Source: an optimization exercise on an open RTL-to-GDS flow (aim: small area and a short achievable clock period). Production flows keep margins and buffers that such runs may drop. RTL that was checked went through simulation tests only; none was proved equivalent to the original. The series may have gaps, and a smaller design here may also do less where the tests do not look. For runs 1 to 5, 7 to 9, 13 and 14, only the layout was checked, not whether the RTL still works.

==> run_1/placed.png <==
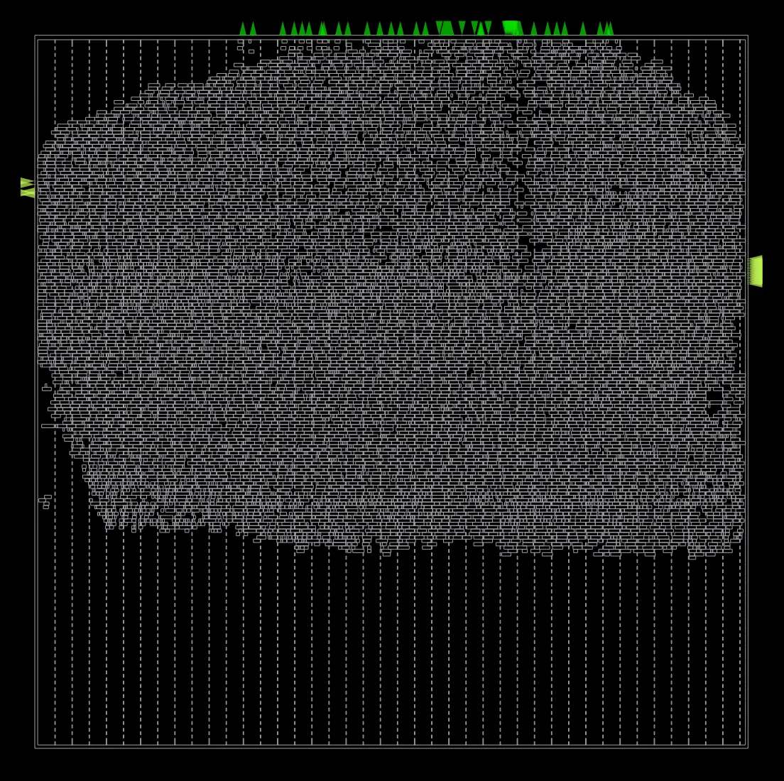
==> run_1/class_map.png <==
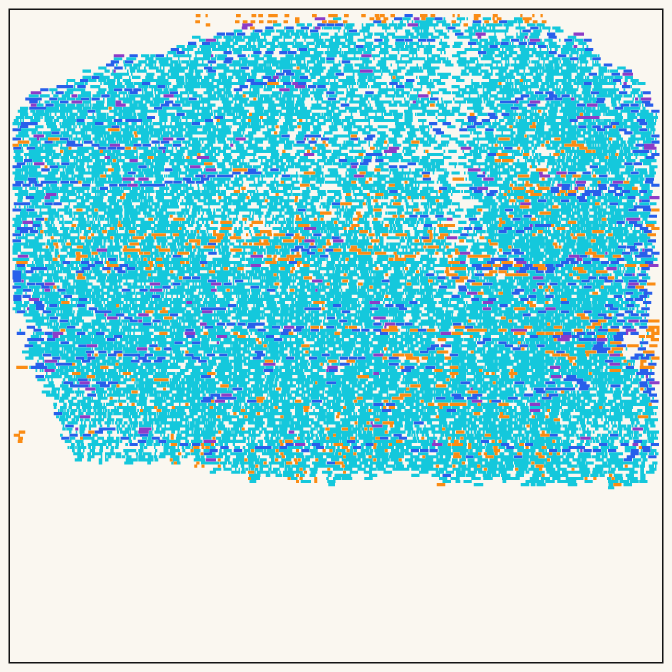
==> run_1/m1.png <==
The bar under the picture is 200 um long. Cells faint in the background.
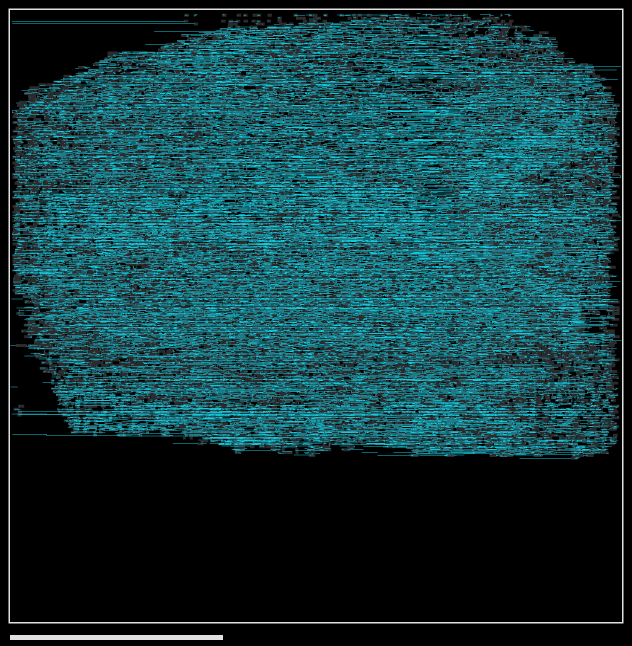
==> flow/design.v, too long to show whole: its modules and the start of the top module <==
// module iir_fa: 4 lines
// module iir_ha: 4 lines
// module iir_gp: 4 lines
// module iir_g: 3 lines
// module iir_gpn: 4 lines
// module iir_gn: 3 lines
// module iir_gpi: 4 lines
// module iir_gi: 3 lines
// module iir_nor: 3 lines
// module iir_nand: 3 lines
// module iir_andn: 3 lines
// module iir_gpa: 4 lines
// module iir_ga: 3 lines
// module iir_xo: 3 lines
// module iir_xn: 3 lines
// module iir_or: 3 lines
// module pipelined_iir: 11372 lines
module pipelined_iir(clk, reset, x, y);
  // ...
==> flow/flow/run.sh <==
#!/bin/bash
set -euo pipefail
export SETUP_SLACK_MARGIN=16
bash standard.sh MATCH_CELL_FOOTPRINT=0   finish > standard.log 2>&1
==> flow/standard.sh <==
#!/bin/bash
# synth_recipe.tcl (not shown) runs the flow's synth.tcl, then flattens the netlist and writes it again
# the make line also repeats each setting of config.mk as NAME=value (left out here)
make -C /OpenROAD-flow-scripts/flow DESIGN_CONFIG=/design/flow/config.mk WORK_HOME=/design/flow/orfs CLKGATE_MAP_FILE= SYNTH_SCRIPT=/design/flow/synth_recipe.tcl "${@:-finish}"
==> flow/config.mk <==
export PLATFORM = sky130hd
export DESIGN_NAME = pipelined_iir
export DESIGN_NICKNAME = pipelined_iir
export VERILOG_FILES = /design/flow/design.v
export SDC_FILE = /design/flow/constraint.sdc
export NUM_CORES = 8
export LEC_CHECK = 0
export CAP_MARGIN = 40
export CORE_MARGIN = 2
export CORE_UTILIZATION = 45
export GPL_TIMING_DRIVEN = 0
export PLACE_DENSITY = 0.75
export SLEW_MARGIN = 40
export SYNTH_HIERARCHICAL = 1
export SYNTH_MINIMUM_KEEP_SIZE = 0
==> flow/constraint.sdc <==
create_clock -name core_clock -period 32.0 [get_ports {clk}]
set_input_delay 6.4000 -clock core_clock [delete_from_list [all_inputs] [get_ports {clk}]]
set_output_delay 6.4000 -clock core_clock [all_outputs]
set_load 0.01 [all_outputs]
==> qor.txt, run 1 <==
Final period utilization: 54.7%
Post-synthesis compound-gate area fraction: 4.01%
TritonCTS clock tree: built
GR Util All Layers: 37.1%
Setup Skew: 0.0876 ns
Largest net degree at the start of global routing: 66
Crit path kind: input port to output port
Worst hold stages: 1
Required time of the critical path: 25.60 ns
Synth warn: 7
Crit path launch type: input port
Largest family of logic cells by synthesized area: adder cells
Run status: complete, no violations
Clock Latency Late Sink: 0.85 ns
Ys flop type: dfxtp_1
WP data arrival: 11.11 ns
Synth Area in Simple Gates: 4.38%
Main area contributors after synthesis: fa_1, dfxtp_1, ha_1
Share of cells above drive strength 1: 16.4%
Die extent in y: 575 um
DRC: 0
Post-DP HPWL: 464 mm
Nets@finish: 17600
H-tree depth: 3
Post-synth top area cell: fa_1
Port Buf Inserts: 65
Hold Vio Cnt, Final: 0
Area grow syn2layout: 16.6%
Chip Width: 575 um
Initial antenna violation count: 35
Mux cell area share after synthesis: 0%
Register area: 16900 um^2
First-pass GRT wire length: 835 mm
Clock transition at path regs: 0.06 ns
RSZ-0062 raised after global routing: true
Area of the multi-input gates: 127000 um^2
Die area: 330000 um^2
FF+latch count, synth: 829
Root buf cell: clkbuf_16
Iteration-0 DRC count of the detailed router: 12300
Hold Crit Class: register to register
Clock buffer depth: 3
Synth Instances: 11000
Total number of vias: 98600
Async SR Flop Fraction: 0%
Vias per cell: 6.03
# hold bufs at CTS: 0
CTS Sinks: 829
-- placed.png (at the start) --
Layout Cells excl Fill: 16400
total core area: 324000 um^2
# rows: 209
Layout fillers: 25900
fin util: 52.7%

-- class_map.png (at the start) --
[remaining logic cells] cyan | cells: 10114 | share of their area: 81%
[clock drivers and dummy loads] purple | cells: 194 | share of their area: 2.3%
[remaining buffers and delay cells] orange | cells: 851 | share of their area: 6.5%
[registers] blue | cells: 829 | share of their area: 10%

-- m1.png (at the start) --
main direction: horizontal
nets with wire on the layer: 16302

## run 1: Yosys cell counts (3+ instances only)
cell         n
a221oi_1     4
nor4_1       7
nor2_1     528
nor3_1      16
clkbuf_1    19
a21o_1     132
a31oi_1      9
a21boi_1     3
or3_1        4
dfxtp_1    829
nor2b_4     39
a21oi_1    116
nand2b_1     9
nand3b_1     3
inv_1     1884
xor2_1     122
o21a_1      45
o31ai_1      4
ha_1       853
o21ai_0     33
xnor2_1    211
o21ai_2     92
buf_4       32
nor2b_1     44
o21bai_1    26
and2_1      65
o41ai_1      3
fa_1      4831
a21oi_2    209
nand4_1     23
inv_2        4
a211oi_1    10
nand2_1    532
buf_2        3
o21ai_1     64
and4_1       7
or4_1        4
nand3_1     21
or2_1       85
a211o_1      4
and3_1       7
o31a_1       3
## run 1: cell type report
type / instances / share of cell area, %
Sequential cell: 829 / 9.87
Buffer: 54 / 0.265
Inverter: 1888 / 4.19
Clock buffer: 145 / 1.79
Timing Repair Buffer: 797 / 6.03
Clock inverter: 49 / 0.420
Tap cell: 4325 / 3.17
Antenna cell: 41 / 0.0600
Multi-Input combinational cell: 8226 / 74.2
## run 1: metrics by stage
stage,std cells,hold WS (ns),utilization [%],setup WS [ns],TNS (ns)
floorplan,11000,0.343,-,15.70,0
global placement,15400,0.349,47.2,-7.83,-1959.63
detailed placement,15900,0.350,50.4,13.08,0
CTS,16200,0.367,52.3,14.62,0
global route,16300,0.379,52.7,14.44,0
finish,16400,0.366,52.7,14.49,0
## run 1: layer usage
metal,vias to the layer above,global-route usage [%],wire [um]
met5,-,3.26,1260
met4,39,33.5,74200
met3,3437,21.8,103000
met2,8655,49.8,235000
met1,51600,40.9,177000
li1,34900,-,-
## run 1: cell usage in the layout, fill, tap and decap left out, types with 107 or more instances in the layout
master and count:
nand2_1 511, buf_4 375, ha_1 819, a21o_1 128
xnor2_2 112, inv_1 1777, fa_1 4738, a21oi_2 179
buf_6 154, clkbuf_16 117, a21oi_1 114, dfxtp_1 753
nor2_1 509, buf_12 107
## run 1: timing repair
action                                 4_1_cts  5_1_grt
resized for setup                          364      107
setup endpoints to repair                   53       48
pin swaps                                  127      111
setup buffers                              121       66
endpoints found under the hold margin        0        0
cloned                                       5        4
## run 1: critical path, cell delays in order
cell     delay [ns]
buf_12         0.14
buf_16         0.16
fa_2           0.39
fa_1           0.47
fa_1           0.49
fa_1           0.57
ha_4           0.24
buf_12         0.13
a21oi_4        0.17
o21ai_4        0.08
a21oi_4        0.20
o21ai_4        0.09
buf_6          0.12
a21oi_4        0.13
buf_12         0.14
buf_12         0.13
buf_4          0.12
o21ai_4        0.07
xor2_4         0.56
buf_6          0.18
buf_6          0.09
## run 1: logic make-up (layout without fill, tap and decap cells)
group	after synthesis	count (layout)
DFF	829	829
other	1	56
AOI/OAI and AO/OA	789	790
and+or+nand+nor	1404	1404
adders and majority gates	5684	5684
xor gates and xnor gates	333	333
buffers and inverters	1942	2933
## Run 2: what changed since run 1
--- a/flow/config.mk
+++ b/flow/config.mk
@@ -7,9 +7,8 @@
 export LEC_CHECK = 0
 export CAP_MARGIN = 40
 export CORE_MARGIN = 2
-export CORE_UTILIZATION = 45
-export GPL_TIMING_DRIVEN = 0
-export PLACE_DENSITY = 0.75
+export CORE_UTILIZATION = 70
+export PLACE_DENSITY = 0.8
 export SLEW_MARGIN = 40
 export SYNTH_HIERARCHICAL = 1
 export SYNTH_MINIMUM_KEEP_SIZE = 0
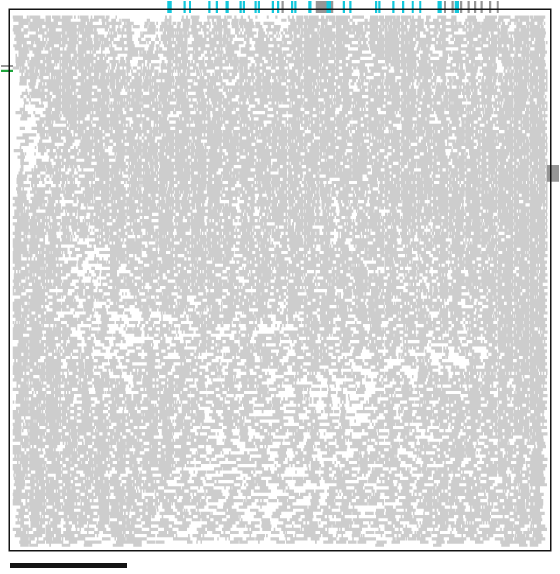
(run_2/pinout.png)
The bar under the picture is 100 um long. Pins as bars across the die edge, other pins in grey.
[`y`] cyan | pins: 32 | direction: output | edge: top
[`reset`] green | pins: 1 | direction: input | edge: left
all pins by edge: 54 top, 10 right, 2 left
die extent in y: 462 um
Port Buf Inserts: 65
Chip Width: 462 um

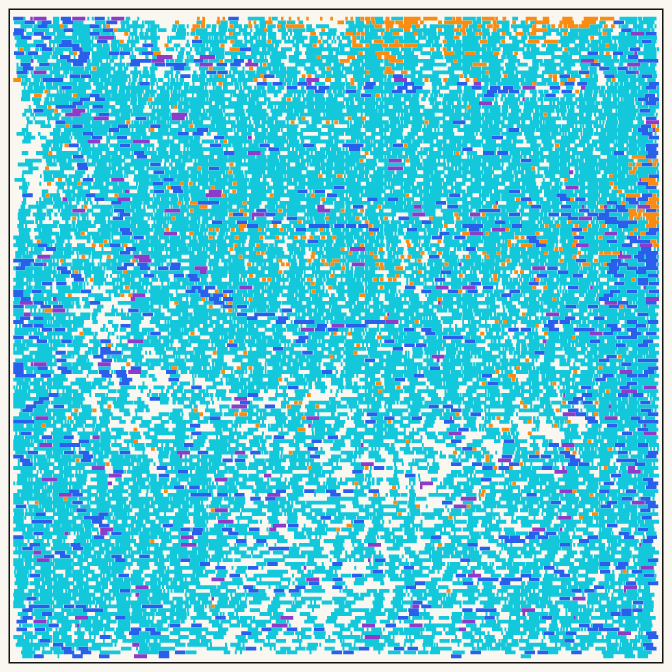
(run_2/class_map.png)
[remaining buffers and delay cells] orange | cells: 641 | share of their area: 3.4%
[registers] blue | cells: 829 | share of their area: 11%
[clock drivers and dummy loads] purple | cells: 200 | share of their area: 2.4%
[remaining logic cells] cyan | cells: 10113 | share of their area: 84%
# rows: 167
total core area: 208000 um^2
fin util: 78.0%
Final Cell Area: 162000 um^2

==> run 2 against run 1 <==
Design area shrank 5.2%; via count grew 5.8%; core utilization grew 25 points; non-clock buffer count shrank 210; critical path type unchanged; cell count shrank 10%; clock skew shrank 0.047 ns; count of clock-buffer cells in the layout shrank 5; sequential cell count is the same; largest cell class unchanged; register-to-register slack lost 0.47 ns; area after synthesis is the same; fmax grew 4.6%.
==> qor.txt, run 2 <==
Hold Vio Cnt, Final: 0
RSZ-0062 raised after global routing: true
Setup Skew: 0.0409 ns
FF+latch count, synth: 829
Vias in the first global route: 117000
Worst hold stages: 1
Clock transition at path regs: 0.06 ns
Commonest non-fill, non-tap cell in the layout: fa_1
Main area contributors after synthesis: fa_1, dfxtp_1, ha_1
Clock buffer depth: 3
H-tree depth: 3
Ys flop type: dfxtp_1
Largest net degree at the start of global routing: 84
Crit-path slowest cell: fa_1
Commonest non-fill, non-tap cells in the layout: fa_1, inv_1, ha_1, dfxtp_1, buf_4
Area grow syn2layout: 10.6%
Iteration-0 DRC count of the detailed router: 15600
Crit path kind: input port to output port
CTS Sinks: 829
Synth Instances: 11000
Clock Latency Late Sink: 0.87 ns
Nets@finish: 17400
Worst hold slack: 0.378 ns
Post-synth top area cell: fa_1
Area of the multi-input gates: 125000 um^2
Run status: complete, no violations
# hold bufs at CTS: 0
Async SR Flop Fraction: 0%
Crit path launch type: input port
Post-DP HPWL: 449 mm
Register area: 16600 um^2
Total number of vias: 104000
Critical path's largest stage delay: 0.56 ns
Share of cells above drive strength 1: 13.1%
GR Util All Layers: 62.8%
Most instantiated cells after synthesis: fa_1, inv_1, ha_1
Synth warn: 7
Root buf cell: clkbuf_16
First-pass GRT wire length: 885 mm
Required time of the critical path: 25.60 ns
Final period utilization: 52.3%
Hold Crit Class: register to register
# IOs: 66
Initial antenna violation count: 55
Die area: 213000 um^2
Most frequent cell after synthesis: fa_1
DRC: 0
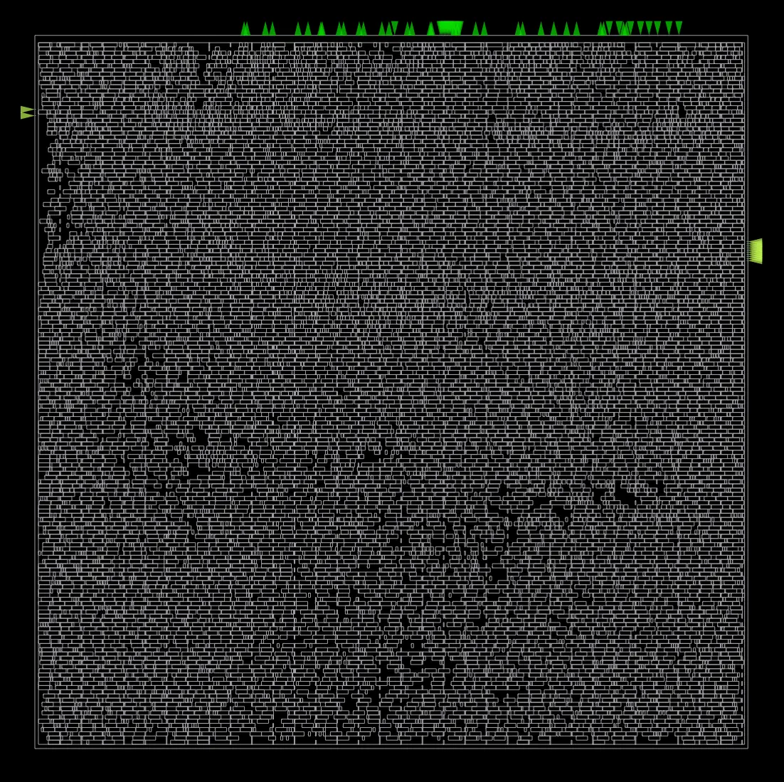
(run_2/placed.png)
TAP cells: 2788
FFs & Latches: 829
Layout fillers: 12100
Layout Cells excl Fill: 14600
sequential share of cell area: 10.3%

==> run 2: per-layer routing <==
metal,up-vias,wire length [um],GRT usage [%],part of all wire [%]
met2,11400,246000,80.7,39
met1,53100,174000,66.5,28
met3,5208,115000,43.4,18
li1,34500,-,-,-
met4,80,88300,59.1,14
met5,-,2560,12.4,0.41
==> run 2: cell families (layout without fill, tap and decap cells) <==
group,Yosys count,in the layout,synth area share [%]
flip-flops,829,829,11.3
other,1,85,0.00256
adder cells (fa/ha/maj),5684,5684,73.2
AO/OA/AOI/OAI,789,789,4.01
XOR/XNOR,333,333,1.99
buffers and inverters,1942,2729,5.06
AND/OR/NAND/NOR,1404,1404,4.38
==> run 2: area by class of cell <==
class                           instances  share of cell area [%]
Multi-Input combinational cell       8225                    77.3
Sequential cell                       829                    10.3
Inverter                             1888                    4.38
Timing Repair Buffer                  641                    3.37
Tap cell                             2788                    2.15
Clock buffer                          140                    1.84
Clock inverter                         60                   0.540
Antenna cell                           70                   0.108
==> run 2: worst max-delay path: cells and delay by family <==
family / cells / cell delay (ns)
xor gates and xnor gates: 1 / 0.13
buffers and inverters: 5 / 0.71
AOI/OAI and AO/OA: 6 / 0.95
adders and majority gates: 5 / 2.10
==> run 2: timing repair <==
action / in CTS / in global routing
setup endpoints to repair: 63 / 32
pin swaps: 93 / 72
resized for setup: 362 / 70
endpoints found under the hold margin: 0 / 0
setup buffers: 105 / 39
==> run 2: stage by stage <==
step | util, % | setup slack (ns) | area, um^2 | cells
4_1_cts | 77.6 | 15.25 | 161000 | 14500
2_1_floorplan | - | 15.70 | 147000 | 11000
3_3_place_gp | 74.8 | 13.96 | 155000 | 14200
5_1_grt | 78.0 | 15.18 | 162000 | 14600
3_5_place_dp | 74.9 | 13.90 | 156000 | 14200
6_report | 78.0 | 15.27 | 162000 | 14600
## Run 3: what changed since run 2
--- a/flow/config.mk
+++ b/flow/config.mk
@@ -7,8 +7,9 @@
 export LEC_CHECK = 0
 export CAP_MARGIN = 40
 export CORE_MARGIN = 2
-export CORE_UTILIZATION = 70
+export CORE_UTILIZATION = 60
 export PLACE_DENSITY = 0.8
 export SLEW_MARGIN = 40
 export SYNTH_HIERARCHICAL = 1
 export SYNTH_MINIMUM_KEEP_SIZE = 0
+export TNS_END_PERCENT = 0
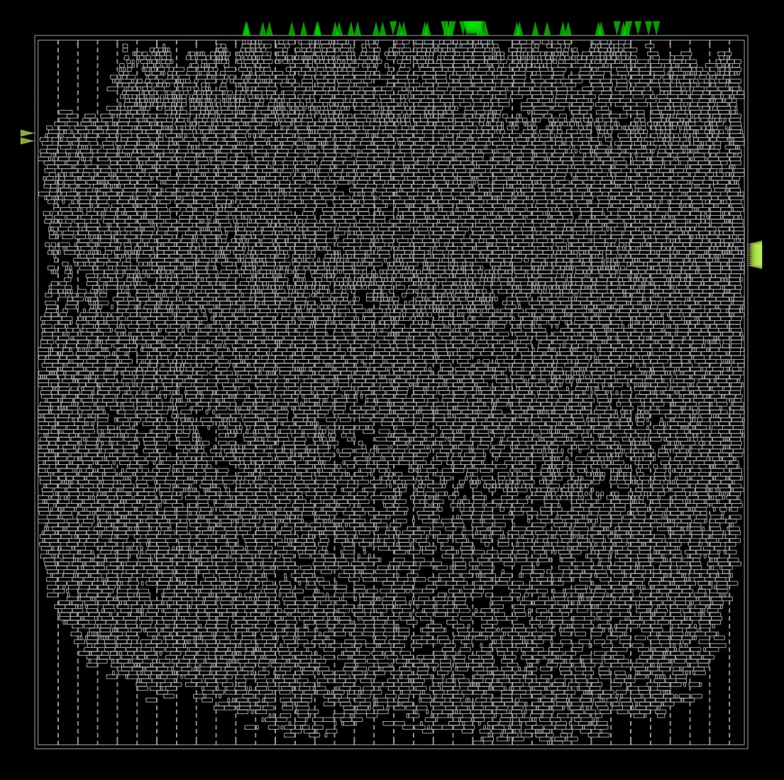
(run_3/placed.png)
Layout Cells excl Fill: 15000
Layout fillers: 17300
TAP cells: 3202
sequential share of cell area: 10.3%
total core area: 243000 um^2

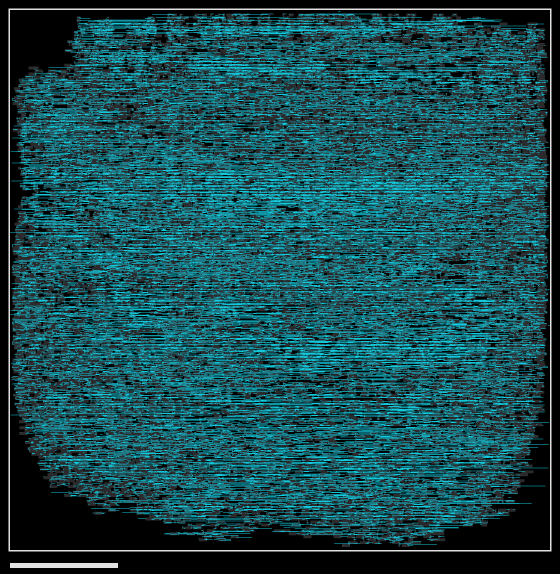
(run_3/m1.png)
The bar under the picture is 100 um long. Cells faint in the background.
nets with wire on the layer: 16108
share of all routed wire: 30%
wire length on this layer: 180 mm
main direction: horizontal
longest straight run: 181 um
total number of vias: 97100
grt met1 use: 57.3%
Final Routed Wirelength: 592 mm

==> run 3 against run 2 <==
Still clean; area after synthesis unchanged; sequential cell count unchanged; cell count up 2.2%; non-clock buffer count down 54; via count down 6.9%; synthesized cell count unchanged; core utilization down 11 points; worst hold slack worse by 0.0081 ns; count of clock-buffer cells in the layout up 4; critical path type unchanged; largest cell class unchanged; highest routed layer unchanged.
==> qor.txt, run 3 <==
Run status: complete, no violations
TritonCTS clock tree: built
Area grow syn2layout: 10.3%
Synth warn: 7
# hold bufs at CTS: 0
Iteration-0 DRC count of the detailed router: 11600
DRC: 0
Critical path's largest stage delay: 0.59 ns
Most instantiated cells after synthesis: fa_1, inv_1, ha_1
Root buf cell: clkbuf_16
CTS Sinks: 829
Synth Instances: 11000
Largest net degree at the start of global routing: 106
Async SR Flop Fraction: 0%
FF+latch count, synth: 829
Worst path top cell family by delay: adder cells
Vias in the first global route: 111000
H-tree depth: 3
Hold Vio Cnt, Final: 0
Clock buffer depth: 3
WP data arrival: 10.43 ns
Commonest non-fill, non-tap cell in the layout: fa_1
Hold Crit Class: register to register
Final period utilization: 52.6%
Port Buf Inserts: 65
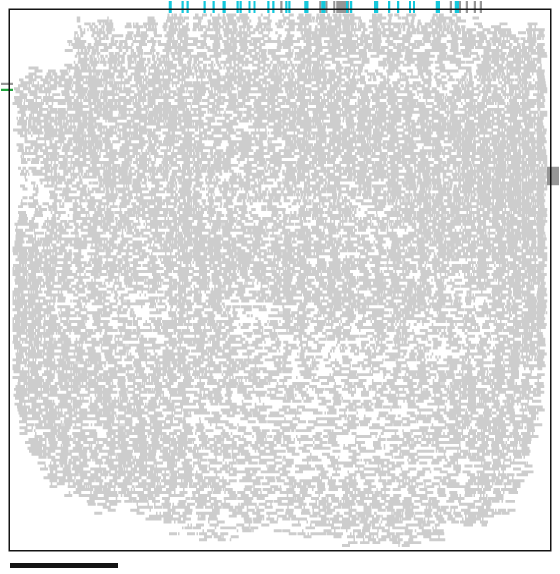
(run_3/pinout.png)
The bar under the picture is 100 um long. Pins as bars across the die edge, other pins in grey.
[`y`] cyan | pins: 32 | direction: output | edge: top
[`reset`] green | pins: 1 | direction: input | edge: left
die extent in y: 498 um
Chip Width: 498 um

-- run 3: cell count changes in the layout (fill, tap and decap cells not counted), sizes merged --
cell	delta
a21o	+1
inv	-4
clkinvlp	+1
diode	-40
bufinv	-2
buf	-75
clkbuf	+7
dlymetal6s2s	+18
clkinv	+6
-- run 3: metrics by stage --
stage / instance area, um^2 / util (%) / cells / worst slack (ns)
global route: 162000 / 66.5 / 14900 / 15.07
detailed placement: 156000 / 64.2 / 14600 / 13.82
CTS: 161000 / 66.4 / 14900 / 15.23
global placement: 156000 / 64.1 / 14600 / 13.89
floorplan: 147000 / - / 11000 / 15.70
finish: 162000 / 66.6 / 15000 / 15.17
-- run 3: cell families (layout without fill, tap and decap cells) --
family	after synthesis	count (layout)	share of synthesized area, %
compound gates	789	790	4.01
fa+ha+maj	5684	5684	73.2
other cells	1	45	0.00256
flops	829	829	11.3
xor+xnor	333	333	1.99
buf+inv	1942	2680	5.06
simple gates	1404	1404	4.38
-- run 3: cell type report --
cell class	instances	area [um^2]	share of cell area [%]
clock inverter	61	896	0.554
timing repair buffer	587	4960	3.07
multi-input combinational	8226	125000	77.3
inverter	1888	7100	4.39
sequential	829	16700	10.3
tap	3202	4010	2.48
antenna	30	75.1	0.0464
clock buffer	144	3060	1.89
-- run 3: worst reg2reg max path, delay by kind of cell (launching register included) --
| family | cells | cell delay (ns) |
|---|---|---|
| AND/OR/NAND/NOR | 12 | 3.15 |
| XOR/XNOR | 3 | 0.42 |
| AO/OA/AOI/OAI | 10 | 2.60 |
| adder cells (fa/ha/maj) | 17 | 7.32 |
| buffers and inverters | 4 | 1.53 |
| flip-flops | 1 | 0.31 |
-- run 3: timing repair --
item / CTS / global route
gates cloned: 1 / 0
setup buffers: 79 / 4
pin swaps: 64 / 13
endpoints found under the setup margin: 62 / 39
gates resized for setup: 291 / 8
-- run 3: metal layers --
layer	vias to the layer above	GRT usage (%)	wire, um
li1	34400	-	-
met1	51400	57.3	180000
met2	8000	69.8	246000
met3	3341	24.5	88800
met4	34	46.4	76000
met5	-	1.22	575
## Run 4: what changed since run 3
==> flow/flow/run.sh (replaced) <==
#!/bin/bash
set -euo pipefail
export SETUP_SLACK_MARGIN=16
bash standard.sh MATCH_CELL_FOOTPRINT=0 IO_CONSTRAINTS=$PWD/flow/io.tcl  finish > standard.log 2>&1
==> flow/flow/io.tcl (new file) <==
# data pins in one ordered group on the bottom edge: y[i] next to the x bits that feed it most
set_io_pin_constraint -group -order -region bottom:* -pin_names {x[0] x[1] x[2] x[3] x[4] x[5] x[6] x[7] x[8] x[9] x[10] y[0] x[11] y[1] x[12] y[2] x[13] y[3] x[14] y[4] x[15] y[5] x[16] y[6] x[17] y[7] x[18] y[8] x[19] y[9] x[20] y[10] x[21] y[11] x[22] y[12] x[23] y[13] x[24] y[14] x[25] y[15] x[26] y[16] x[27] y[17] x[28] y[18] x[29] y[19] x[30] y[20] x[31] y[21] y[22] y[23] y[24] y[25] y[26] y[27] y[28] y[29] y[30] y[31]}
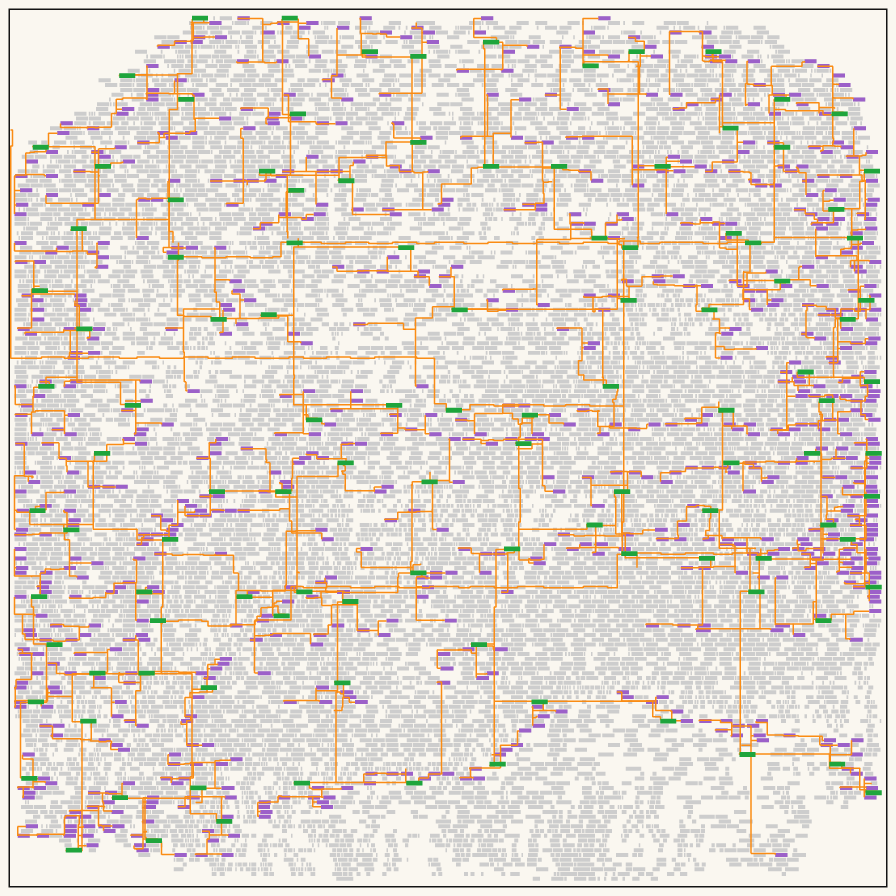
(run_4/clock_wires.png)
[clock-net drivers] green | count: 112
[clock wires] orange | length: 16600 um
[flip-flops] purple | count: 829
routed clock nets: 113
flops lie: all over the die

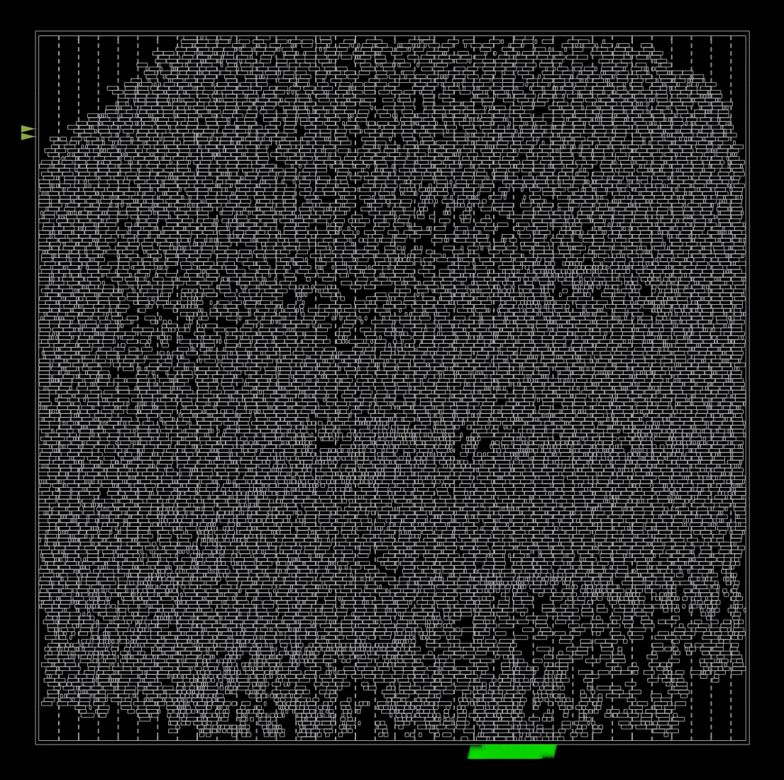
(run_4/placed.png)
Layout fillers: 17500
# rows: 181
sequential share of cell area: 10.3%
Layout Cells excl Fill: 15000
fin util: 66.8%

==> run 4 against run 3 <==
Die area did not move; highest routed layer unchanged; synthesized cell count did not move; sequential cell count did not move; worst hold slack got worse by 0.0036 ns; via count rose by 0.30%; critical path depth fell by 1; sequential share of layout area barely moved.
==> qor.txt, run 4 <==
Clock transition at path regs: 0.06 ns
Root buf cell: clkbuf_16
Crit path kind: input port to output port
Vias per cell: 6.49
Global-route met2 utilization: 69.4%
Most instantiated cells after synthesis: fa_1, inv_1, ha_1
Area grow syn2layout: 10.7%
Most frequent cell after synthesis: fa_1
Final period utilization: 52.3%
Largest net degree at the start of global routing: 90
Synth warn: 7
Worst hold slack: 0.366 ns
Initial antenna violation count: 44
Synth Instances: 11000
Hold Vio Cnt, Final: 0
Die extent in y: 498 um
FF+latch count, synth: 829
Final Routed Wirelength: 592 mm
RSZ-0062 raised after global routing: true
Ys flop type: dfxtp_1
Share of cells above drive strength 1: 12.7%
Run status: complete, no violations
Busiest grt layer: met2
Chip Width: 498 um
Post-DP HPWL: 448 mm
Crit path launch type: input port
Crit path cell chain: buf_6 -> buf_12 -> fa_2 -> fa_1 -> fa_1 -> fa_1 -> ha_4 -> nand2_4 -> nor2_4 -> buf_6 -> a21oi_4 -> o21ai_4 -> a21o_4 -> buf_4 -> a21oi_4 -> xnor2_1 -> buf_2
Clock Latency Late Sink: 0.90 ns
# IOs: 66
WP data arrival: 10.33 ns
Commonest non-fill, non-tap cell in the layout: fa_1
Async SR Flop Fraction: 0%
Post-synth top area cell: fa_1
M3 GR Usage: 25.4%
GR Util All Layers: 50.2%
Grt met1 use: 57.7%
Crit-path slowest cell: fa_1
CP bufs+invs: 5
Iteration-0 DRC count of the detailed router: 11000
Hold Crit Class: register to register
TritonCTS clock tree: built
First-pass GRT wire length: 839 mm
Die area: 248000 um^2
Commonest non-fill, non-tap cells in the layout: fa_1, inv_1, ha_1, dfxtp_1, buf_4
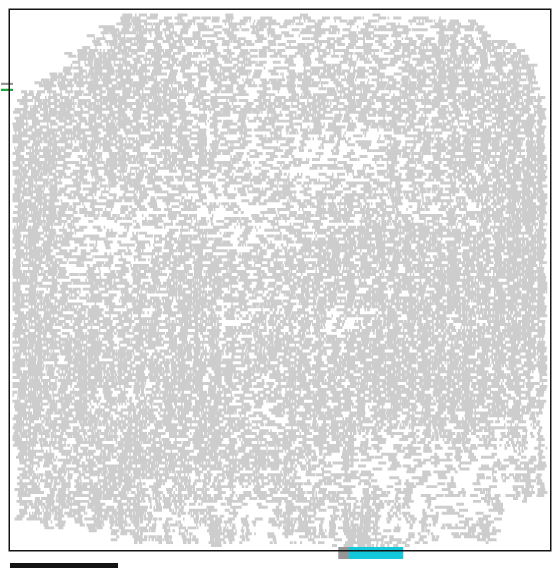
(run_4/pinout.png)
The bar under the picture is 100 um long. Pins as bars across the die edge, other pins in grey.
[`y`] cyan | pins: 32 | direction: output | edge: bottom
[`reset`] green | pins: 1 | direction: input | edge: left
all pins by edge: 64 bottom, 2 left

run 4: worst register-to-register path, delay by kind of cell (launching register included):
kind,cells,cell delay (ns)
buffers and inverters,6,2.64
adders and majority gates,16,7.52
and+or+nand+nor,8,1.91
DFF,1,0.31
xor gates and xnor gates,1,0.08
AOI/OAI and AO/OA,13,3.14
run 4: layer usage:
layer | up-vias | wire [um]
met5 | - | 332
met4 | 36 | 71800
met3 | 3447 | 91000
met2 | 8211 | 246000
met1 | 51300 | 183000
li1 | 34400 | -
run 4: cell type report:
class / instances / area (um^2) / share of cell area [%]
timing repair buffer: 615 / 5280 / 3.25
sequential: 829 / 16700 / 10.3
antenna: 38 / 95.1 / 0.0586
clock buffer: 151 / 3150 / 1.94
tap: 3202 / 4010 / 2.47
multi-input combinational: 8225 / 125000 / 77.1
clock inverter: 54 / 828 / 0.510
inverter: 1888 / 7100 / 4.38
run 4: through the flow:
stage | util, % | instance area [um^2] | setup WS [ns] | std cells
floorplan | - | 147000 | 15.70 | 11000
global placement | 64.1 | 156000 | 13.30 | 14600
detailed placement | 64.2 | 156000 | 13.27 | 14600
CTS | 66.5 | 162000 | 15.24 | 14900
global route | 66.7 | 162000 | 15.19 | 15000
finish | 66.8 | 162000 | 15.27 | 15000
run 4: cell families after synthesis:
| group | share of synthesized area (%) |
|---|---|
| XOR/XNOR | 1.99 |
| AND/OR/NAND/NOR | 4.38 |
| buffers and inverters | 5.06 |
| AO/OA/AOI/OAI | 4.01 |
| flip-flops | 11.3 |
| adder cells (fa/ha/maj) | 73.2 |
| other | 0.00256 |
run 4: repair_timing:
item                       CTS  global route
cloned                       0             1
pin swaps                   75            56
resized for setup          324            71
hold buffers                 0             0
setup endpoints to repair   63            32
setup buffers               80            30
## Run 5: what changed since run 4
==> flow/flow/run.sh (replaced) <==
#!/bin/bash
set -euo pipefail
export SETUP_SLACK_MARGIN=17
bash standard.sh MATCH_CELL_FOOTPRINT=0 IO_CONSTRAINTS=$PWD/flow/io.tcl  finish > standard.log 2>&1
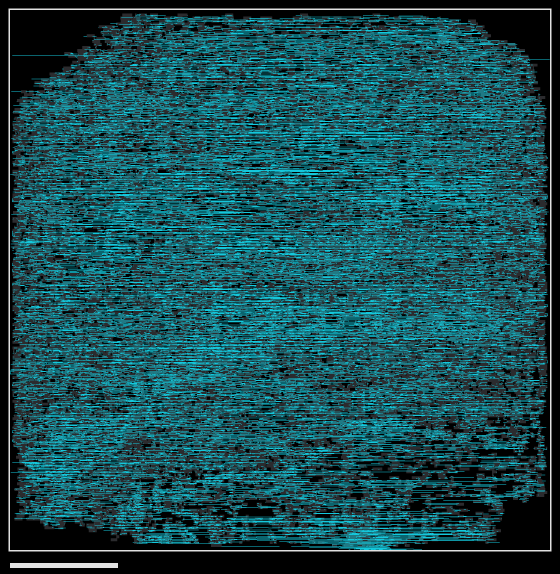
(run_5/m1.png)
The bar under the picture is 100 um long. Cells faint in the background.
longest straight run: 119 um
main direction: horizontal
grt met1 use: 57.7%
Final Routed Wirelength: 592 mm
total number of vias: 97400

==> run 5 against run 4 <==
Sequential share of layout area unchanged; clock skew unchanged; routed wire length stayed put; worst hold slack unchanged; global-route usage stayed put; synthesized cell count is the same; core utilization unchanged; die area unchanged; via count unchanged; register-to-register slack is essentially flat; largest cell class unchanged; highest routed layer unchanged.
==> qor.txt, run 5 <==
Run status: complete, no violations
Crit path launch type: input port
DRC: 0
TritonCTS clock tree: built
GR Util All Layers: 50.2%
H-tree depth: 3
# IOs: 66
Area grow syn2layout: 10.7%
Commonest non-fill, non-tap cell in the layout: fa_1
RSZ-0062 raised after global routing: true
Async SR Flop Fraction: 0%
First-pass GRT wire length: 839 mm
Port Buf Inserts: 65
Crit path kind: input port to output port
Vias per cell: 6.49
Die area: 248000 um^2
Worst hold stages: 1
Die extent in y: 498 um
Synth Instances: 11000
WP data arrival: 10.33 ns
Commonest non-fill, non-tap cells in the layout: fa_1, inv_1, ha_1, dfxtp_1, buf_4
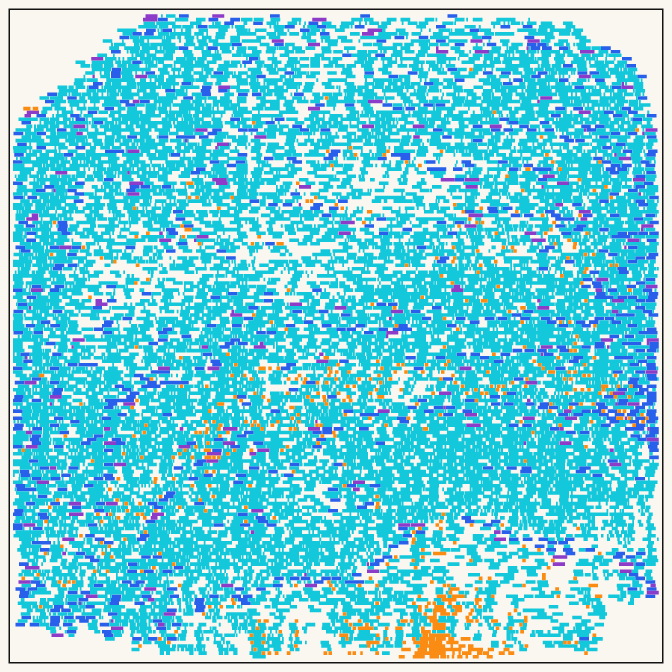
(run_5/class_map.png)
[registers] blue | cells: 829 | share of their area: 11%
[remaining logic cells] cyan | cells: 10113 | share of their area: 84%
[clock drivers and dummy loads] purple | cells: 205 | share of their area: 2.5%
[remaining buffers and delay cells] orange | cells: 615 | share of their area: 3.3%
Final Cell Area: 162000 um^2

-- run 5: logic make-up after synthesis --
group | Yosys count | synth area share, %
simple gates | 1404 | 4.38
fa+ha+maj | 5684 | 73.2
buf+inv | 1942 | 5.06
other cells | 1 | 0.00256
compound gates | 789 | 4.01
flops | 829 | 11.3
xor+xnor | 333 | 1.99
-- run 5: routing by layer --
metal | wire, um | vias to the layer above | share of wire, % | global-route usage (%)
met1 | 183000 | 51300 | 31 | 57.7
li1 | - | 34400 | - | -
met4 | 71800 | 36 | 12 | 43.4
met5 | 332 | - | 0.056 | 0.367
met3 | 91000 | 3447 | 15 | 25.4
met2 | 246000 | 8211 | 42 | 69.4
-- run 5: metrics by stage --
step | setup WS (ns) | area [um^2] | hold slack (ns) | cells
2_1_floorplan | 15.70 | 147000 | 0.343 | 11000
3_3_place_gp | 13.30 | 156000 | 0.356 | 14600
3_5_place_dp | 13.27 | 156000 | 0.351 | 14600
4_1_cts | 15.24 | 162000 | 0.368 | 14900
5_1_grt | 15.19 | 162000 | 0.380 | 15000
6_report | 15.27 | 162000 | 0.366 | 15000
-- run 5: critical path, cell delays in order --
cell,delay (ns)
buf_6,0.10
buf_12,0.14
fa_2,0.39
fa_1,0.54
fa_1,0.44
fa_1,0.60
ha_4,0.24
nand2_4,0.09
nor2_4,0.06
buf_6,0.11
a21oi_4,0.15
o21ai_4,0.09
a21o_4,0.22
buf_4,0.19
a21oi_4,0.18
xnor2_1,0.18
buf_2,0.19
-- run 5: timing repair --
| item | CTS | global route |
|---|---|---|
| setup buffers | 80 | 30 |
| pin swaps | 75 | 56 |
| endpoints found under the setup margin | 82 | 76 |
| cloned | 0 | 1 |
| hold endpoints to repair | 0 | 0 |
| gates resized for setup | 324 | 71 |
| hold buffers | 0 | 0 |
-- run 5: area by class of cell --
class	instances	area (um^2)
Antenna cell	38	95.1
Clock buffer	151	3150
Clock inverter	54	828
Fill cell	17500	80700
Inverter	1888	7100
Multi-Input combinational cell	8225	125000
Sequential cell	829	16700
Tap cell	3202	4010
Timing Repair Buffer	615	5280
## Run 6: what changed since run 5
--- a/flow/design.v
+++ b/flow/design.v
@@ -43,6 +43,21 @@
 module iir_ga(input wire gh, input wire ph, input wire gl, output wire g);
   assign g = gh & (ph | gl);
 endmodule
+module iir_mj(input wire a, input wire b, input wire c, output wire y);
+  assign y = (a & b) | (a & c) | (b & c);
+endmodule
+module iir_mx(input wire a, input wire b, input wire s, output wire y);
+  assign y = s ? b : a;
+endmodule
+module iir_fg(input wire a, input wire b, input wire c, output wire s, output wire co);
+  wire t;
+  iir_xo x0 (.a(a), .b(b), .y(t));
+  iir_xo x1 (.a(t), .b(c), .y(s));
+  iir_mj m0 (.a(a), .b(b), .c(c), .y(co));
+endmodule
+module iir_an(input wire a, input wire b, output wire y);
+  assign y = a & b;
+endmodule
 module iir_xo(input wire a, input wire b, output wire y);
   assign y = a ^ b;
 endmodule
==> flow/flow/run.sh (replaced) <==
#!/bin/bash
set -euo pipefail
export SETUP_SLACK_MARGIN=16
bash standard.sh MATCH_CELL_FOOTPRINT=0 IO_CONSTRAINTS=$PWD/flow/io.tcl finish > standard.log 2>&1
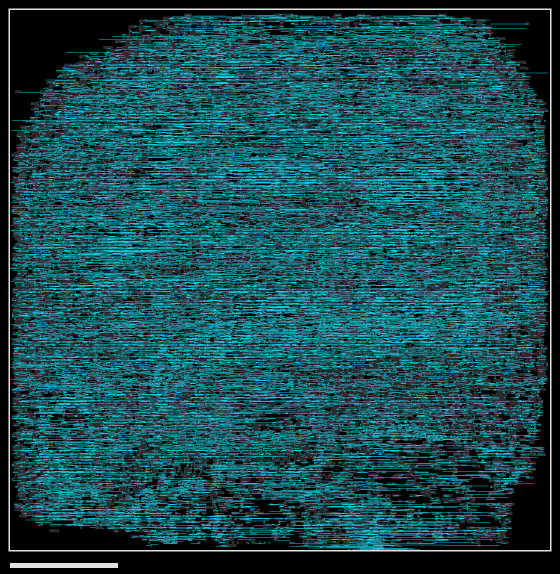
(run_6/m1.png)
The bar under the picture is 100 um long. Cells faint in the background.
longest straight run: 227 um
nets with wire on the layer: 16131
share of all routed wire: 30%

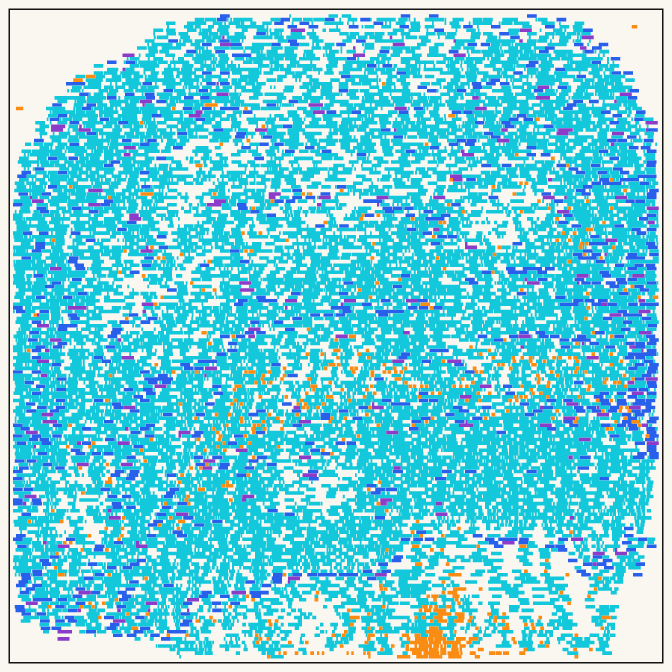
(run_6/class_map.png)
[registers] blue | cells: 829 | share of their area: 11%
[remaining buffers and delay cells] orange | cells: 596 | share of their area: 3.3%
[clock drivers and dummy loads] purple | cells: 205 | share of their area: 2.4%
[remaining logic cells] cyan | cells: 10137 | share of their area: 84%

==> run 6 against run 5 <==
Sequential share of layout area barely moved; area after synthesis barely moved; design area fell by 0.24%; critical endpoint is now y[31]; critical path type unchanged; via count rose by 0.19%.
==> qor.txt, run 6 <==
Run status: complete, no violations
Clock Latency Late Sink: 0.88 ns
First-pass GRT wire length: 839 mm
H-tree depth: 3
Most frequent CP cell: a21oi_4
Chip Width: 498 um
Placement Setup Slack: 13.29 ns
Required time of the critical path: 25.60 ns
Total number of vias: 97600
# rows: 181
Final Routed Wirelength: 591 mm
Critical path's largest stage delay: 0.56 ns
Top Metal Used: met5
GR Util All Layers: 50.2%
Commonest non-fill, non-tap cells in the layout: fa_1, inv_1, ha_1, dfxtp_1, nand2_1
Hold Vio Cnt, Final: 0
Root buf cell: clkbuf_16
Final period utilization: 52.4%
Worst hold slack: 0.369 ns
Commonest non-fill, non-tap cell in the layout: fa_1
Port Buf Inserts: 65
Synth Instances: 11000
Synth warn: 7
Area grow syn2layout: 10.4%
Final worst-path setup slack: 15.22 ns
Crit path launch type: input port
Post-DP HPWL: 447 mm
Crit-path slowest cell: fa_2
Post-place instance area: 156000 um^2
Vias in the first global route: 111000
RSZ-0062 raised after global routing: true
Total core area: 243000 um^2
Final setup TNS: 0 ns
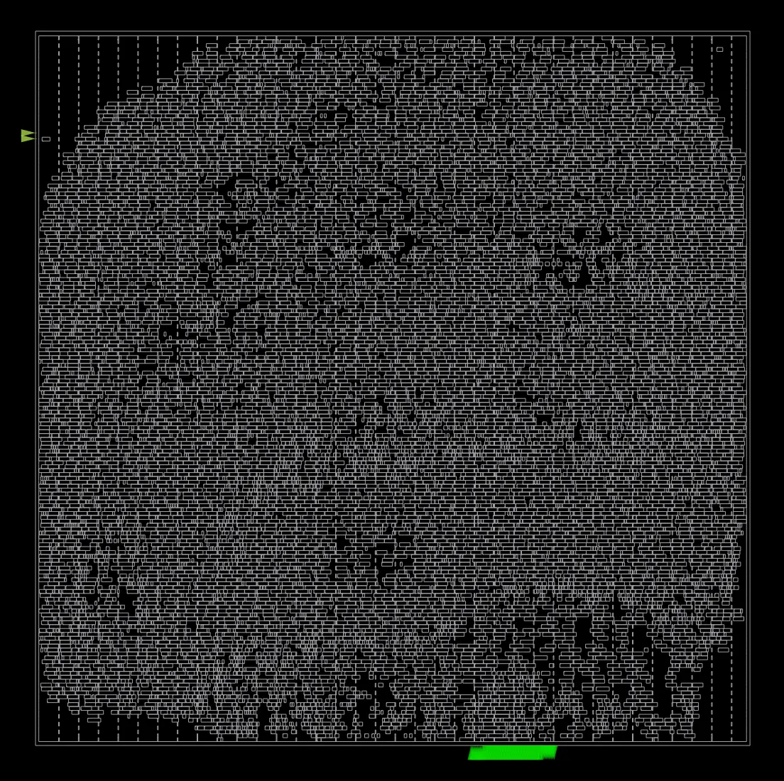
(run_6/placed.png)
Layout fillers: 17500
Layout Cells excl Fill: 15000
sequential share of cell area: 10.3%
fin util: 66.6%

run 6: changes by cell type after synthesis, sizes merged, moves of 4 or more:
cell    before   now
a21o       132   106
o21a        45    35
a21oi      325   339
nor3b        0     4
nand2      532   545
o21ai      189   200
nand2b       9    19
nor2b       83    77
inv       1888  1895
o211ai       2     7
and3         7    11
run 6: metal layers:
layer | track usage [%] | up-vias
li1 | - | 34500
met1 | 57.1 | 51500
met2 | 69.2 | 8195
met3 | 25.4 | 3411
met4 | 44.2 | 50
met5 | 3.53 | -
run 6: metrics by stage:
step / std cells / util, %
2_1_floorplan: 11000 / -
3_3_place_gp: 14700 / 64.1
3_5_place_dp: 14700 / 64.2
4_1_cts: 14900 / 66.4
5_1_grt: 15000 / 66.6
6_report: 15000 / 66.6
run 6: cell families (layout without fill, tap and decap cells):
family	Yosys count	after routing	synth area share (%)
flops	829	829	11.3
other cells	1	61	0.00256
compound gates	789	789	3.93
simple gates	1421	1421	4.43
xor+xnor	333	333	1.99
buf+inv	1946	2696	5.07
fa+ha+maj	5684	5684	73.3
run 6: layout make-up:
| cell class | instances | area [um^2] |
|---|---|---|
| multi-input combinational | 8242 | 125000 |
| fill | 17500 | 81100 |
| sequential | 829 | 16700 |
| inverter | 1895 | 7130 |
| timing repair buffer | 596 | 5140 |
| tap | 3202 | 4010 |
| clock buffer | 145 | 3120 |
| clock inverter | 60 | 688 |
| antenna | 46 | 115 |
run 6: timing repair:
action                     4_1_cts  5_1_grt
gates cloned                     0        0
buffers inserted                73       19
setup endpoints to repair       63       32
gates resized for setup        300       61
pin swaps                       79       45
## Run 7: large edit since run 6, in outline
flow/design.v: 11441 -> 11441 lines; modules unchanged: 20
  pipelined_iir: edited, 11372 -> 11372 lines
==> flow/flow/run.sh (replaced) <==
#!/bin/bash
set -euo pipefail
export SETUP_SLACK_MARGIN=16
bash standard.sh MATCH_CELL_FOOTPRINT=0   finish > standard.log 2>&1
--- a/flow/config.mk
+++ b/flow/config.mk
@@ -8,8 +8,7 @@
 export CAP_MARGIN = 40
 export CORE_MARGIN = 2
-export CORE_UTILIZATION = 60
-export PLACE_DENSITY = 0.8
+export CORE_UTILIZATION = 45
+export PLACE_DENSITY = 0.75
 export SLEW_MARGIN = 40
 export SYNTH_HIERARCHICAL = 1
 export SYNTH_MINIMUM_KEEP_SIZE = 0
-export TNS_END_PERCENT = 0
removed: flow/flow/io.tcl
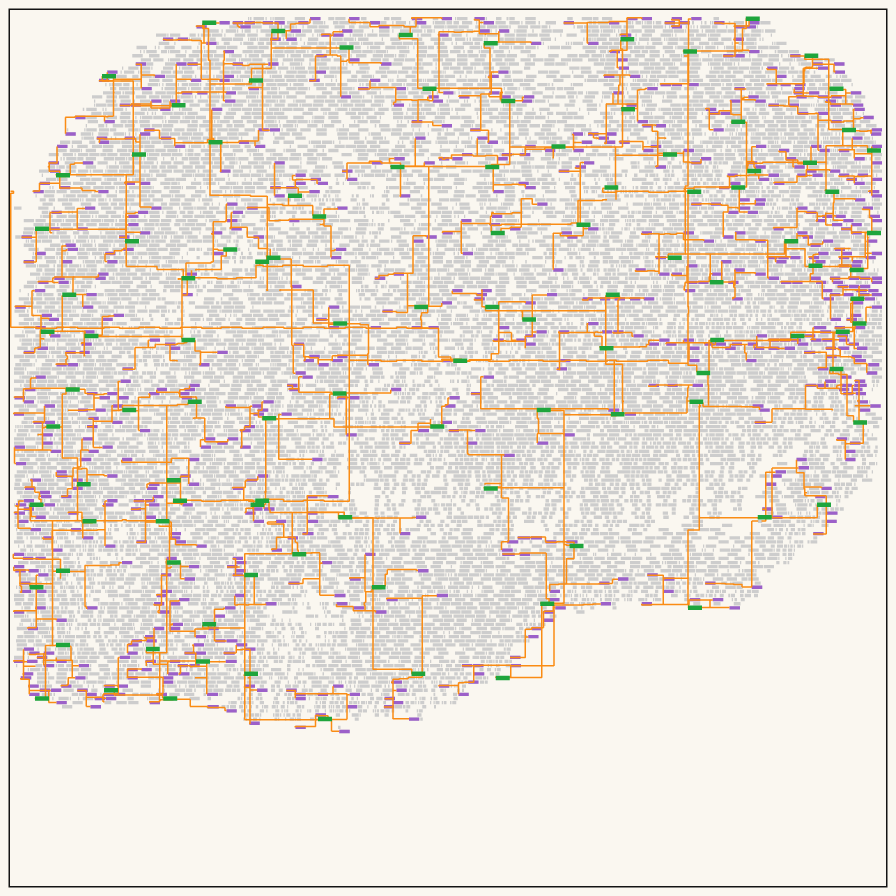
(run_7/clock_wires.png)
[clock-net drivers] green | count: 109
[flip-flops] purple | count: 829
[clock wires] orange | length: 17100 um
flops lie: all over the die
Setup Skew: 0.105 ns

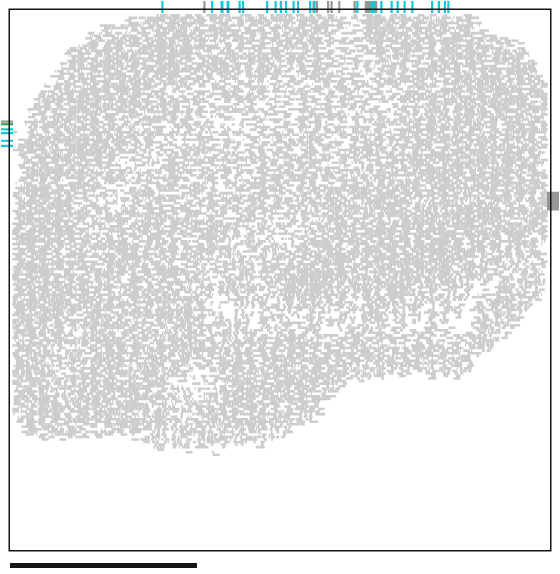
(run_7/pinout.png)
The bar under the picture is 200 um long. Pins as bars across the die edge, other pins in grey.
[`y`] cyan | pins: 32 | direction: output | edge: 28 top, 4 left
[`reset`] green | pins: 1 | direction: input | edge: left

==> run 7 against run 6 <==
Global-route usage shrank 12 points; highest routed layer unchanged; worst hold slack worse by 0.0016 ns; clock skew up 0.053 ns; sequential share of layout area decreased by 0.41 points; first-iteration DRC count is 12% higher; non-clock buffer count is 184 higher; largest cell class unchanged; die area increased by 35%.
==> qor.txt, run 7 <==
Post-synthesis adder-cell area fraction: 71.1%
GR Util All Layers: 38.4%
Port Buf Inserts: 65
Layout Cells excl Fill: 16800
Area of the multi-input gates: 128000 um^2
RSZ-0062 raised after global routing: true
Post-synthesis xor/xnor area fraction: 4.40%
Nets@finish: 17800
Most instantiated cells after synthesis: fa_1, inv_1, ha_1
Die area: 334000 um^2
Vias in the first global route: 111000
First-pass GRT wire length: 866 mm
Crit path kind: input port to output port
Grt met1 use: 42.7%
Die extent in y: 578 um
Clock Latency Late Sink: 0.88 ns
Share of cells above drive strength 1: 15.3%
M3 GR Usage: 19.5%
Largest net degree at the start of global routing: 130
Post-synth top area cell: fa_1
Crit path launch type: input port
Clock transition at path regs: 0.06 ns
Layout fillers: 27500
Initial antenna violation count: 52
Global-route met2 utilization: 53.2%
Final period utilization: 52.5%
Run status: complete, no violations
DRC: 0
CTS Sinks: 829
Post-DP HPWL: 466 mm
Worst hold stages: 1
Chip Width: 578 um
CP bufs+invs: 7
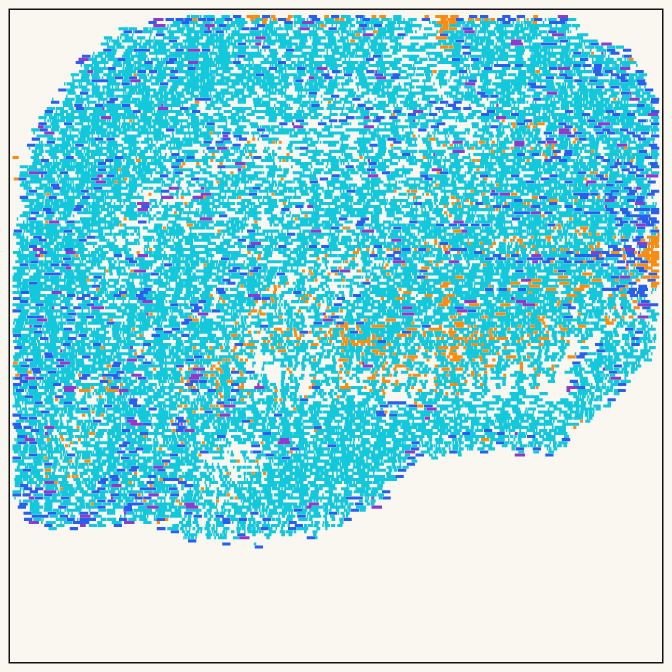
(run_7/class_map.png)
[clock drivers and dummy loads] purple | cells: 204 | share of their area: 2.5%
[registers] blue | cells: 829 | share of their area: 10%
[remaining buffers and delay cells] orange | cells: 780 | share of their area: 4.6%
[remaining logic cells] cyan | cells: 10550 | share of their area: 83%
total core area: 328000 um^2
Final Cell Area: 169000 um^2
# rows: 210
sequential share of cell area: 9.88%
fin util: 51.5%

==> run 7: changes by cell type in the layout (fill, tap and decap cells not counted), moves of 15 or more <==
cell,change
maj3_2,+206
a21oi_4,+15
fa_2,-37
buf_12,+32
buf_6,+59
clkbuf_16,+32
xor2_4,+22
xor2_2,+18
buf_4,+89
xor2_1,+372
fa_1,-170
==> run 7: kinds of logic (layout without fill, tap and decap cells) <==
group / after synthesis / in the layout
xor+xnor: 745 / 745
fa+ha+maj: 5684 / 5684
simple gates: 1421 / 1421
other cells: 1 / 70
compound gates: 789 / 790
buf+inv: 1946 / 2879
flops: 829 / 829
==> run 7: what timing repair did <==
item	CTS	global route
hold endpoints to repair	0	0
gates resized for setup	520	87
pin swaps	179	133
buffers inserted	154	65
cloned	30	4
setup endpoints to repair	33	38
==> run 7: through the flow <==
step / cell area, um^2 / worst slack [ns] / hold slack, ns
2_1_floorplan: 148000 / 15.98 / 0.343
3_3_place_gp: 159000 / 13.08 / 0.348
3_5_place_dp: 159000 / 13.06 / 0.356
4_1_cts: 167000 / 15.36 / 0.367
5_1_grt: 169000 / 15.16 / 0.376
6_report: 169000 / 15.19 / 0.367
==> run 7: per-layer routing <==
| layer | routed length, um | vias to the layer above |
|---|---|---|
| met1 | 192000 | 53000 |
| met4 | 76400 | 40 |
| met2 | 254000 | 8470 |
| met5 | 1520 | - |
| met3 | 98700 | 3298 |
| li1 | - | 36300 |
==> run 7: layout make-up <==
class | count | share of cell area (%)
diodes | 55 | 0.0816
clock inverters | 62 | 0.573
flip-flops and latches | 829 | 9.88
inverters | 1895 | 4.22
clock buffers | 142 | 1.81
multi-input cells | 8655 | 75.8
well taps | 4346 | 3.22
repair buffers | 780 | 4.45
## Run 8: what changed since run 7
--- a/flow/config.mk
+++ b/flow/config.mk
@@ -12,3 +12,4 @@
 export SLEW_MARGIN = 40
 export SYNTH_HIERARCHICAL = 1
 export SYNTH_MINIMUM_KEEP_SIZE = 0
+export TNS_END_PERCENT = 5
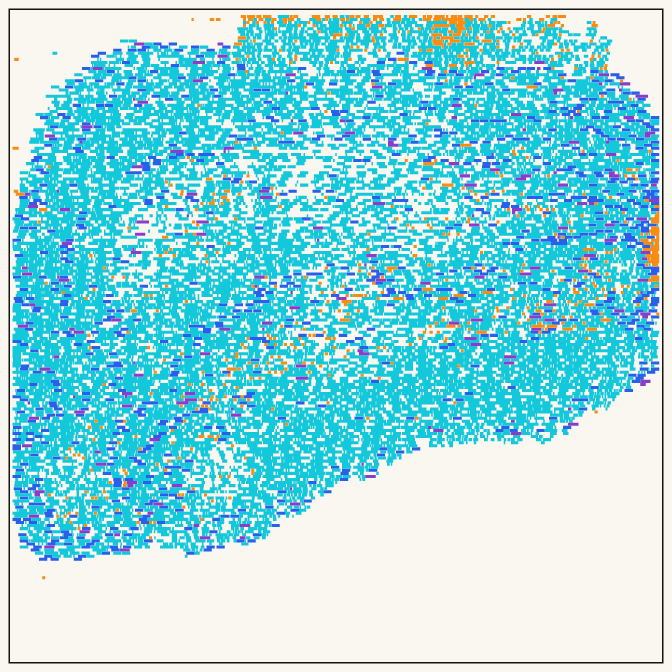
(run_8/class_map.png)
[remaining buffers and delay cells] orange | cells: 687 | share of their area: 3.9%
[remaining logic cells] cyan | cells: 10549 | share of their area: 83%
[registers] blue | cells: 829 | share of their area: 10%
[clock drivers and dummy loads] purple | cells: 188 | share of their area: 2.3%

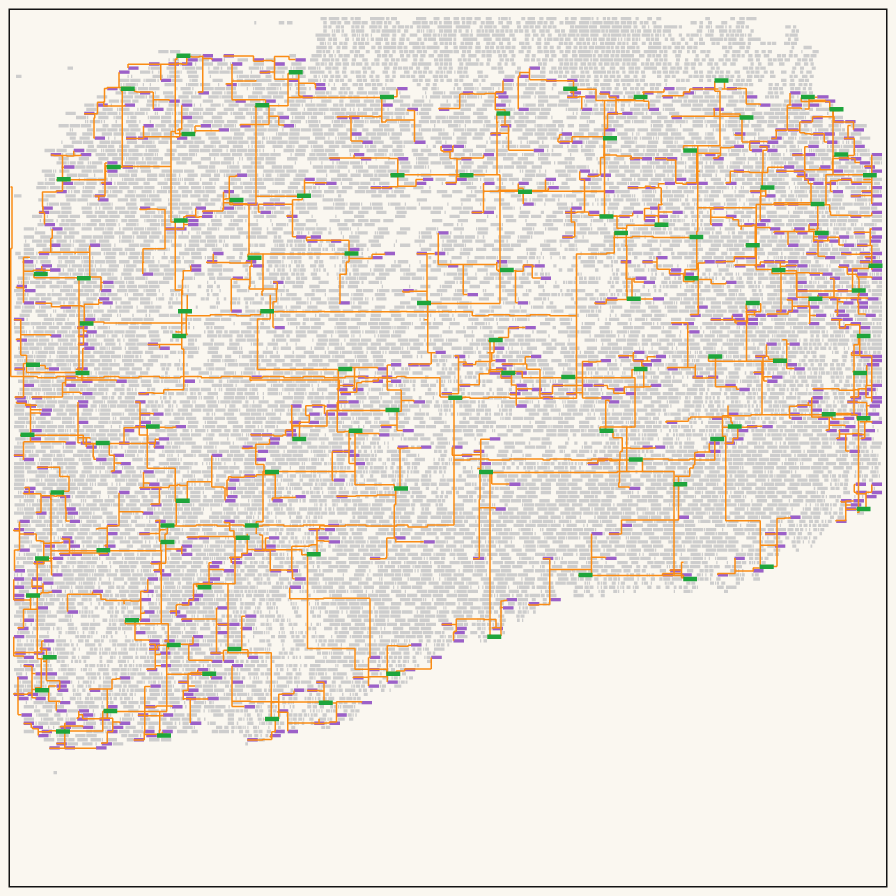
(run_8/clock_wires.png)
[clock-net drivers] green | count: 106
[clock wires] orange | length: 16700 um
[flip-flops] purple | count: 829
routed clock nets: 107
Clock Latency Late Sink: 0.89 ns
Setup Skew: 0.0775 ns

==> run 8 against run 7 <==
Still clean on timing, DRC and antenna; worst setup slack improved by 0.0061 ns; worst hold slack got worse by 0.0026 ns; synthesized cell count did not move; design area fell by 1.4%; core utilization fell by 0.71 points; clock skew fell by 0.028 ns; critical path depth fell by 2.
==> qor.txt, run 8 <==
Run status: complete, no violations
Die extent in y: 578 um
Post-DP HPWL: 478 mm
Final Routed Wirelength: 633 mm
DRC: 0
Crit path launch type: input port
GR Util All Layers: 38.8%
Clock buffer depth: 3
Critical path's largest stage delay: 0.35 ns
Final period utilization: 52.5%
Nets@finish: 17700
Levels on crit path: 19
First-pass GRT wire length: 873 mm
Worst path top cell family by delay: adder cells
Crit path kind: input port to output port
FF+latch count, synth: 829
# rows: 210
Commonest non-fill, non-tap cells in the layout: fa_1, inv_1, ha_1, dfxtp_1, buf_4
Worst hold stages: 1
# IOs: 66
Die area: 334000 um^2
Total core area: 328000 um^2
Root buf cell: clkbuf_16
Vias in the first global route: 110000
Share of cells above drive strength 1: 13.9%
Most instantiated cells after synthesis: fa_1, inv_1, ha_1
Crit path cell chain: buf_4 -> buf_12 -> xor2_1 -> xor2_1 -> maj3_2 -> maj3_2 -> xor2_2 -> xor2_1 -> ha_2 -> a21oi_4 -> o21ai_4 -> a21oi_2 -> o21ai_4 -> a21o_2 -> buf_12 -> buf_12 -> a21oi_4 -> xnor2_4 -> buf_2
Post-synth top area cell: fa_1
WP data arrival: 10.41 ns
Synth Instances: 11400
Iteration-0 DRC count of the detailed router: 12300
Hold Crit Class: register to register
Clock transition at path regs: 0.06 ns
Required time of the critical path: 25.60 ns
Ys flop type: dfxtp_1
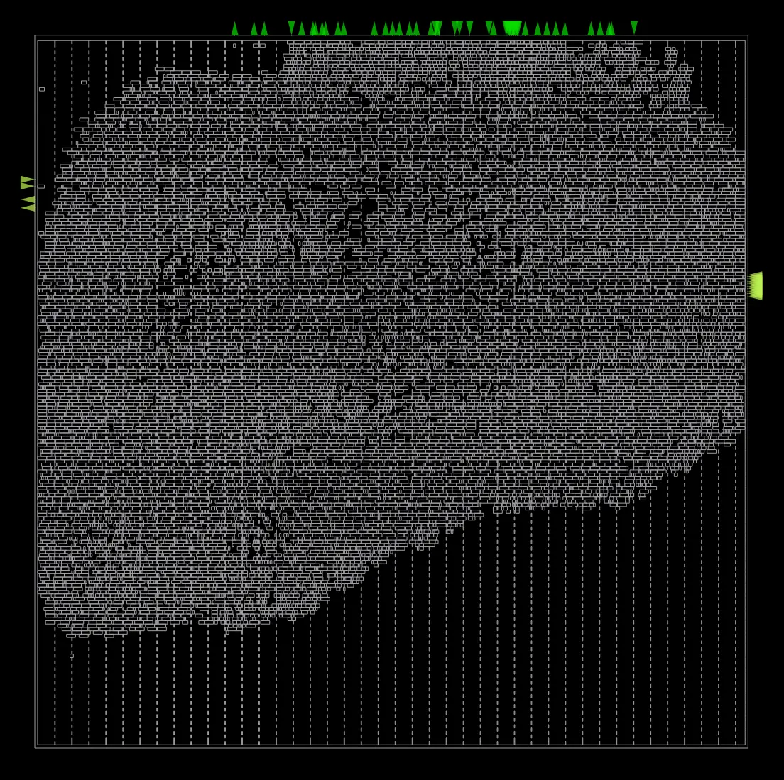
(run_8/placed.png)
Layout fillers: 27600
TAP cells: 4346
fin util: 50.8%

==> run 8: cell type report <==
| type | count | area [um^2] | area share [%] |
|---|---|---|---|
| clock inverters | 45 | 669 | 0.402 |
| repair buffers | 687 | 6350 | 3.82 |
| diodes | 61 | 153 | 0.0917 |
| multi-input cells | 8654 | 127000 | 76.3 |
| clock buffers | 143 | 3050 | 1.83 |
| well taps | 4346 | 5440 | 3.27 |
| inverters | 1895 | 7120 | 4.28 |
| flip-flops and latches | 829 | 16700 | 10.0 |
==> run 8: cell families after synthesis <==
family / count (synthesis) / share of synthesized area [%]
xor gates and xnor gates: 745 / 4.40
DFF: 829 / 11.2
and+or+nand+nor: 1421 / 4.38
other: 1 / 0.00253
AOI/OAI and AO/OA: 789 / 3.89
adders and majority gates: 5684 / 71.1
buffers and inverters: 1946 / 5.00
==> run 8: through the flow <==
| stage | std cells | setup WS, ns | utilization, % | hold WS (ns) | cell area [um^2] |
|---|---|---|---|---|---|
| final | 16700 | 15.19 | 50.8 | 0.365 | 166000 |
| after global routing | 16600 | 15.14 | 50.7 | 0.378 | 166000 |
| after CTS | 16500 | 15.37 | 50.4 | 0.366 | 165000 |
| after detailed placement | 16300 | 13.01 | 48.6 | 0.352 | 159000 |
| after global placement | 16300 | 12.62 | 48.5 | 0.345 | 159000 |
| after floorplan | 11400 | 15.96 | - | 0.343 | 148000 |
==> run 8: layer usage <==
layer	up-vias	routed length, um	track usage [%]
met5	-	866	1.43
met4	46	82700	36.6
met3	3392	105000	21.7
met2	8717	251000	52.7
met1	52800	193000	42.3
li1	36200	-	-
==> run 8: what timing repair did <==
action,4_1_cts,5_1_grt
hold buffers,0,0
pin swaps,57,54
endpoints found under the setup margin,55,38
resized for setup,309,71
gates cloned,7,15
setup buffers,66,61
==> run 9: too many edits to list; what changed since run 8 <==
flow/design.v: 11441 -> 11430 lines; modules unchanged: 20
  pipelined_iir: edited, 11372 -> 11361 lines
==> flow/flow/run.sh (replaced) <==
#!/bin/bash
set -euo pipefail
export SETUP_SLACK_MARGIN=16
bash standard.sh MATCH_CELL_FOOTPRINT=0 IO_CONSTRAINTS=$PWD/flow/io.tcl  finish > standard.log 2>&1
==> flow/flow/io.tcl (new file) <==
# data pins in one ordered group on the bottom edge: y[i] next to the x bits that feed it most
set_io_pin_constraint -group -order -region bottom:* -pin_names {x[0] x[1] x[2] x[3] x[4] x[5] x[6] x[7] x[8] x[9] x[10] y[0] x[11] y[1] x[12] y[2] x[13] y[3] x[14] y[4] x[15] y[5] x[16] y[6] x[17] y[7] x[18] y[8] x[19] y[9] x[20] y[10] x[21] y[11] x[22] y[12] x[23] y[13] x[24] y[14] x[25] y[15] x[26] y[16] x[27] y[17] x[28] y[18] x[29] y[19] x[30] y[20] x[31] y[21] y[22] y[23] y[24] y[25] y[26] y[27] y[28] y[29] y[30] y[31]}
--- a/flow/config.mk
+++ b/flow/config.mk
@@ -8,8 +8,8 @@
 export CAP_MARGIN = 40
 export CORE_MARGIN = 2
-export CORE_UTILIZATION = 45
-export PLACE_DENSITY = 0.75
+export CORE_UTILIZATION = 60
+export PLACE_DENSITY = 0.8
 export SLEW_MARGIN = 40
 export SYNTH_HIERARCHICAL = 1
 export SYNTH_MINIMUM_KEEP_SIZE = 0
-export TNS_END_PERCENT = 5
+export TNS_END_PERCENT = 0
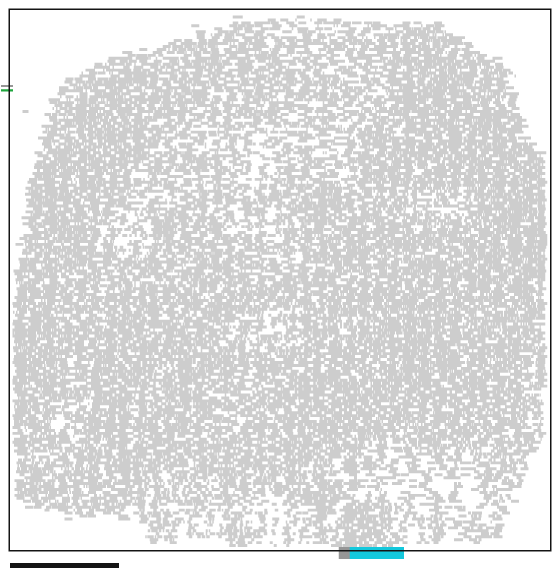
(run_9/pinout.png)
The bar under the picture is 100 um long. Pins as bars across the die edge, other pins in grey.
[`y`] cyan | pins: 32 | direction: output | edge: bottom
[`reset`] green | pins: 1 | direction: input | edge: left
all pins by edge: 64 bottom, 2 left
Chip Width: 497 um
die extent in y: 497 um

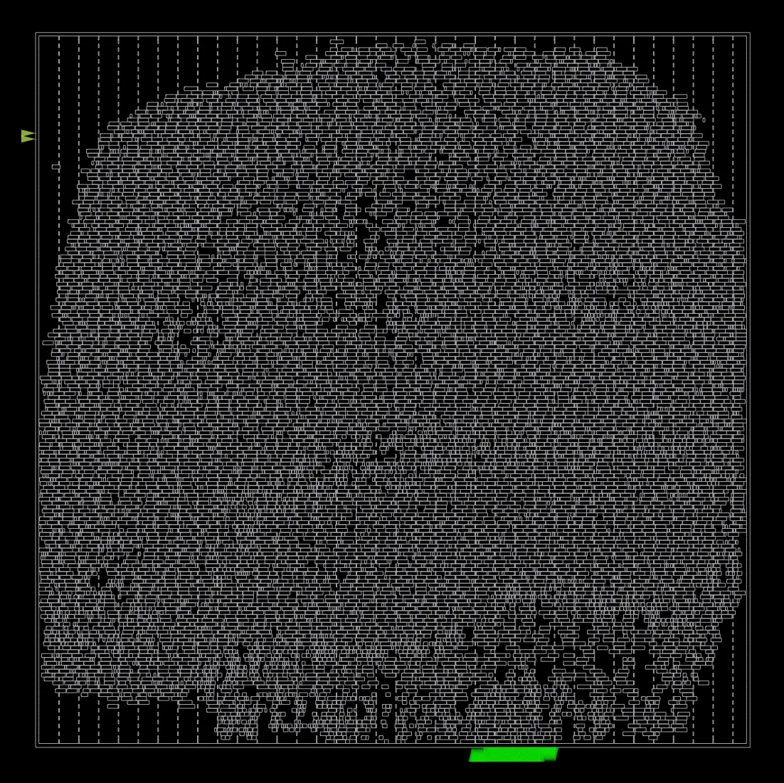
(run_9/placed.png)
total core area: 243000 um^2
# rows: 181
Layout Cells excl Fill: 15000

==> run 9 against run 8 <==
Still clean; synthesized cell count shrank 4.1%; register-to-register slack gained 0.51 ns; worst setup slack gained 0.053 ns; fmax grew 0.32%; via count shrank 2.2%; die area shrank 26%; largest cell class unchanged.
==> qor.txt, run 9 <==
Root buf cell: clkbuf_16
Final worst-path setup slack: 15.25 ns
Async SR Flop Fraction: 0%
Fin util: 66.6%
Crit-path slowest cell: fa_1
Share of cells above drive strength 1: 12.6%
Critical path's largest stage delay: 0.58 ns
Required time of the critical path: 25.60 ns
Total number of vias: 98900
Port Buf Inserts: 65
Ys flop type: dfxtp_1
Levels on crit path: 16
Vias in the first global route: 112000
Main area contributors after synthesis: fa_1, dfxtp_1, ha_1
Clock transition at path regs: 0.06 ns
Synth warn: 7
Crit path cell chain: buf_8 -> fa_2 -> fa_1 -> fa_1 -> fa_1 -> ha_4 -> a21oi_4 -> o21ai_2 -> a21oi_2 -> o21ai_4 -> a21o_4 -> buf_6 -> buf_6 -> a21oi_4 -> xnor2_2 -> buf_6
DRC: 0
Worst path top cell family by delay: adder cells
CTS Sinks: 829
Run status: complete, no violations
Commonest non-fill, non-tap cell in the layout: fa_1
Worst hold slack: 0.365 ns
Clock Latency Late Sink: 0.88 ns
Post-synth top area cell: fa_1
Crit path launch type: input port
Hold Crit Class: register to register
TritonCTS clock tree: built
Iteration-0 DRC count of the detailed router: 12200
H-tree depth: 3
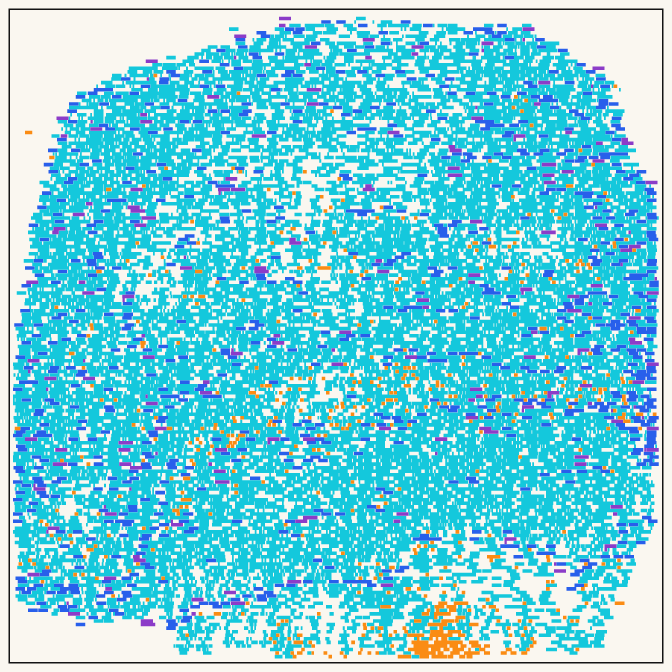
(run_9/class_map.png)
[registers] blue | cells: 829 | share of their area: 11%
[clock drivers and dummy loads] purple | cells: 204 | share of their area: 2.5%
[remaining logic cells] cyan | cells: 10081 | share of their area: 84%
[remaining buffers and delay cells] orange | cells: 588 | share of their area: 3.2%

==> run 9: cell types whose count changed in the layout (fill, tap and decap cells not counted), moves of 35 or more <==
cell | previous run | this run
xor2_1 | 466 | 63
maj3_2 | 206 | 0
fa_1 | 4618 | 4800
ha_1 | 829 | 760
buf_4 | 553 | 498
fa_2 | 6 | 41
==> run 9: layer usage <==
| metal | wire length [um] | GRT usage [%] |
|---|---|---|
| met1 | 170000 | 54.2 |
| met3 | 96100 | 28.6 |
| met5 | 1200 | 4.03 |
| met2 | 240000 | 67.5 |
| met4 | 73900 | 44.5 |
==> run 9: stage by stage <==
| stage | instances | instance area (um^2) |
|---|---|---|
| after floorplan | 11000 | 146000 |
| after global placement | 14600 | 155000 |
| after detailed placement | 14600 | 156000 |
| after CTS | 14900 | 161000 |
| after global routing | 14900 | 161000 |
| final | 15000 | 162000 |
==> run 9: area by class of cell <==
type                    instances  area, um^2
clock buffers                 159        3220
inverters                    1935        7280
fillers                     17000       81000
diodes                         50         125
clock inverters                45         677
well taps                    3202        4010
flip-flops and latches        829       16600
repair buffers                588        5100
multi-input cells            8146      124000
==> run 9: worst register-to-register path, delay by kind of cell (launching register included) <==
kind,cells,cell delay [ns]
simple gates,4,0.43
fa+ha+maj,19,8.23
compound gates,13,3.46
buf+inv,7,2.40
flops,1,0.89
==> run 9: repair_timing <==
item	4_1_cts	5_1_grt
pin swaps	87	12
hold buffers	0	0
gates resized for setup	336	19
cloned	0	0
buffers inserted	89	6
setup endpoints to repair	63	32
==> run 9: kinds of logic (layout without fill, tap and decap cells) <==
group | count (synthesis) | in the layout | synth area share [%]
AOI/OAI and AO/OA | 792 | 792 | 4.08
xor gates and xnor gates | 319 | 319 | 1.91
adders and majority gates | 5629 | 5629 | 73.1
buffers and inverters | 1981 | 2727 | 5.18
DFF | 829 | 829 | 11.4
other | 1 | 65 | 0.00257
and+or+nand+nor | 1391 | 1391 | 4.36
--- run 10: outline of the changes from run 9 ---
flow/design.v: 11430 -> 11430 lines; modules unchanged: 20
  pipelined_iir: edited, 11361 -> 11361 lines
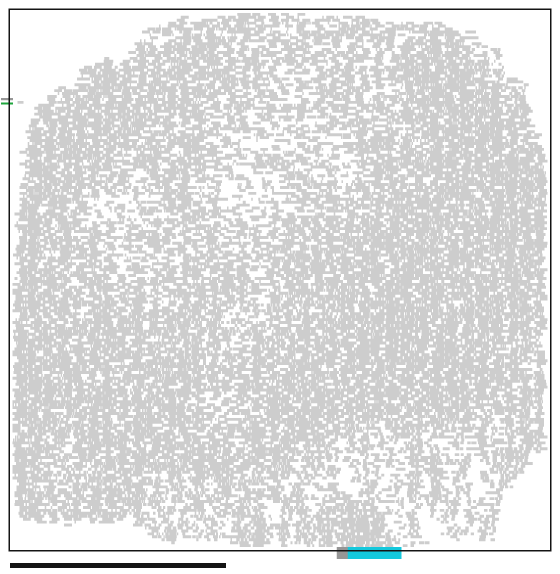
(run_10/pinout.png)
The bar under the picture is 200 um long. Pins as bars across the die edge, other pins in grey.
[`y`] cyan | pins: 32 | direction: output | edge: bottom
[`reset`] green | pins: 1 | direction: input | edge: left
all pins by edge: 64 bottom, 2 left

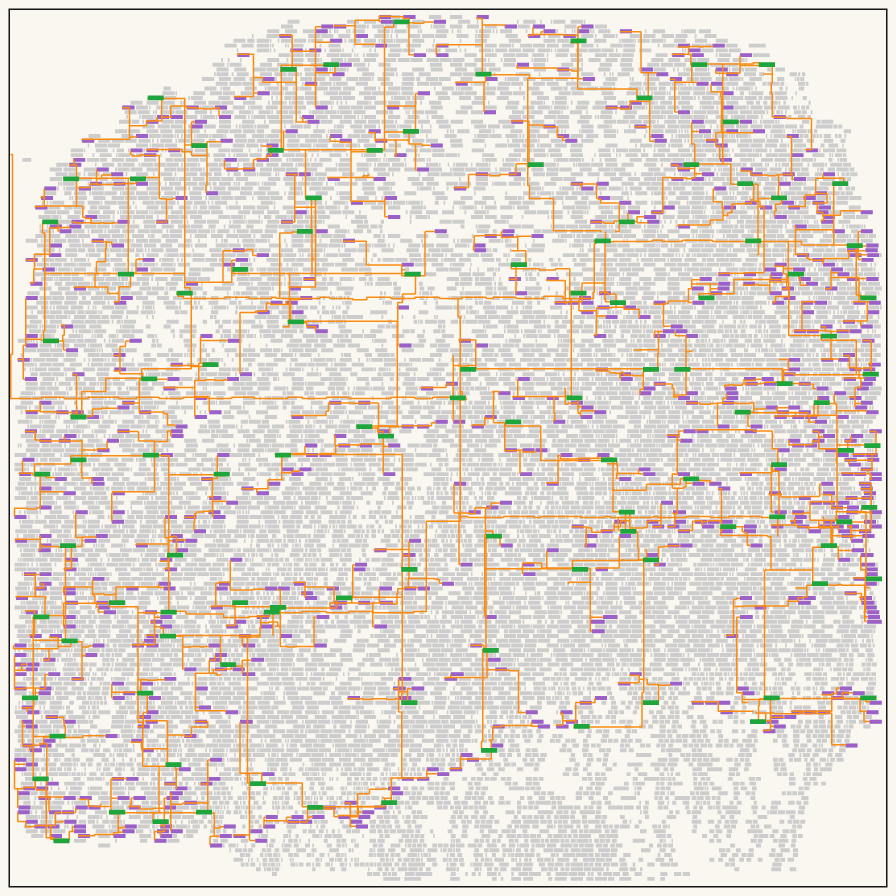
(run_10/clock_wires.png)
[flip-flops] purple | count: 829
[clock wires] orange | length: 16700 um
[clock-net drivers] green | count: 111
flops lie: all over the die
routed clock nets: 112

==> run 10 against run 9 <==
Still clean; routed wire length grew 3.6%; core utilization grew 0.12 points; cell count grew 3.0%; sequential cell count is the same; sequential share of layout area shrank 0.14 points.
==> qor.txt, run 10 <==
Run status: complete, no violations
WP data arrival: 10.12 ns
Commonest non-fill, non-tap cells in the layout: fa_1, inv_1, dfxtp_1, ha_1, nand2_1
Crit path kind: input port to output port
Synth warn: 7
Vias in the first global route: 114000
Final Cell Area: 164000 um^2
Most frequent CP cell: xor2_1
Iteration-0 DRC count of the detailed router: 12000
RSZ-0062 raised after global routing: true
Layout fillers: 17400
Post-DP HPWL: 448 mm
Commonest non-fill, non-tap cell in the layout: fa_1
Async SR Flop Fraction: 0%
Levels on crit path: 19
Nets@finish: 17500
Root buf cell: clkbuf_16
DRC: 0
Post-synth top area cell: fa_1
Main area contributors after synthesis: fa_1, dfxtp_1, ha_1
Final period utilization: 51.6%
# hold bufs at CTS: 0
TritonCTS clock tree: built
Worst hold stages: 1
Largest net degree at the start of global routing: 122
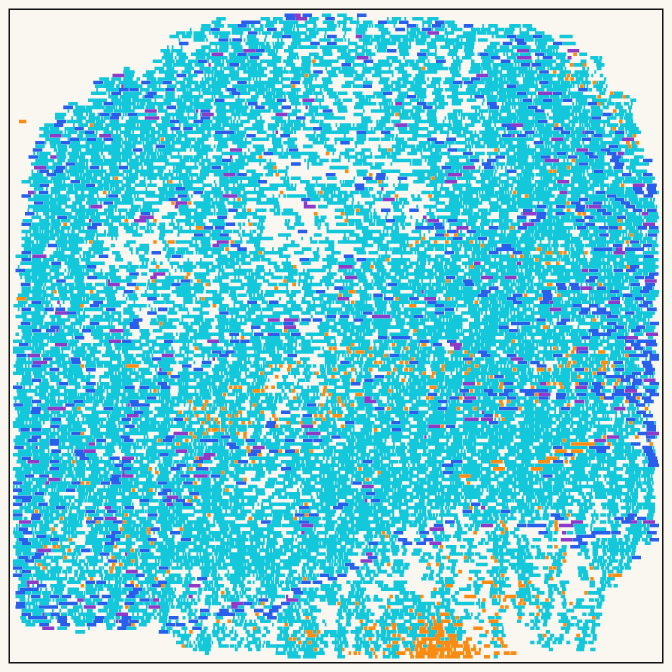
(run_10/class_map.png)
[remaining logic cells] cyan | cells: 10493 | share of their area: 84%
[remaining buffers and delay cells] orange | cells: 620 | share of their area: 3.4%
[clock drivers and dummy loads] purple | cells: 208 | share of their area: 2.5%
[registers] blue | cells: 829 | share of their area: 10%

run 10: final cells by class:
type	instances	area [um^2]	area share, %
sequential	829	16700	10.2
inverter	1935	7280	4.44
antenna	36	90.1	0.0550
clock inverter	55	761	0.465
clock buffer	153	3220	1.96
tap	3220	4030	2.46
timing repair buffer	620	5440	3.32
multi-input combinational	8558	126000	77.1
run 10: routing by layer:
metal  part of all wire [%]  track usage (%)
met2                     41             69.6
met3                     16             26.2
met5                   0.24             4.86
met1                     30             55.8
met4                     13             44.5
run 10: cells by family (layout without fill, tap and decap cells):
| kind of cell | count (synthesis) | after routing | synth area share, % |
|---|---|---|---|
| buffers and inverters | 1981 | 2763 | 5.12 |
| AND/OR/NAND/NOR | 1391 | 1391 | 4.31 |
| other | 1 | 51 | 0.00254 |
| XOR/XNOR | 731 | 731 | 4.33 |
| AO/OA/AOI/OAI | 792 | 792 | 4.03 |
| adder cells (fa/ha/maj) | 5629 | 5629 | 71.0 |
| flip-flops | 829 | 829 | 11.2 |
run 10: what timing repair did:
action                                  CTS  global route
gates cloned                              9             4
buffers inserted                         58            33
endpoints found under the setup margin   55            32
resized for setup                       307            52
pin swaps                                44            55
run 10: through the flow:
step | cells | hold WS [ns]
after floorplan | 11400 | 0.343
after global placement | 15100 | 0.351
after detailed placement | 15100 | 0.349
after CTS | 15300 | 0.366
after global routing | 15400 | 0.375
final | 15400 | 0.363
## Run 11: what changed since run 10
--- a/flow/config.mk
+++ b/flow/config.mk
@@ -7,8 +7,8 @@
 export LEC_CHECK = 0
 export CAP_MARGIN = 40
 export CORE_MARGIN = 2
-export CORE_UTILIZATION = 60
-export PLACE_DENSITY = 0.8
+export CORE_UTILIZATION = 70
+export PLACE_DENSITY = 0.85
 export SLEW_MARGIN = 40
 export SYNTH_HIERARCHICAL = 1
 export SYNTH_MINIMUM_KEEP_SIZE = 0
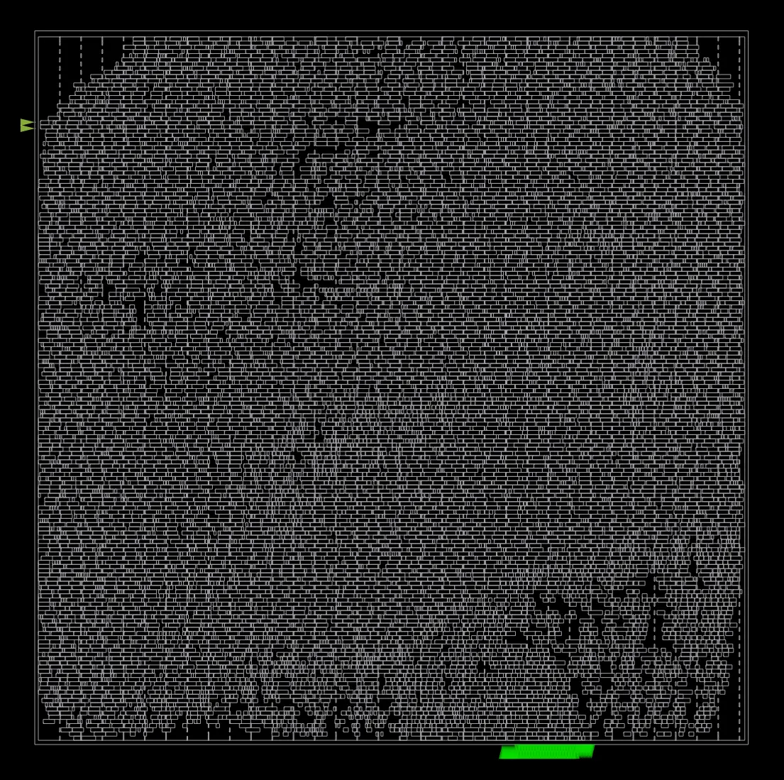
(run_11/placed.png)
# rows: 168
TAP cells: 2805
Layout Cells excl Fill: 15000
fin util: 78.0%

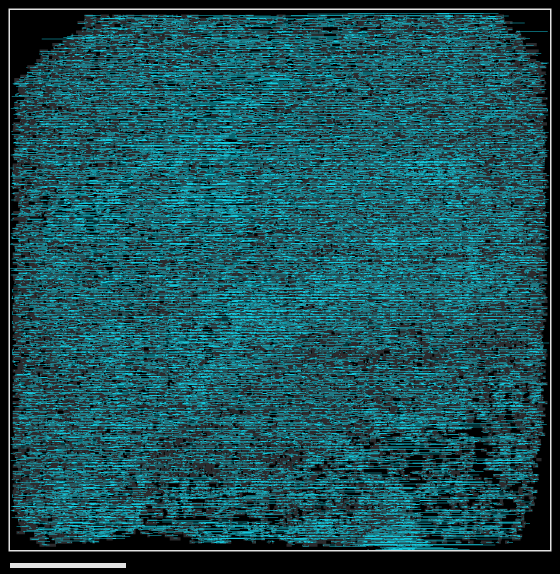
(run_11/m1.png)
The bar under the picture is 100 um long. Cells faint in the background.
nets with wire on the layer: 16375
main direction: horizontal
longest straight run: 103 um
total number of vias: 107000
grt met1 use: 63.7%
Final Routed Wirelength: 616 mm

==> run 11 against run 10 <==
Still clean on timing, DRC and antenna; routed wire length increased by 2.4%; design area about the same; synthesized cell count did not move; non-clock buffer count increased by 3; worst hold slack better by 0.0058 ns; sequential cell count unchanged; first-iteration DRC count up 34%; area after synthesis stayed put; worst setup slack better by 0.015 ns; critical path depth stayed put; register-to-register slack worse by 0.37 ns; highest routed layer unchanged.
==> qor.txt, run 11 <==
RSZ-0062 raised after global routing: true
GR Util All Layers: 60.2%
Clock transition at path regs: 0.06 ns
TritonCTS clock tree: built
Async SR Flop Fraction: 0%
Crit path cell chain: buf_4 -> buf_12 -> maj3_2 -> xor2_1 -> xor2_1 -> buf_4 -> maj3_2 -> maj3_2 -> ha_4 -> nand2_2 -> nor2_4 -> nand2_2 -> o21ai_4 -> a21oi_4 -> buf_12 -> buf_6 -> o21ai_4 -> xor2_2 -> buf_2
FF+latch count, synth: 829
Vias per cell: 7.13
Clock Latency Late Sink: 0.93 ns
Initial antenna violation count: 66
Final setup TNS: 0 ns
Hold Crit Class: register to register
Largest net degree at the start of global routing: 107
CP bufs+invs: 6
Share of cells above drive strength 1: 13.9%
Synth Instances: 11400
Commonest non-fill, non-tap cell in the layout: fa_1
Setup Skew: 0.112 ns
Critical path's largest stage delay: 0.35 ns
Layout fillers: 12300
Worst hold stages: 1
Commonest non-fill, non-tap cells in the layout: fa_1, inv_1, dfxtp_1, ha_1, nand2_1
Crit path kind: input port to output port
Final period utilization: 51.6%
# IOs: 66
Routed Antenna Nets: 0
Crit path launch type: input port
Clock buffer depth: 3
Run status: complete, no violations
Hold Vio Cnt, Final: 0
Total core area: 210000 um^2
Area of the multi-input gates: 126000 um^2
First-pass GRT wire length: 873 mm
WL/cell: 41.0 um
Most frequent cell after synthesis: fa_1
Iteration-0 DRC count of the detailed router: 16000
# hold bufs at CTS: 0
Worst path top cell family by delay: adder cells
DRC: 0
Vias in the first global route: 118000
Post-Syn Area: 148000 um^2
Required time of the critical path: 25.60 ns
Nets@finish: 17500
Most instantiated cells after synthesis: fa_1, inv_1, dfxtp_1
Synth warn: 7
Main area contributors after synthesis: fa_1, dfxtp_1, ha_1
H-tree depth: 3
Post-synth top area cell: fa_1
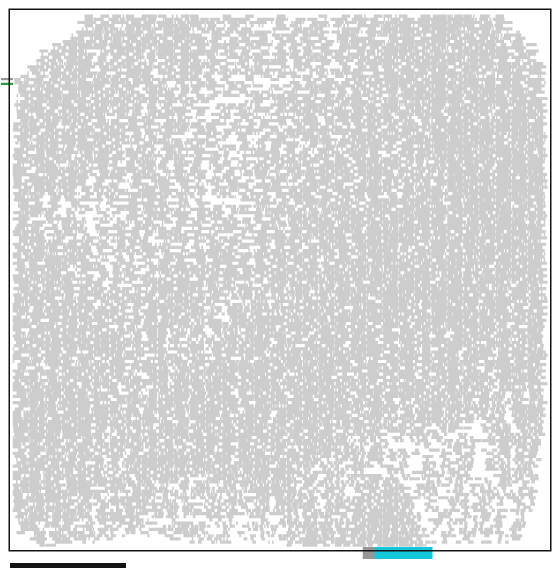
(run_11/pinout.png)
The bar under the picture is 100 um long. Pins as bars across the die edge, other pins in grey.
[`reset`] green | pins: 1 | direction: input | edge: left
[`y`] cyan | pins: 32 | direction: output | edge: bottom
all pins by edge: 64 bottom, 2 left
die extent in y: 464 um
Chip Width: 464 um

## run 11: cell counts after synthesis
No cell type changed its count.
## run 11: logic make-up (layout without fill, tap and decap cells)
group                      count (synthesis)  count (layout)  share of synthesized area (%)
DFF                                      829             829                           11.2
buffers and inverters                   1981            2760                           5.12
adders and majority gates               5629            5629                           71.0
xor gates and xnor gates                 731             731                           4.33
and+or+nand+nor                         1391            1391                           4.31
AOI/OAI and AO/OA                        792             792                           4.03
other                                      1              95                        0.00254
## run 11: routing by layer
layer / wire length [um] / track usage, % / vias up
li1: - / - / 35800
met1: 170000 / 63.7 / 54000
met2: 245000 / 78.9 / 11900
met3: 114000 / 40.6 / 5340
met4: 83700 / 54.2 / 91
met5: 3000 / 14.6 / -
## run 11: repair_timing
| action | 4_1_cts | 5_1_grt |
|---|---|---|
| setup endpoints to repair | 40 | 32 |
| buffers inserted | 84 | 21 |
| gates cloned | 17 | 0 |
| pin swaps | 73 | 42 |
| gates resized for setup | 337 | 58 |
## run 11: area by class of cell
class | instances | share of cell area [%]
inverters | 1935 | 4.45
clock inverters | 52 | 0.524
diodes | 80 | 0.122
multi-input cells | 8558 | 77.2
well taps | 2805 | 2.14
clock buffers | 150 | 1.91
repair buffers | 623 | 3.45
flip-flops and latches | 829 | 10.2
## run 11: metrics by stage
stage	util [%]	worst slack, ns	std cells	area, um^2
5_1_grt	77.9	15.41	15000	163000
3_5_place_dp	74.6	13.61	14600	157000
3_3_place_gp	74.4	13.70	14600	156000
4_1_cts	77.6	15.61	14900	163000
6_report	78.0	15.50	15000	164000
2_1_floorplan	-	15.96	11400	148000
## Run 12: what changed since run 11
==> flow/flow/run.sh (replaced) <==
#!/bin/bash
set -euo pipefail
export SETUP_SLACK_MARGIN=16
bash standard.sh MATCH_CELL_FOOTPRINT=0 IO_CONSTRAINTS=$PWD/flow/io.tcl finish > standard.log 2>&1
--- a/flow/config.mk
+++ b/flow/config.mk
@@ -7,8 +7,8 @@
 export LEC_CHECK = 0
 export CAP_MARGIN = 40
 export CORE_MARGIN = 2
-export CORE_UTILIZATION = 70
-export PLACE_DENSITY = 0.85
+export CORE_UTILIZATION = 60
+export PLACE_DENSITY = 0.8
 export SLEW_MARGIN = 40
 export SYNTH_HIERARCHICAL = 1
 export SYNTH_MINIMUM_KEEP_SIZE = 0
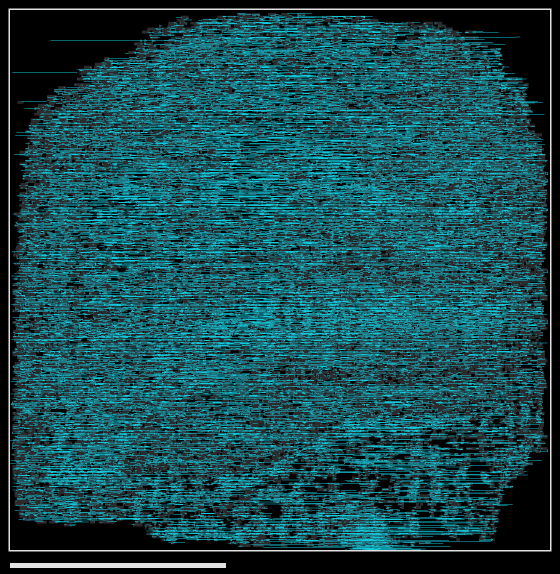
(run_12/m1.png)
The bar under the picture is 200 um long. Cells faint in the background.
share of all routed wire: 30%
nets with wire on the layer: 16387
wire length on this layer: 179 mm
longest straight run: 122 um

==> run 12 against run 11 <==
Still clean on timing, DRC and antenna; register-to-register slack improved by 0.37 ns; count of clock-buffer cells in the layout increased by 3; sequential cell count unchanged; largest cell class unchanged.
==> qor.txt, run 12 <==
Run status: complete, no violations
Post-DP HPWL: 448 mm
H-tree depth: 3
Initial antenna violation count: 43
Largest net degree at the start of global routing: 122
Synth Instances: 11400
Mux cell area share after synthesis: 0%
Iteration-0 DRC count of the detailed router: 12000
Nets@finish: 17500
Clock Latency Late Sink: 0.89 ns
Final period utilization: 51.6%
Final Cell Area: 164000 um^2
Total core area: 245000 um^2
Crit path kind: input port to output port
Post-synth top area cell: fa_1
Final setup TNS: 0 ns
First-pass GRT wire length: 849 mm
FF+latch count, synth: 829
Clock transition at path regs: 0.06 ns
Routed Antenna Nets: 0
Chip Width: 500 um
Post-synthesis xor/xnor area fraction: 4.33%
Share of cells above drive strength 1: 14.0%
Area grow syn2layout: 10.7%
Die area: 250000 um^2
WP data arrival: 10.12 ns
GR Util All Layers: 50.2%
Required time of the critical path: 25.60 ns
Synth warn: 7
Post-Syn Area: 148000 um^2
Port Buf Inserts: 65
Most instantiated cells after synthesis: fa_1, inv_1, dfxtp_1
RSZ-0062 raised after global routing: true
Clock buffer depth: 3
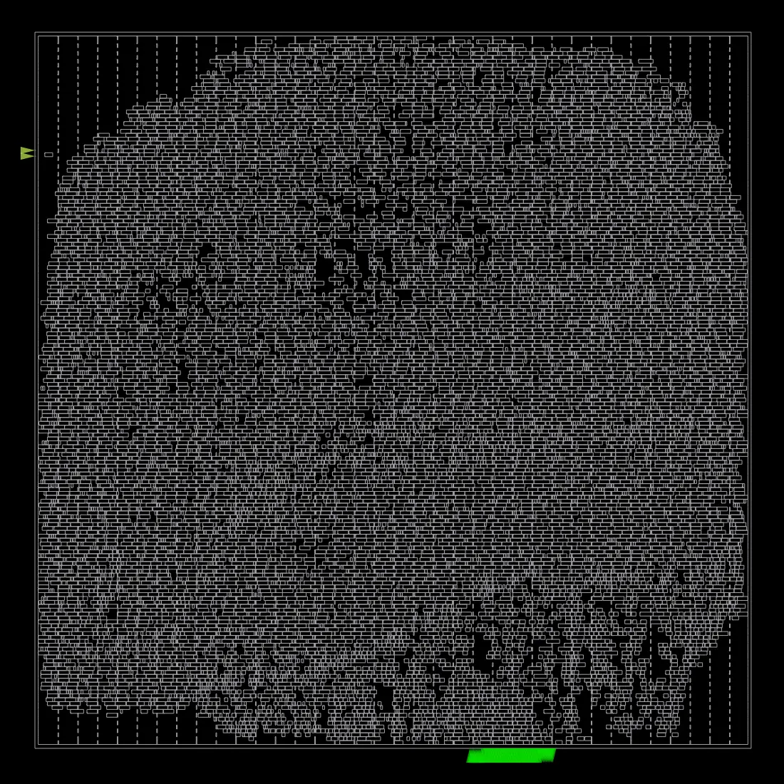
(run_12/placed.png)
TAP cells: 3220
fin util: 66.7%
Layout fillers: 17400

==> run 12: cell counts after synthesis <==
Identical to the previous run, type by type.
==> run 12: logic make-up after synthesis <==
family,Yosys count
other cells,1
simple gates,1391
flops,829
compound gates,792
buf+inv,1981
fa+ha+maj,5629
xor+xnor,731
==> run 12: metrics by stage <==
stage	hold WS [ns]	cells
floorplan	0.343	11400
global placement	0.351	15100
detailed placement	0.349	15100
CTS	0.366	15300
global route	0.375	15400
finish	0.363	15400
==> run 12: final cells by class <==
| class | count | area [um^2] | share of cell area, % |
|---|---|---|---|
| multi-input combinational | 8558 | 126000 | 77.1 |
| sequential | 829 | 16700 | 10.2 |
| inverter | 1935 | 7280 | 4.44 |
| timing repair buffer | 620 | 5440 | 3.32 |
| tap | 3220 | 4030 | 2.46 |
| clock buffer | 153 | 3220 | 1.96 |
| clock inverter | 55 | 761 | 0.465 |
| antenna | 36 | 90.1 | 0.0550 |
==> run 12: critical path, stage by stage <==
cell and delay [ns]:
clkbuf_4 0.20, buf_12 0.18, xor2_1 0.17, xor2_1 0.17, maj3_2 0.36, maj3_2 0.34
xor2_1 0.18, xor2_1 0.27, ha_4 0.27, a21oi_2 0.19, o21ai_4 0.09, a21oi_4 0.16
o21ai_2 0.09, a21o_4 0.24, buf_6 0.14, buf_6 0.11, a21oi_4 0.16, xnor2_2 0.17
buf_2 0.19
==> run 12: repair_timing <==
item / 4_1_cts / 5_1_grt
pin swaps: 44 / 55
endpoints found under the setup margin: 55 / 32
resized for setup: 307 / 52
buffers inserted: 58 / 33
gates cloned: 9 / 4
==> run 12: routing by layer <==
layer | global-route usage (%) | share of wire [%] | up-vias | wire [um]
met4 | 44.5 | 13 | 49 | 75600
met1 | 55.8 | 30 | 52800 | 179000
met5 | 4.86 | 0.24 | - | 1470
met3 | 26.2 | 16 | 3715 | 96500
met2 | 69.6 | 41 | 8682 | 249000
li1 | - | - | 35700 | -
## Run 13: large edit since run 12, in outline
flow/design.v: 11430 -> 11430 lines; modules unchanged: 20
  pipelined_iir: edited, 11361 -> 11361 lines
==> flow/flow/run.sh (replaced) <==
#!/bin/bash
set -euo pipefail
export SETUP_SLACK_MARGIN=16
bash standard.sh MATCH_CELL_FOOTPRINT=0 IO_CONSTRAINTS=$PWD/flow/io.tcl  finish > standard.log 2>&1
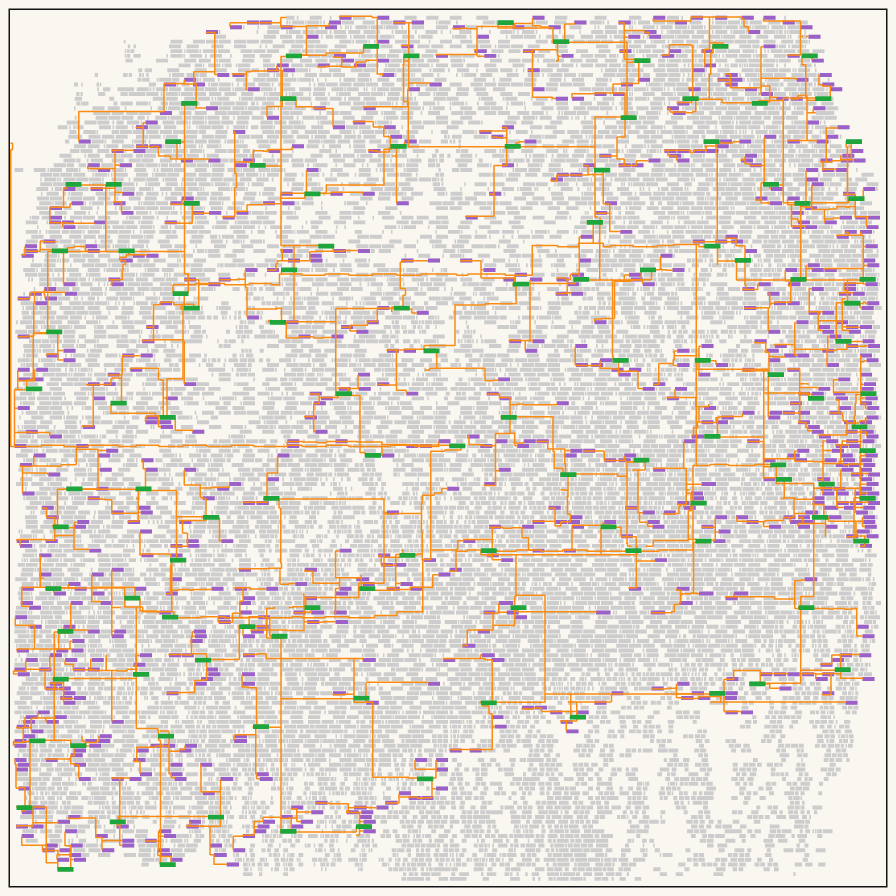
(run_13/clock_wires.png)
[clock-net drivers] green | count: 114
[flip-flops] purple | count: 829
[clock wires] orange | length: 16400 um
routed clock nets: 115
flops lie: all over the die
Setup Skew: 0.0550 ns

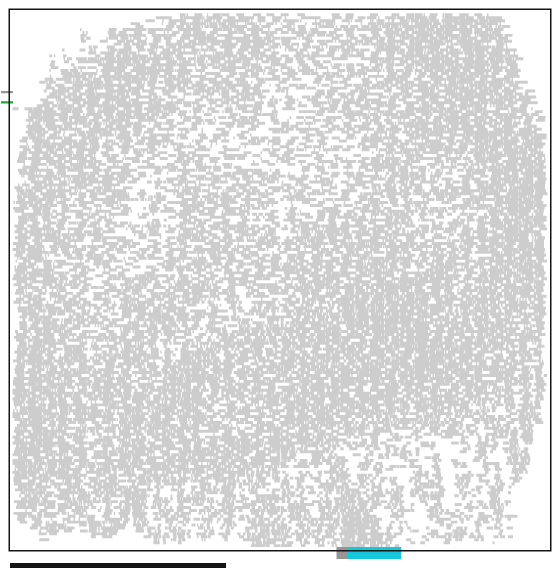
(run_13/pinout.png)
The bar under the picture is 200 um long. Pins as bars across the die edge, other pins in grey.
[`y`] cyan | pins: 32 | direction: output | edge: bottom
[`reset`] green | pins: 1 | direction: input | edge: left
all pins by edge: 64 bottom, 2 left
die extent in y: 501 um
Chip Width: 501 um

==> run 13 against run 12 <==
Still clean on timing, DRC and antenna; critical path depth shrank 1; non-clock buffer count grew 40.
==> qor.txt, run 13 <==
Vias in the first global route: 114000
Root buf cell: clkbuf_16
WP data arrival: 10.19 ns
Worst hold slack: 0.367 ns
Routed Antenna Nets: 0
GR Util All Layers: 51.5%
Commonest non-fill, non-tap cells in the layout: fa_1, inv_1, dfxtp_1, ha_1, buf_4
Final setup TNS: 0 ns
Initial antenna violation count: 49
Run status: complete, no violations
Iteration-0 DRC count of the detailed router: 11700
WL/cell: 39.5 um
Vias per cell: 6.53
# IOs: 66
Post-synthesis adder-cell area fraction: 69.8%
Largest family of logic cells by synthesized area: adder cells
TritonCTS clock tree: built
Ys flop type: dfxtp_1
Crit path kind: input port to output port
Post-synthesis compound-gate area fraction: 3.98%
Crit-path slowest cell: xor2_1
Required time of the critical path: 25.60 ns
First-pass GRT wire length: 867 mm
Main area contributors after synthesis: fa_1, dfxtp_1, ha_1
Hold Vio Cnt, Final: 0
Port Buf Inserts: 65
Clock transition at path regs: 0.06 ns
Area grow syn2layout: 11.2%
Most frequent CP cell: xor2_1
Clock buffer depth: 3
Share of cells above drive strength 1: 14.3%
Hold Crit Class: register to register
DRC: 0
Most instantiated cells after synthesis: fa_1, inv_1, dfxtp_1
Clock Latency Late Sink: 0.89 ns
CTS Sinks: 829
Post-DP HPWL: 456 mm
Async SR Flop Fraction: 0%
Mux cell area share after synthesis: 0%
Post-synth top area cell: fa_1
CP bufs+invs: 4
Largest net degree at the start of global routing: 90
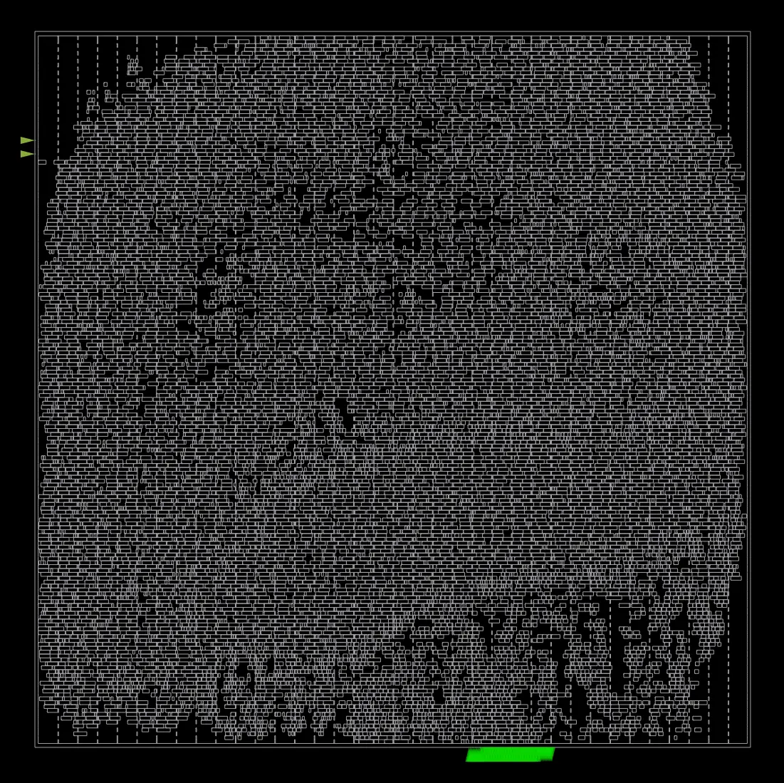
(run_13/placed.png)
Layout Cells excl Fill: 15600
fin util: 67.1%
sequential share of cell area: 10.1%
# rows: 182
Layout fillers: 17500

==> run 13: cell types whose count changed after synthesis, sizes merged, moves of 4 or more <==
cell | previous run | this run
o21ai | 199 | 194
inv | 1935 | 1939
and2 | 64 | 187
a21oi | 328 | 320
buf | 34 | 39
o21a | 28 | 33
ha | 788 | 660
xor2 | 536 | 663
clkbuf | 12 | 7
nor2b | 83 | 79
nand3 | 15 | 19
nand2 | 549 | 553
nand2b | 13 | 8
==> run 13: per-layer routing <==
metal / routed length (um) / global-route usage [%] / share of wire, %
met1: 185000 / 57.3 / 30
met3: 98800 / 27.3 / 16
met5: 1130 / 2.82 / 0.18
met2: 255000 / 71.1 / 41
met4: 76000 / 46.1 / 12
==> run 13: cell families (layout without fill, tap and decap cells) <==
| family | Yosys count | in the layout |
|---|---|---|
| AOI/OAI and AO/OA | 788 | 789 |
| xor gates and xnor gates | 858 | 858 |
| adders and majority gates | 5501 | 5501 |
| buffers and inverters | 1985 | 2811 |
| DFF | 829 | 829 |
| other | 1 | 72 |
| and+or+nand+nor | 1519 | 1519 |
==> run 13: layout make-up <==
class                   count  area [um^2]  area share (%)
well taps                3220         4030            2.45
multi-input cells        8695       127000            76.9
repair buffers            660         5740            3.49
clock buffers             145         3190            1.94
clock inverters            67          962           0.584
flip-flops and latches    829        16700            10.1
diodes                     44          110          0.0668
inverters                1939         7290            4.43
==> run 13: through the flow <==
step / instances / instance area (um^2) / setup WS [ns]
after global routing: 15600 / 165000 / 15.31
after CTS: 15500 / 164000 / 15.60
after global placement: 15200 / 157000 / 13.42
final: 15600 / 165000 / 15.41
after floorplan: 11500 / 148000 / 15.98
after detailed placement: 15200 / 158000 / 13.41
==> run 13: timing repair <==
action / CTS / global route
gates resized for setup: 318 / 50
pin swaps: 97 / 42
endpoints found under the setup margin: 55 / 42
gates cloned: 12 / 2
buffers inserted: 98 / 24
==> run 14: too many edits to list; what changed since run 13 <==
flow/design.v: 11430 -> 10703 lines; modules unchanged: 20
  pipelined_iir: edited, 11361 -> 10634 lines
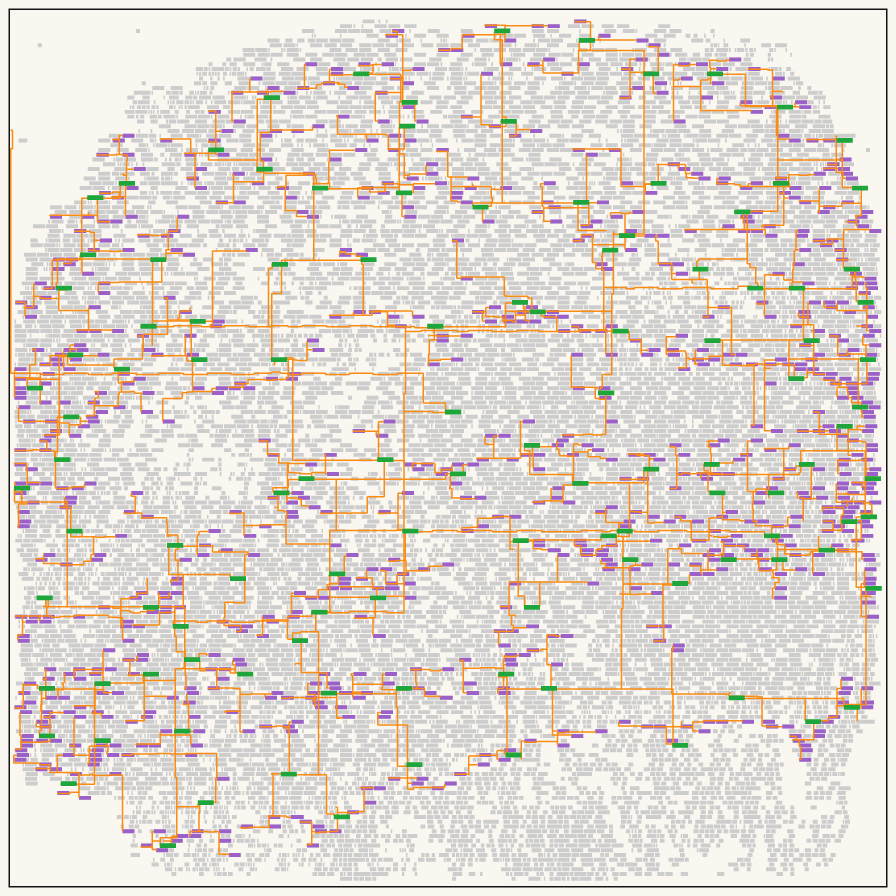
(run_14/clock_wires.png)
[clock wires] orange | length: 16400 um
[clock-net drivers] green | count: 116
[flip-flops] purple | count: 905
flops lie: all over the die

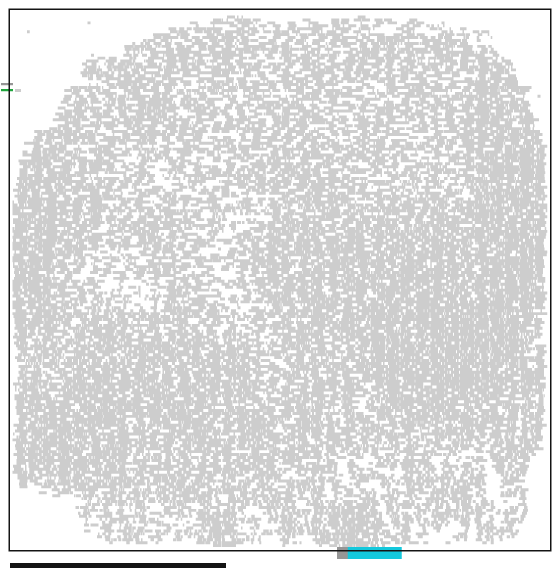
(run_14/pinout.png)
The bar under the picture is 200 um long. Pins as bars across the die edge, other pins in grey.
[`reset`] green | pins: 1 | direction: input | edge: left
[`y`] cyan | pins: 32 | direction: output | edge: bottom
all pins by edge: 64 bottom, 2 left
Chip Width: 500 um
die extent in y: 500 um

==> run 14 against run 13 <==
Still clean; non-clock buffer count rose by 56; cell count is 2.8% lower; critical path depth decreased by 1; die area is 0.28% lower; design area decreased by 0.24%; routed wire length is 3.1% lower; sequential share of layout area increased by 0.95 points; worst hold slack is essentially flat; area after synthesis fell by 0.28%; core utilization barely moved; fmax grew 0.26%; critical path type unchanged; critical endpoint is now y[30].
==> qor.txt, run 14 <==
Port Buf Inserts: 65
Global-route met2 utilization: 69.9%
Initial antenna violation count: 45
Number of post-CTS setup repair buffers: 102
# hold bufs at CTS: 0
Run status: complete, no violations
Final Routed Wirelength: 596 mm
M3 GR Usage: 25.1%
Layout fillers: 17200
Commonest non-fill, non-tap cell in the layout: fa_1
GR Util All Layers: 49.9%
Hold Vio Cnt, Final: 0
Nets@finish: 17200
Synth Instances: 11000
# IOs: 66
H-tree depth: 3
CTS Sinks: 905
WL/cell: 39.3 um
Clock Latency Late Sink: 0.87 ns
Hold Crit Class: register to register
Share of cells above drive strength 1: 14.6%
Largest net degree at the start of global routing: 78
Worst path top cell family by delay: XOR/XNOR gates
Critical path's largest stage delay: 0.35 ns
FF+latch count, synth: 905
Root buf cell: clkbuf_16
Most frequent CP cell: xor2_1
Clock buffer depth: 3
Total core area: 245000 um^2
Synth warn: 7
Ys flop type: dfxtp_1
Busiest grt layer: met2
Clock transition at path regs: 0.06 ns
Main area contributors after synthesis: fa_1, dfxtp_1, ha_1
DRC: 0
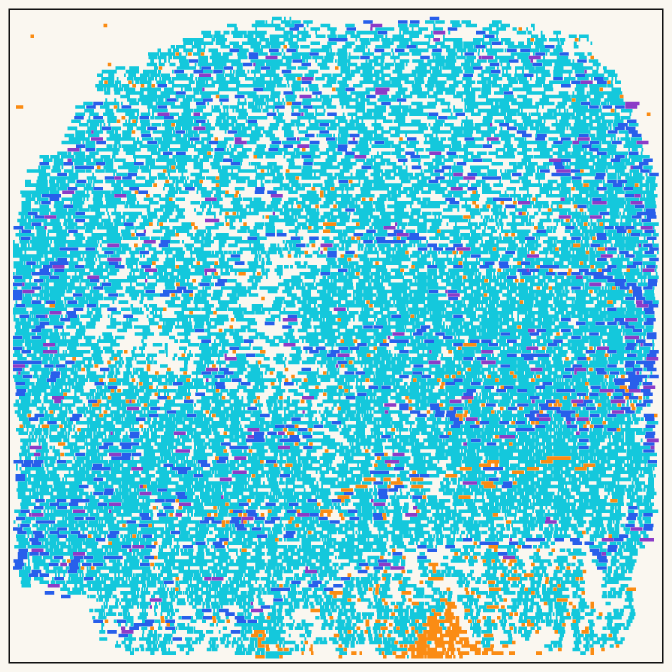
(run_14/class_map.png)
[clock drivers and dummy loads] purple | cells: 215 | share of their area: 2.5%
[remaining logic cells] cyan | cells: 10053 | share of their area: 82%
[remaining buffers and delay cells] orange | cells: 716 | share of their area: 4.1%
[registers] blue | cells: 905 | share of their area: 11%
Final Cell Area: 164000 um^2
fin util: 67.0%

run 14: cell types whose count changed after synthesis, sizes merged, moves of 17 or more:
| cell | change |
|---|---|
| a21o | +24 |
| and2 | -139 |
| dfxtp | +76 |
| ha | +120 |
| inv | -561 |
| nand2b | +18 |
| nor2 | +56 |
| nor2b | +17 |
| xor2 | -113 |
run 14: metrics by stage:
stage                     worst slack (ns)  util (%)  cells
after floorplan                      16.03         -  11000
after global placement               13.32      63.8  14700
after detailed placement             13.32      63.9  14700
after CTS                            15.50      66.6  15100
after global routing                 15.32      67.0  15100
final                                15.46      67.0  15200
run 14: worst register-to-register path: cells and delay by family (launching register included):
family | cells | cell delay, ns
and+or+nand+nor | 2 | 0.37
AOI/OAI and AO/OA | 6 | 1.56
adders and majority gates | 30 | 11.93
DFF | 1 | 0.33
buffers and inverters | 2 | 1.33
run 14: cells by family (layout without fill, tap and decap cells):
| family | after synthesis | after routing | synth area share (%) |
|---|---|---|---|
| other cells | 1 | 69 | 0.00254 |
| simple gates | 1490 | 1490 | 4.61 |
| flops | 905 | 905 | 12.3 |
| buf+inv | 1442 | 2309 | 3.75 |
| compound gates | 809 | 809 | 4.07 |
| fa+ha+maj | 5610 | 5610 | 70.8 |
| xor+xnor | 751 | 751 | 4.46 |
run 14: layer usage:
layer  share of wire (%)  wire [um]
met1                  30     179000
met2                  42     252000
met3                  15      88900
met4                  13      75700
met5                0.13        797
run 14: layout make-up:
cell class | instances | area [um^2] | share of cell area (%)
Timing Repair Buffer | 716 | 6610 | 4.02
Sequential cell | 905 | 18200 | 11.1
Inverter | 1378 | 5180 | 3.15
Clock inverter | 57 | 797 | 0.485
Clock buffer | 158 | 3220 | 1.96
Antenna cell | 54 | 135 | 0.0822
Tap cell | 3220 | 4030 | 2.45
Multi-Input combinational cell | 8675 | 126000 | 76.8

==> layout pictures side by side <==
I/O pins on the die edge.
picture 1
The bar under the picture is 200 um long. Pins as bars across the die edge, other pins in grey.
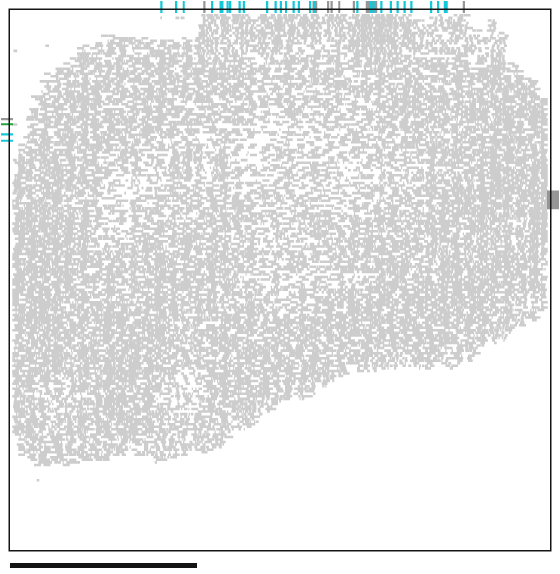
picture 2
The bar under the picture is 100 um long. Pins as bars across the die edge, other pins in grey.
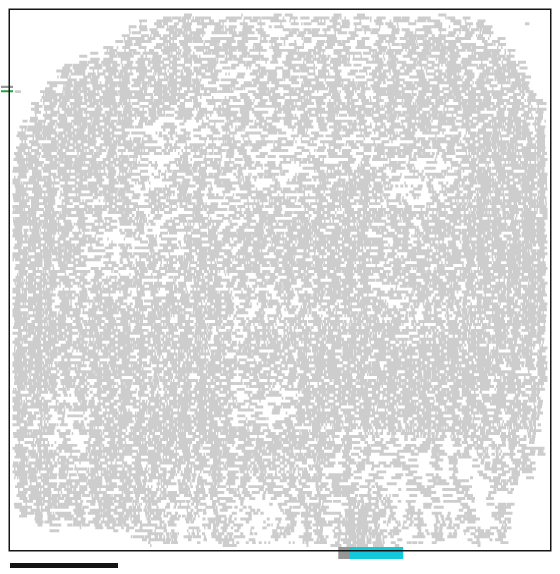
Of these, largest die: picture 1
run 6: picture 2
run 8: picture 1


==> screenshots <==
Clock wires, drivers and flops.
panel A
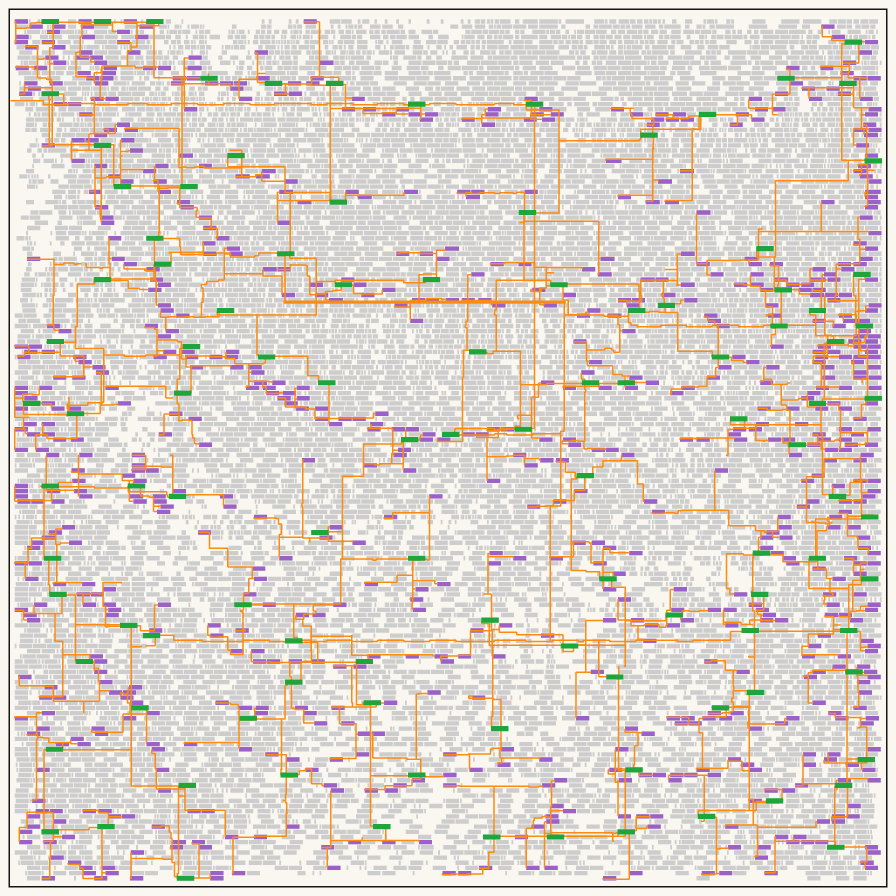
panel B
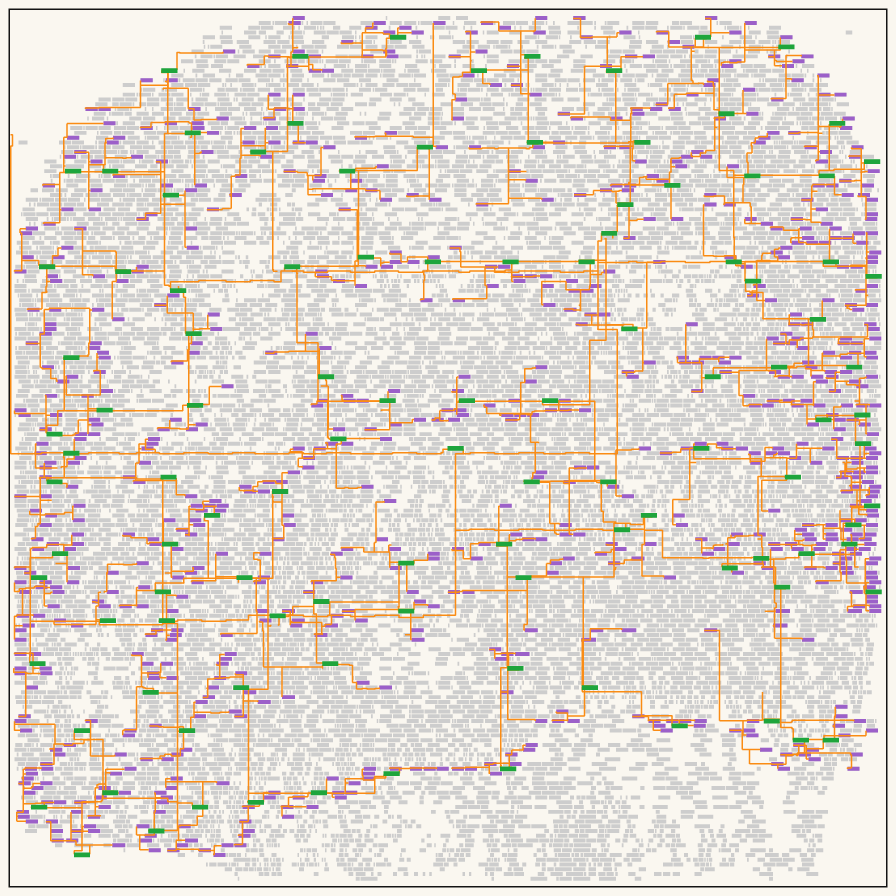
panel C
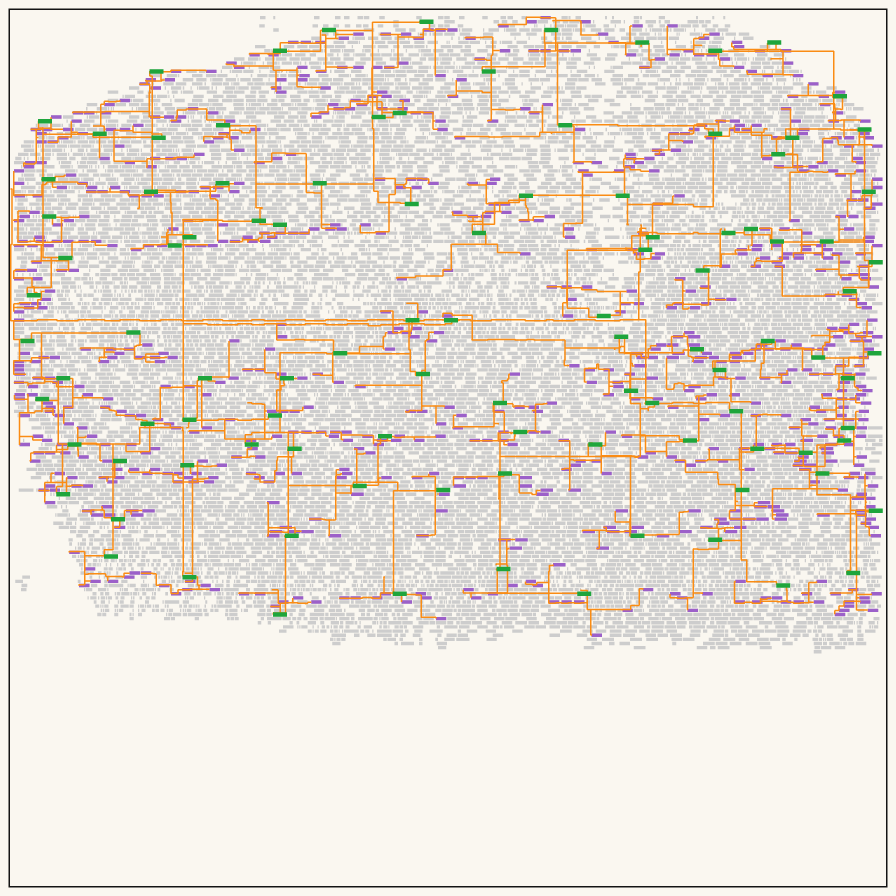
| picture | from |
|---|---|
| panel C | run 1 |
| panel A | run 2 |
| panel B | run 6 |

[port drivers added, routing unchanged]
The results above use ideal ports. As a check the final layouts listed here were re-extracted and re-timed, cells and wires unchanged. Step 1: set_driving_cell puts a clkbuf_16 on clk and a buf_2 on each other input, an assumption about the parent block. Step 2 moves the port delays by t, midway between the first and last clock arrival at a register: inputs arrive t later, outputs are due t later. That takes back most of the time a late clock gives input paths. Three values: ideal ports, drivers, drivers and shift; two values: the first two.
run | t (ns) | setup slack, ns | clock arrival spread, ns
run 1 | 0.907 | 14.495 / 14.213 / 14.213 | 0.088 / 0.088
run 2 | 0.970 | 15.272 / 15.222 / 15.222 | 0.041 / 0.041
run 3 | 0.954 | 15.166 / 15.106 / 15.106 | 0.058 / 0.058
run 4 | 0.961 | 15.274 / 15.217 / 15.217 | 0.083 / 0.083
run 5 | 0.961 | 15.274 / 15.217 / 15.217 | 0.083 / 0.083
run 6 | 0.956 | 15.217 / 15.167 / 15.167 | 0.052 / 0.052
run 7 | 0.932 | 15.188 / 15.011 / 15.011 | 0.105 / 0.105
run 8 | 0.962 | 15.194 / 15.151 / 15.151 | 0.078 / 0.077
run 9 | 0.948 | 15.248 / 15.172 / 15.172 | 0.069 / 0.069
run 10 | 0.957 | 15.485 / 15.452 / 15.452 | 0.069 / 0.068
run 11 | 0.983 | 15.500 / 15.467 / 15.467 | 0.111 / 0.111
run 12 | 0.957 | 15.485 / 15.452 / 15.452 | 0.069 / 0.068
run 13 | 0.971 | 15.412 / 15.386 / 15.386 | 0.056 / 0.056
run 14 | 0.946 | 15.456 / 15.400 / 15.400 | 0.060 / 0.060
After both steps every run listed still meets setup and hold. For run 1, which loses most, drivers alone change the setup slack by -0.282 ns; drivers and shift together by -0.282 ns.
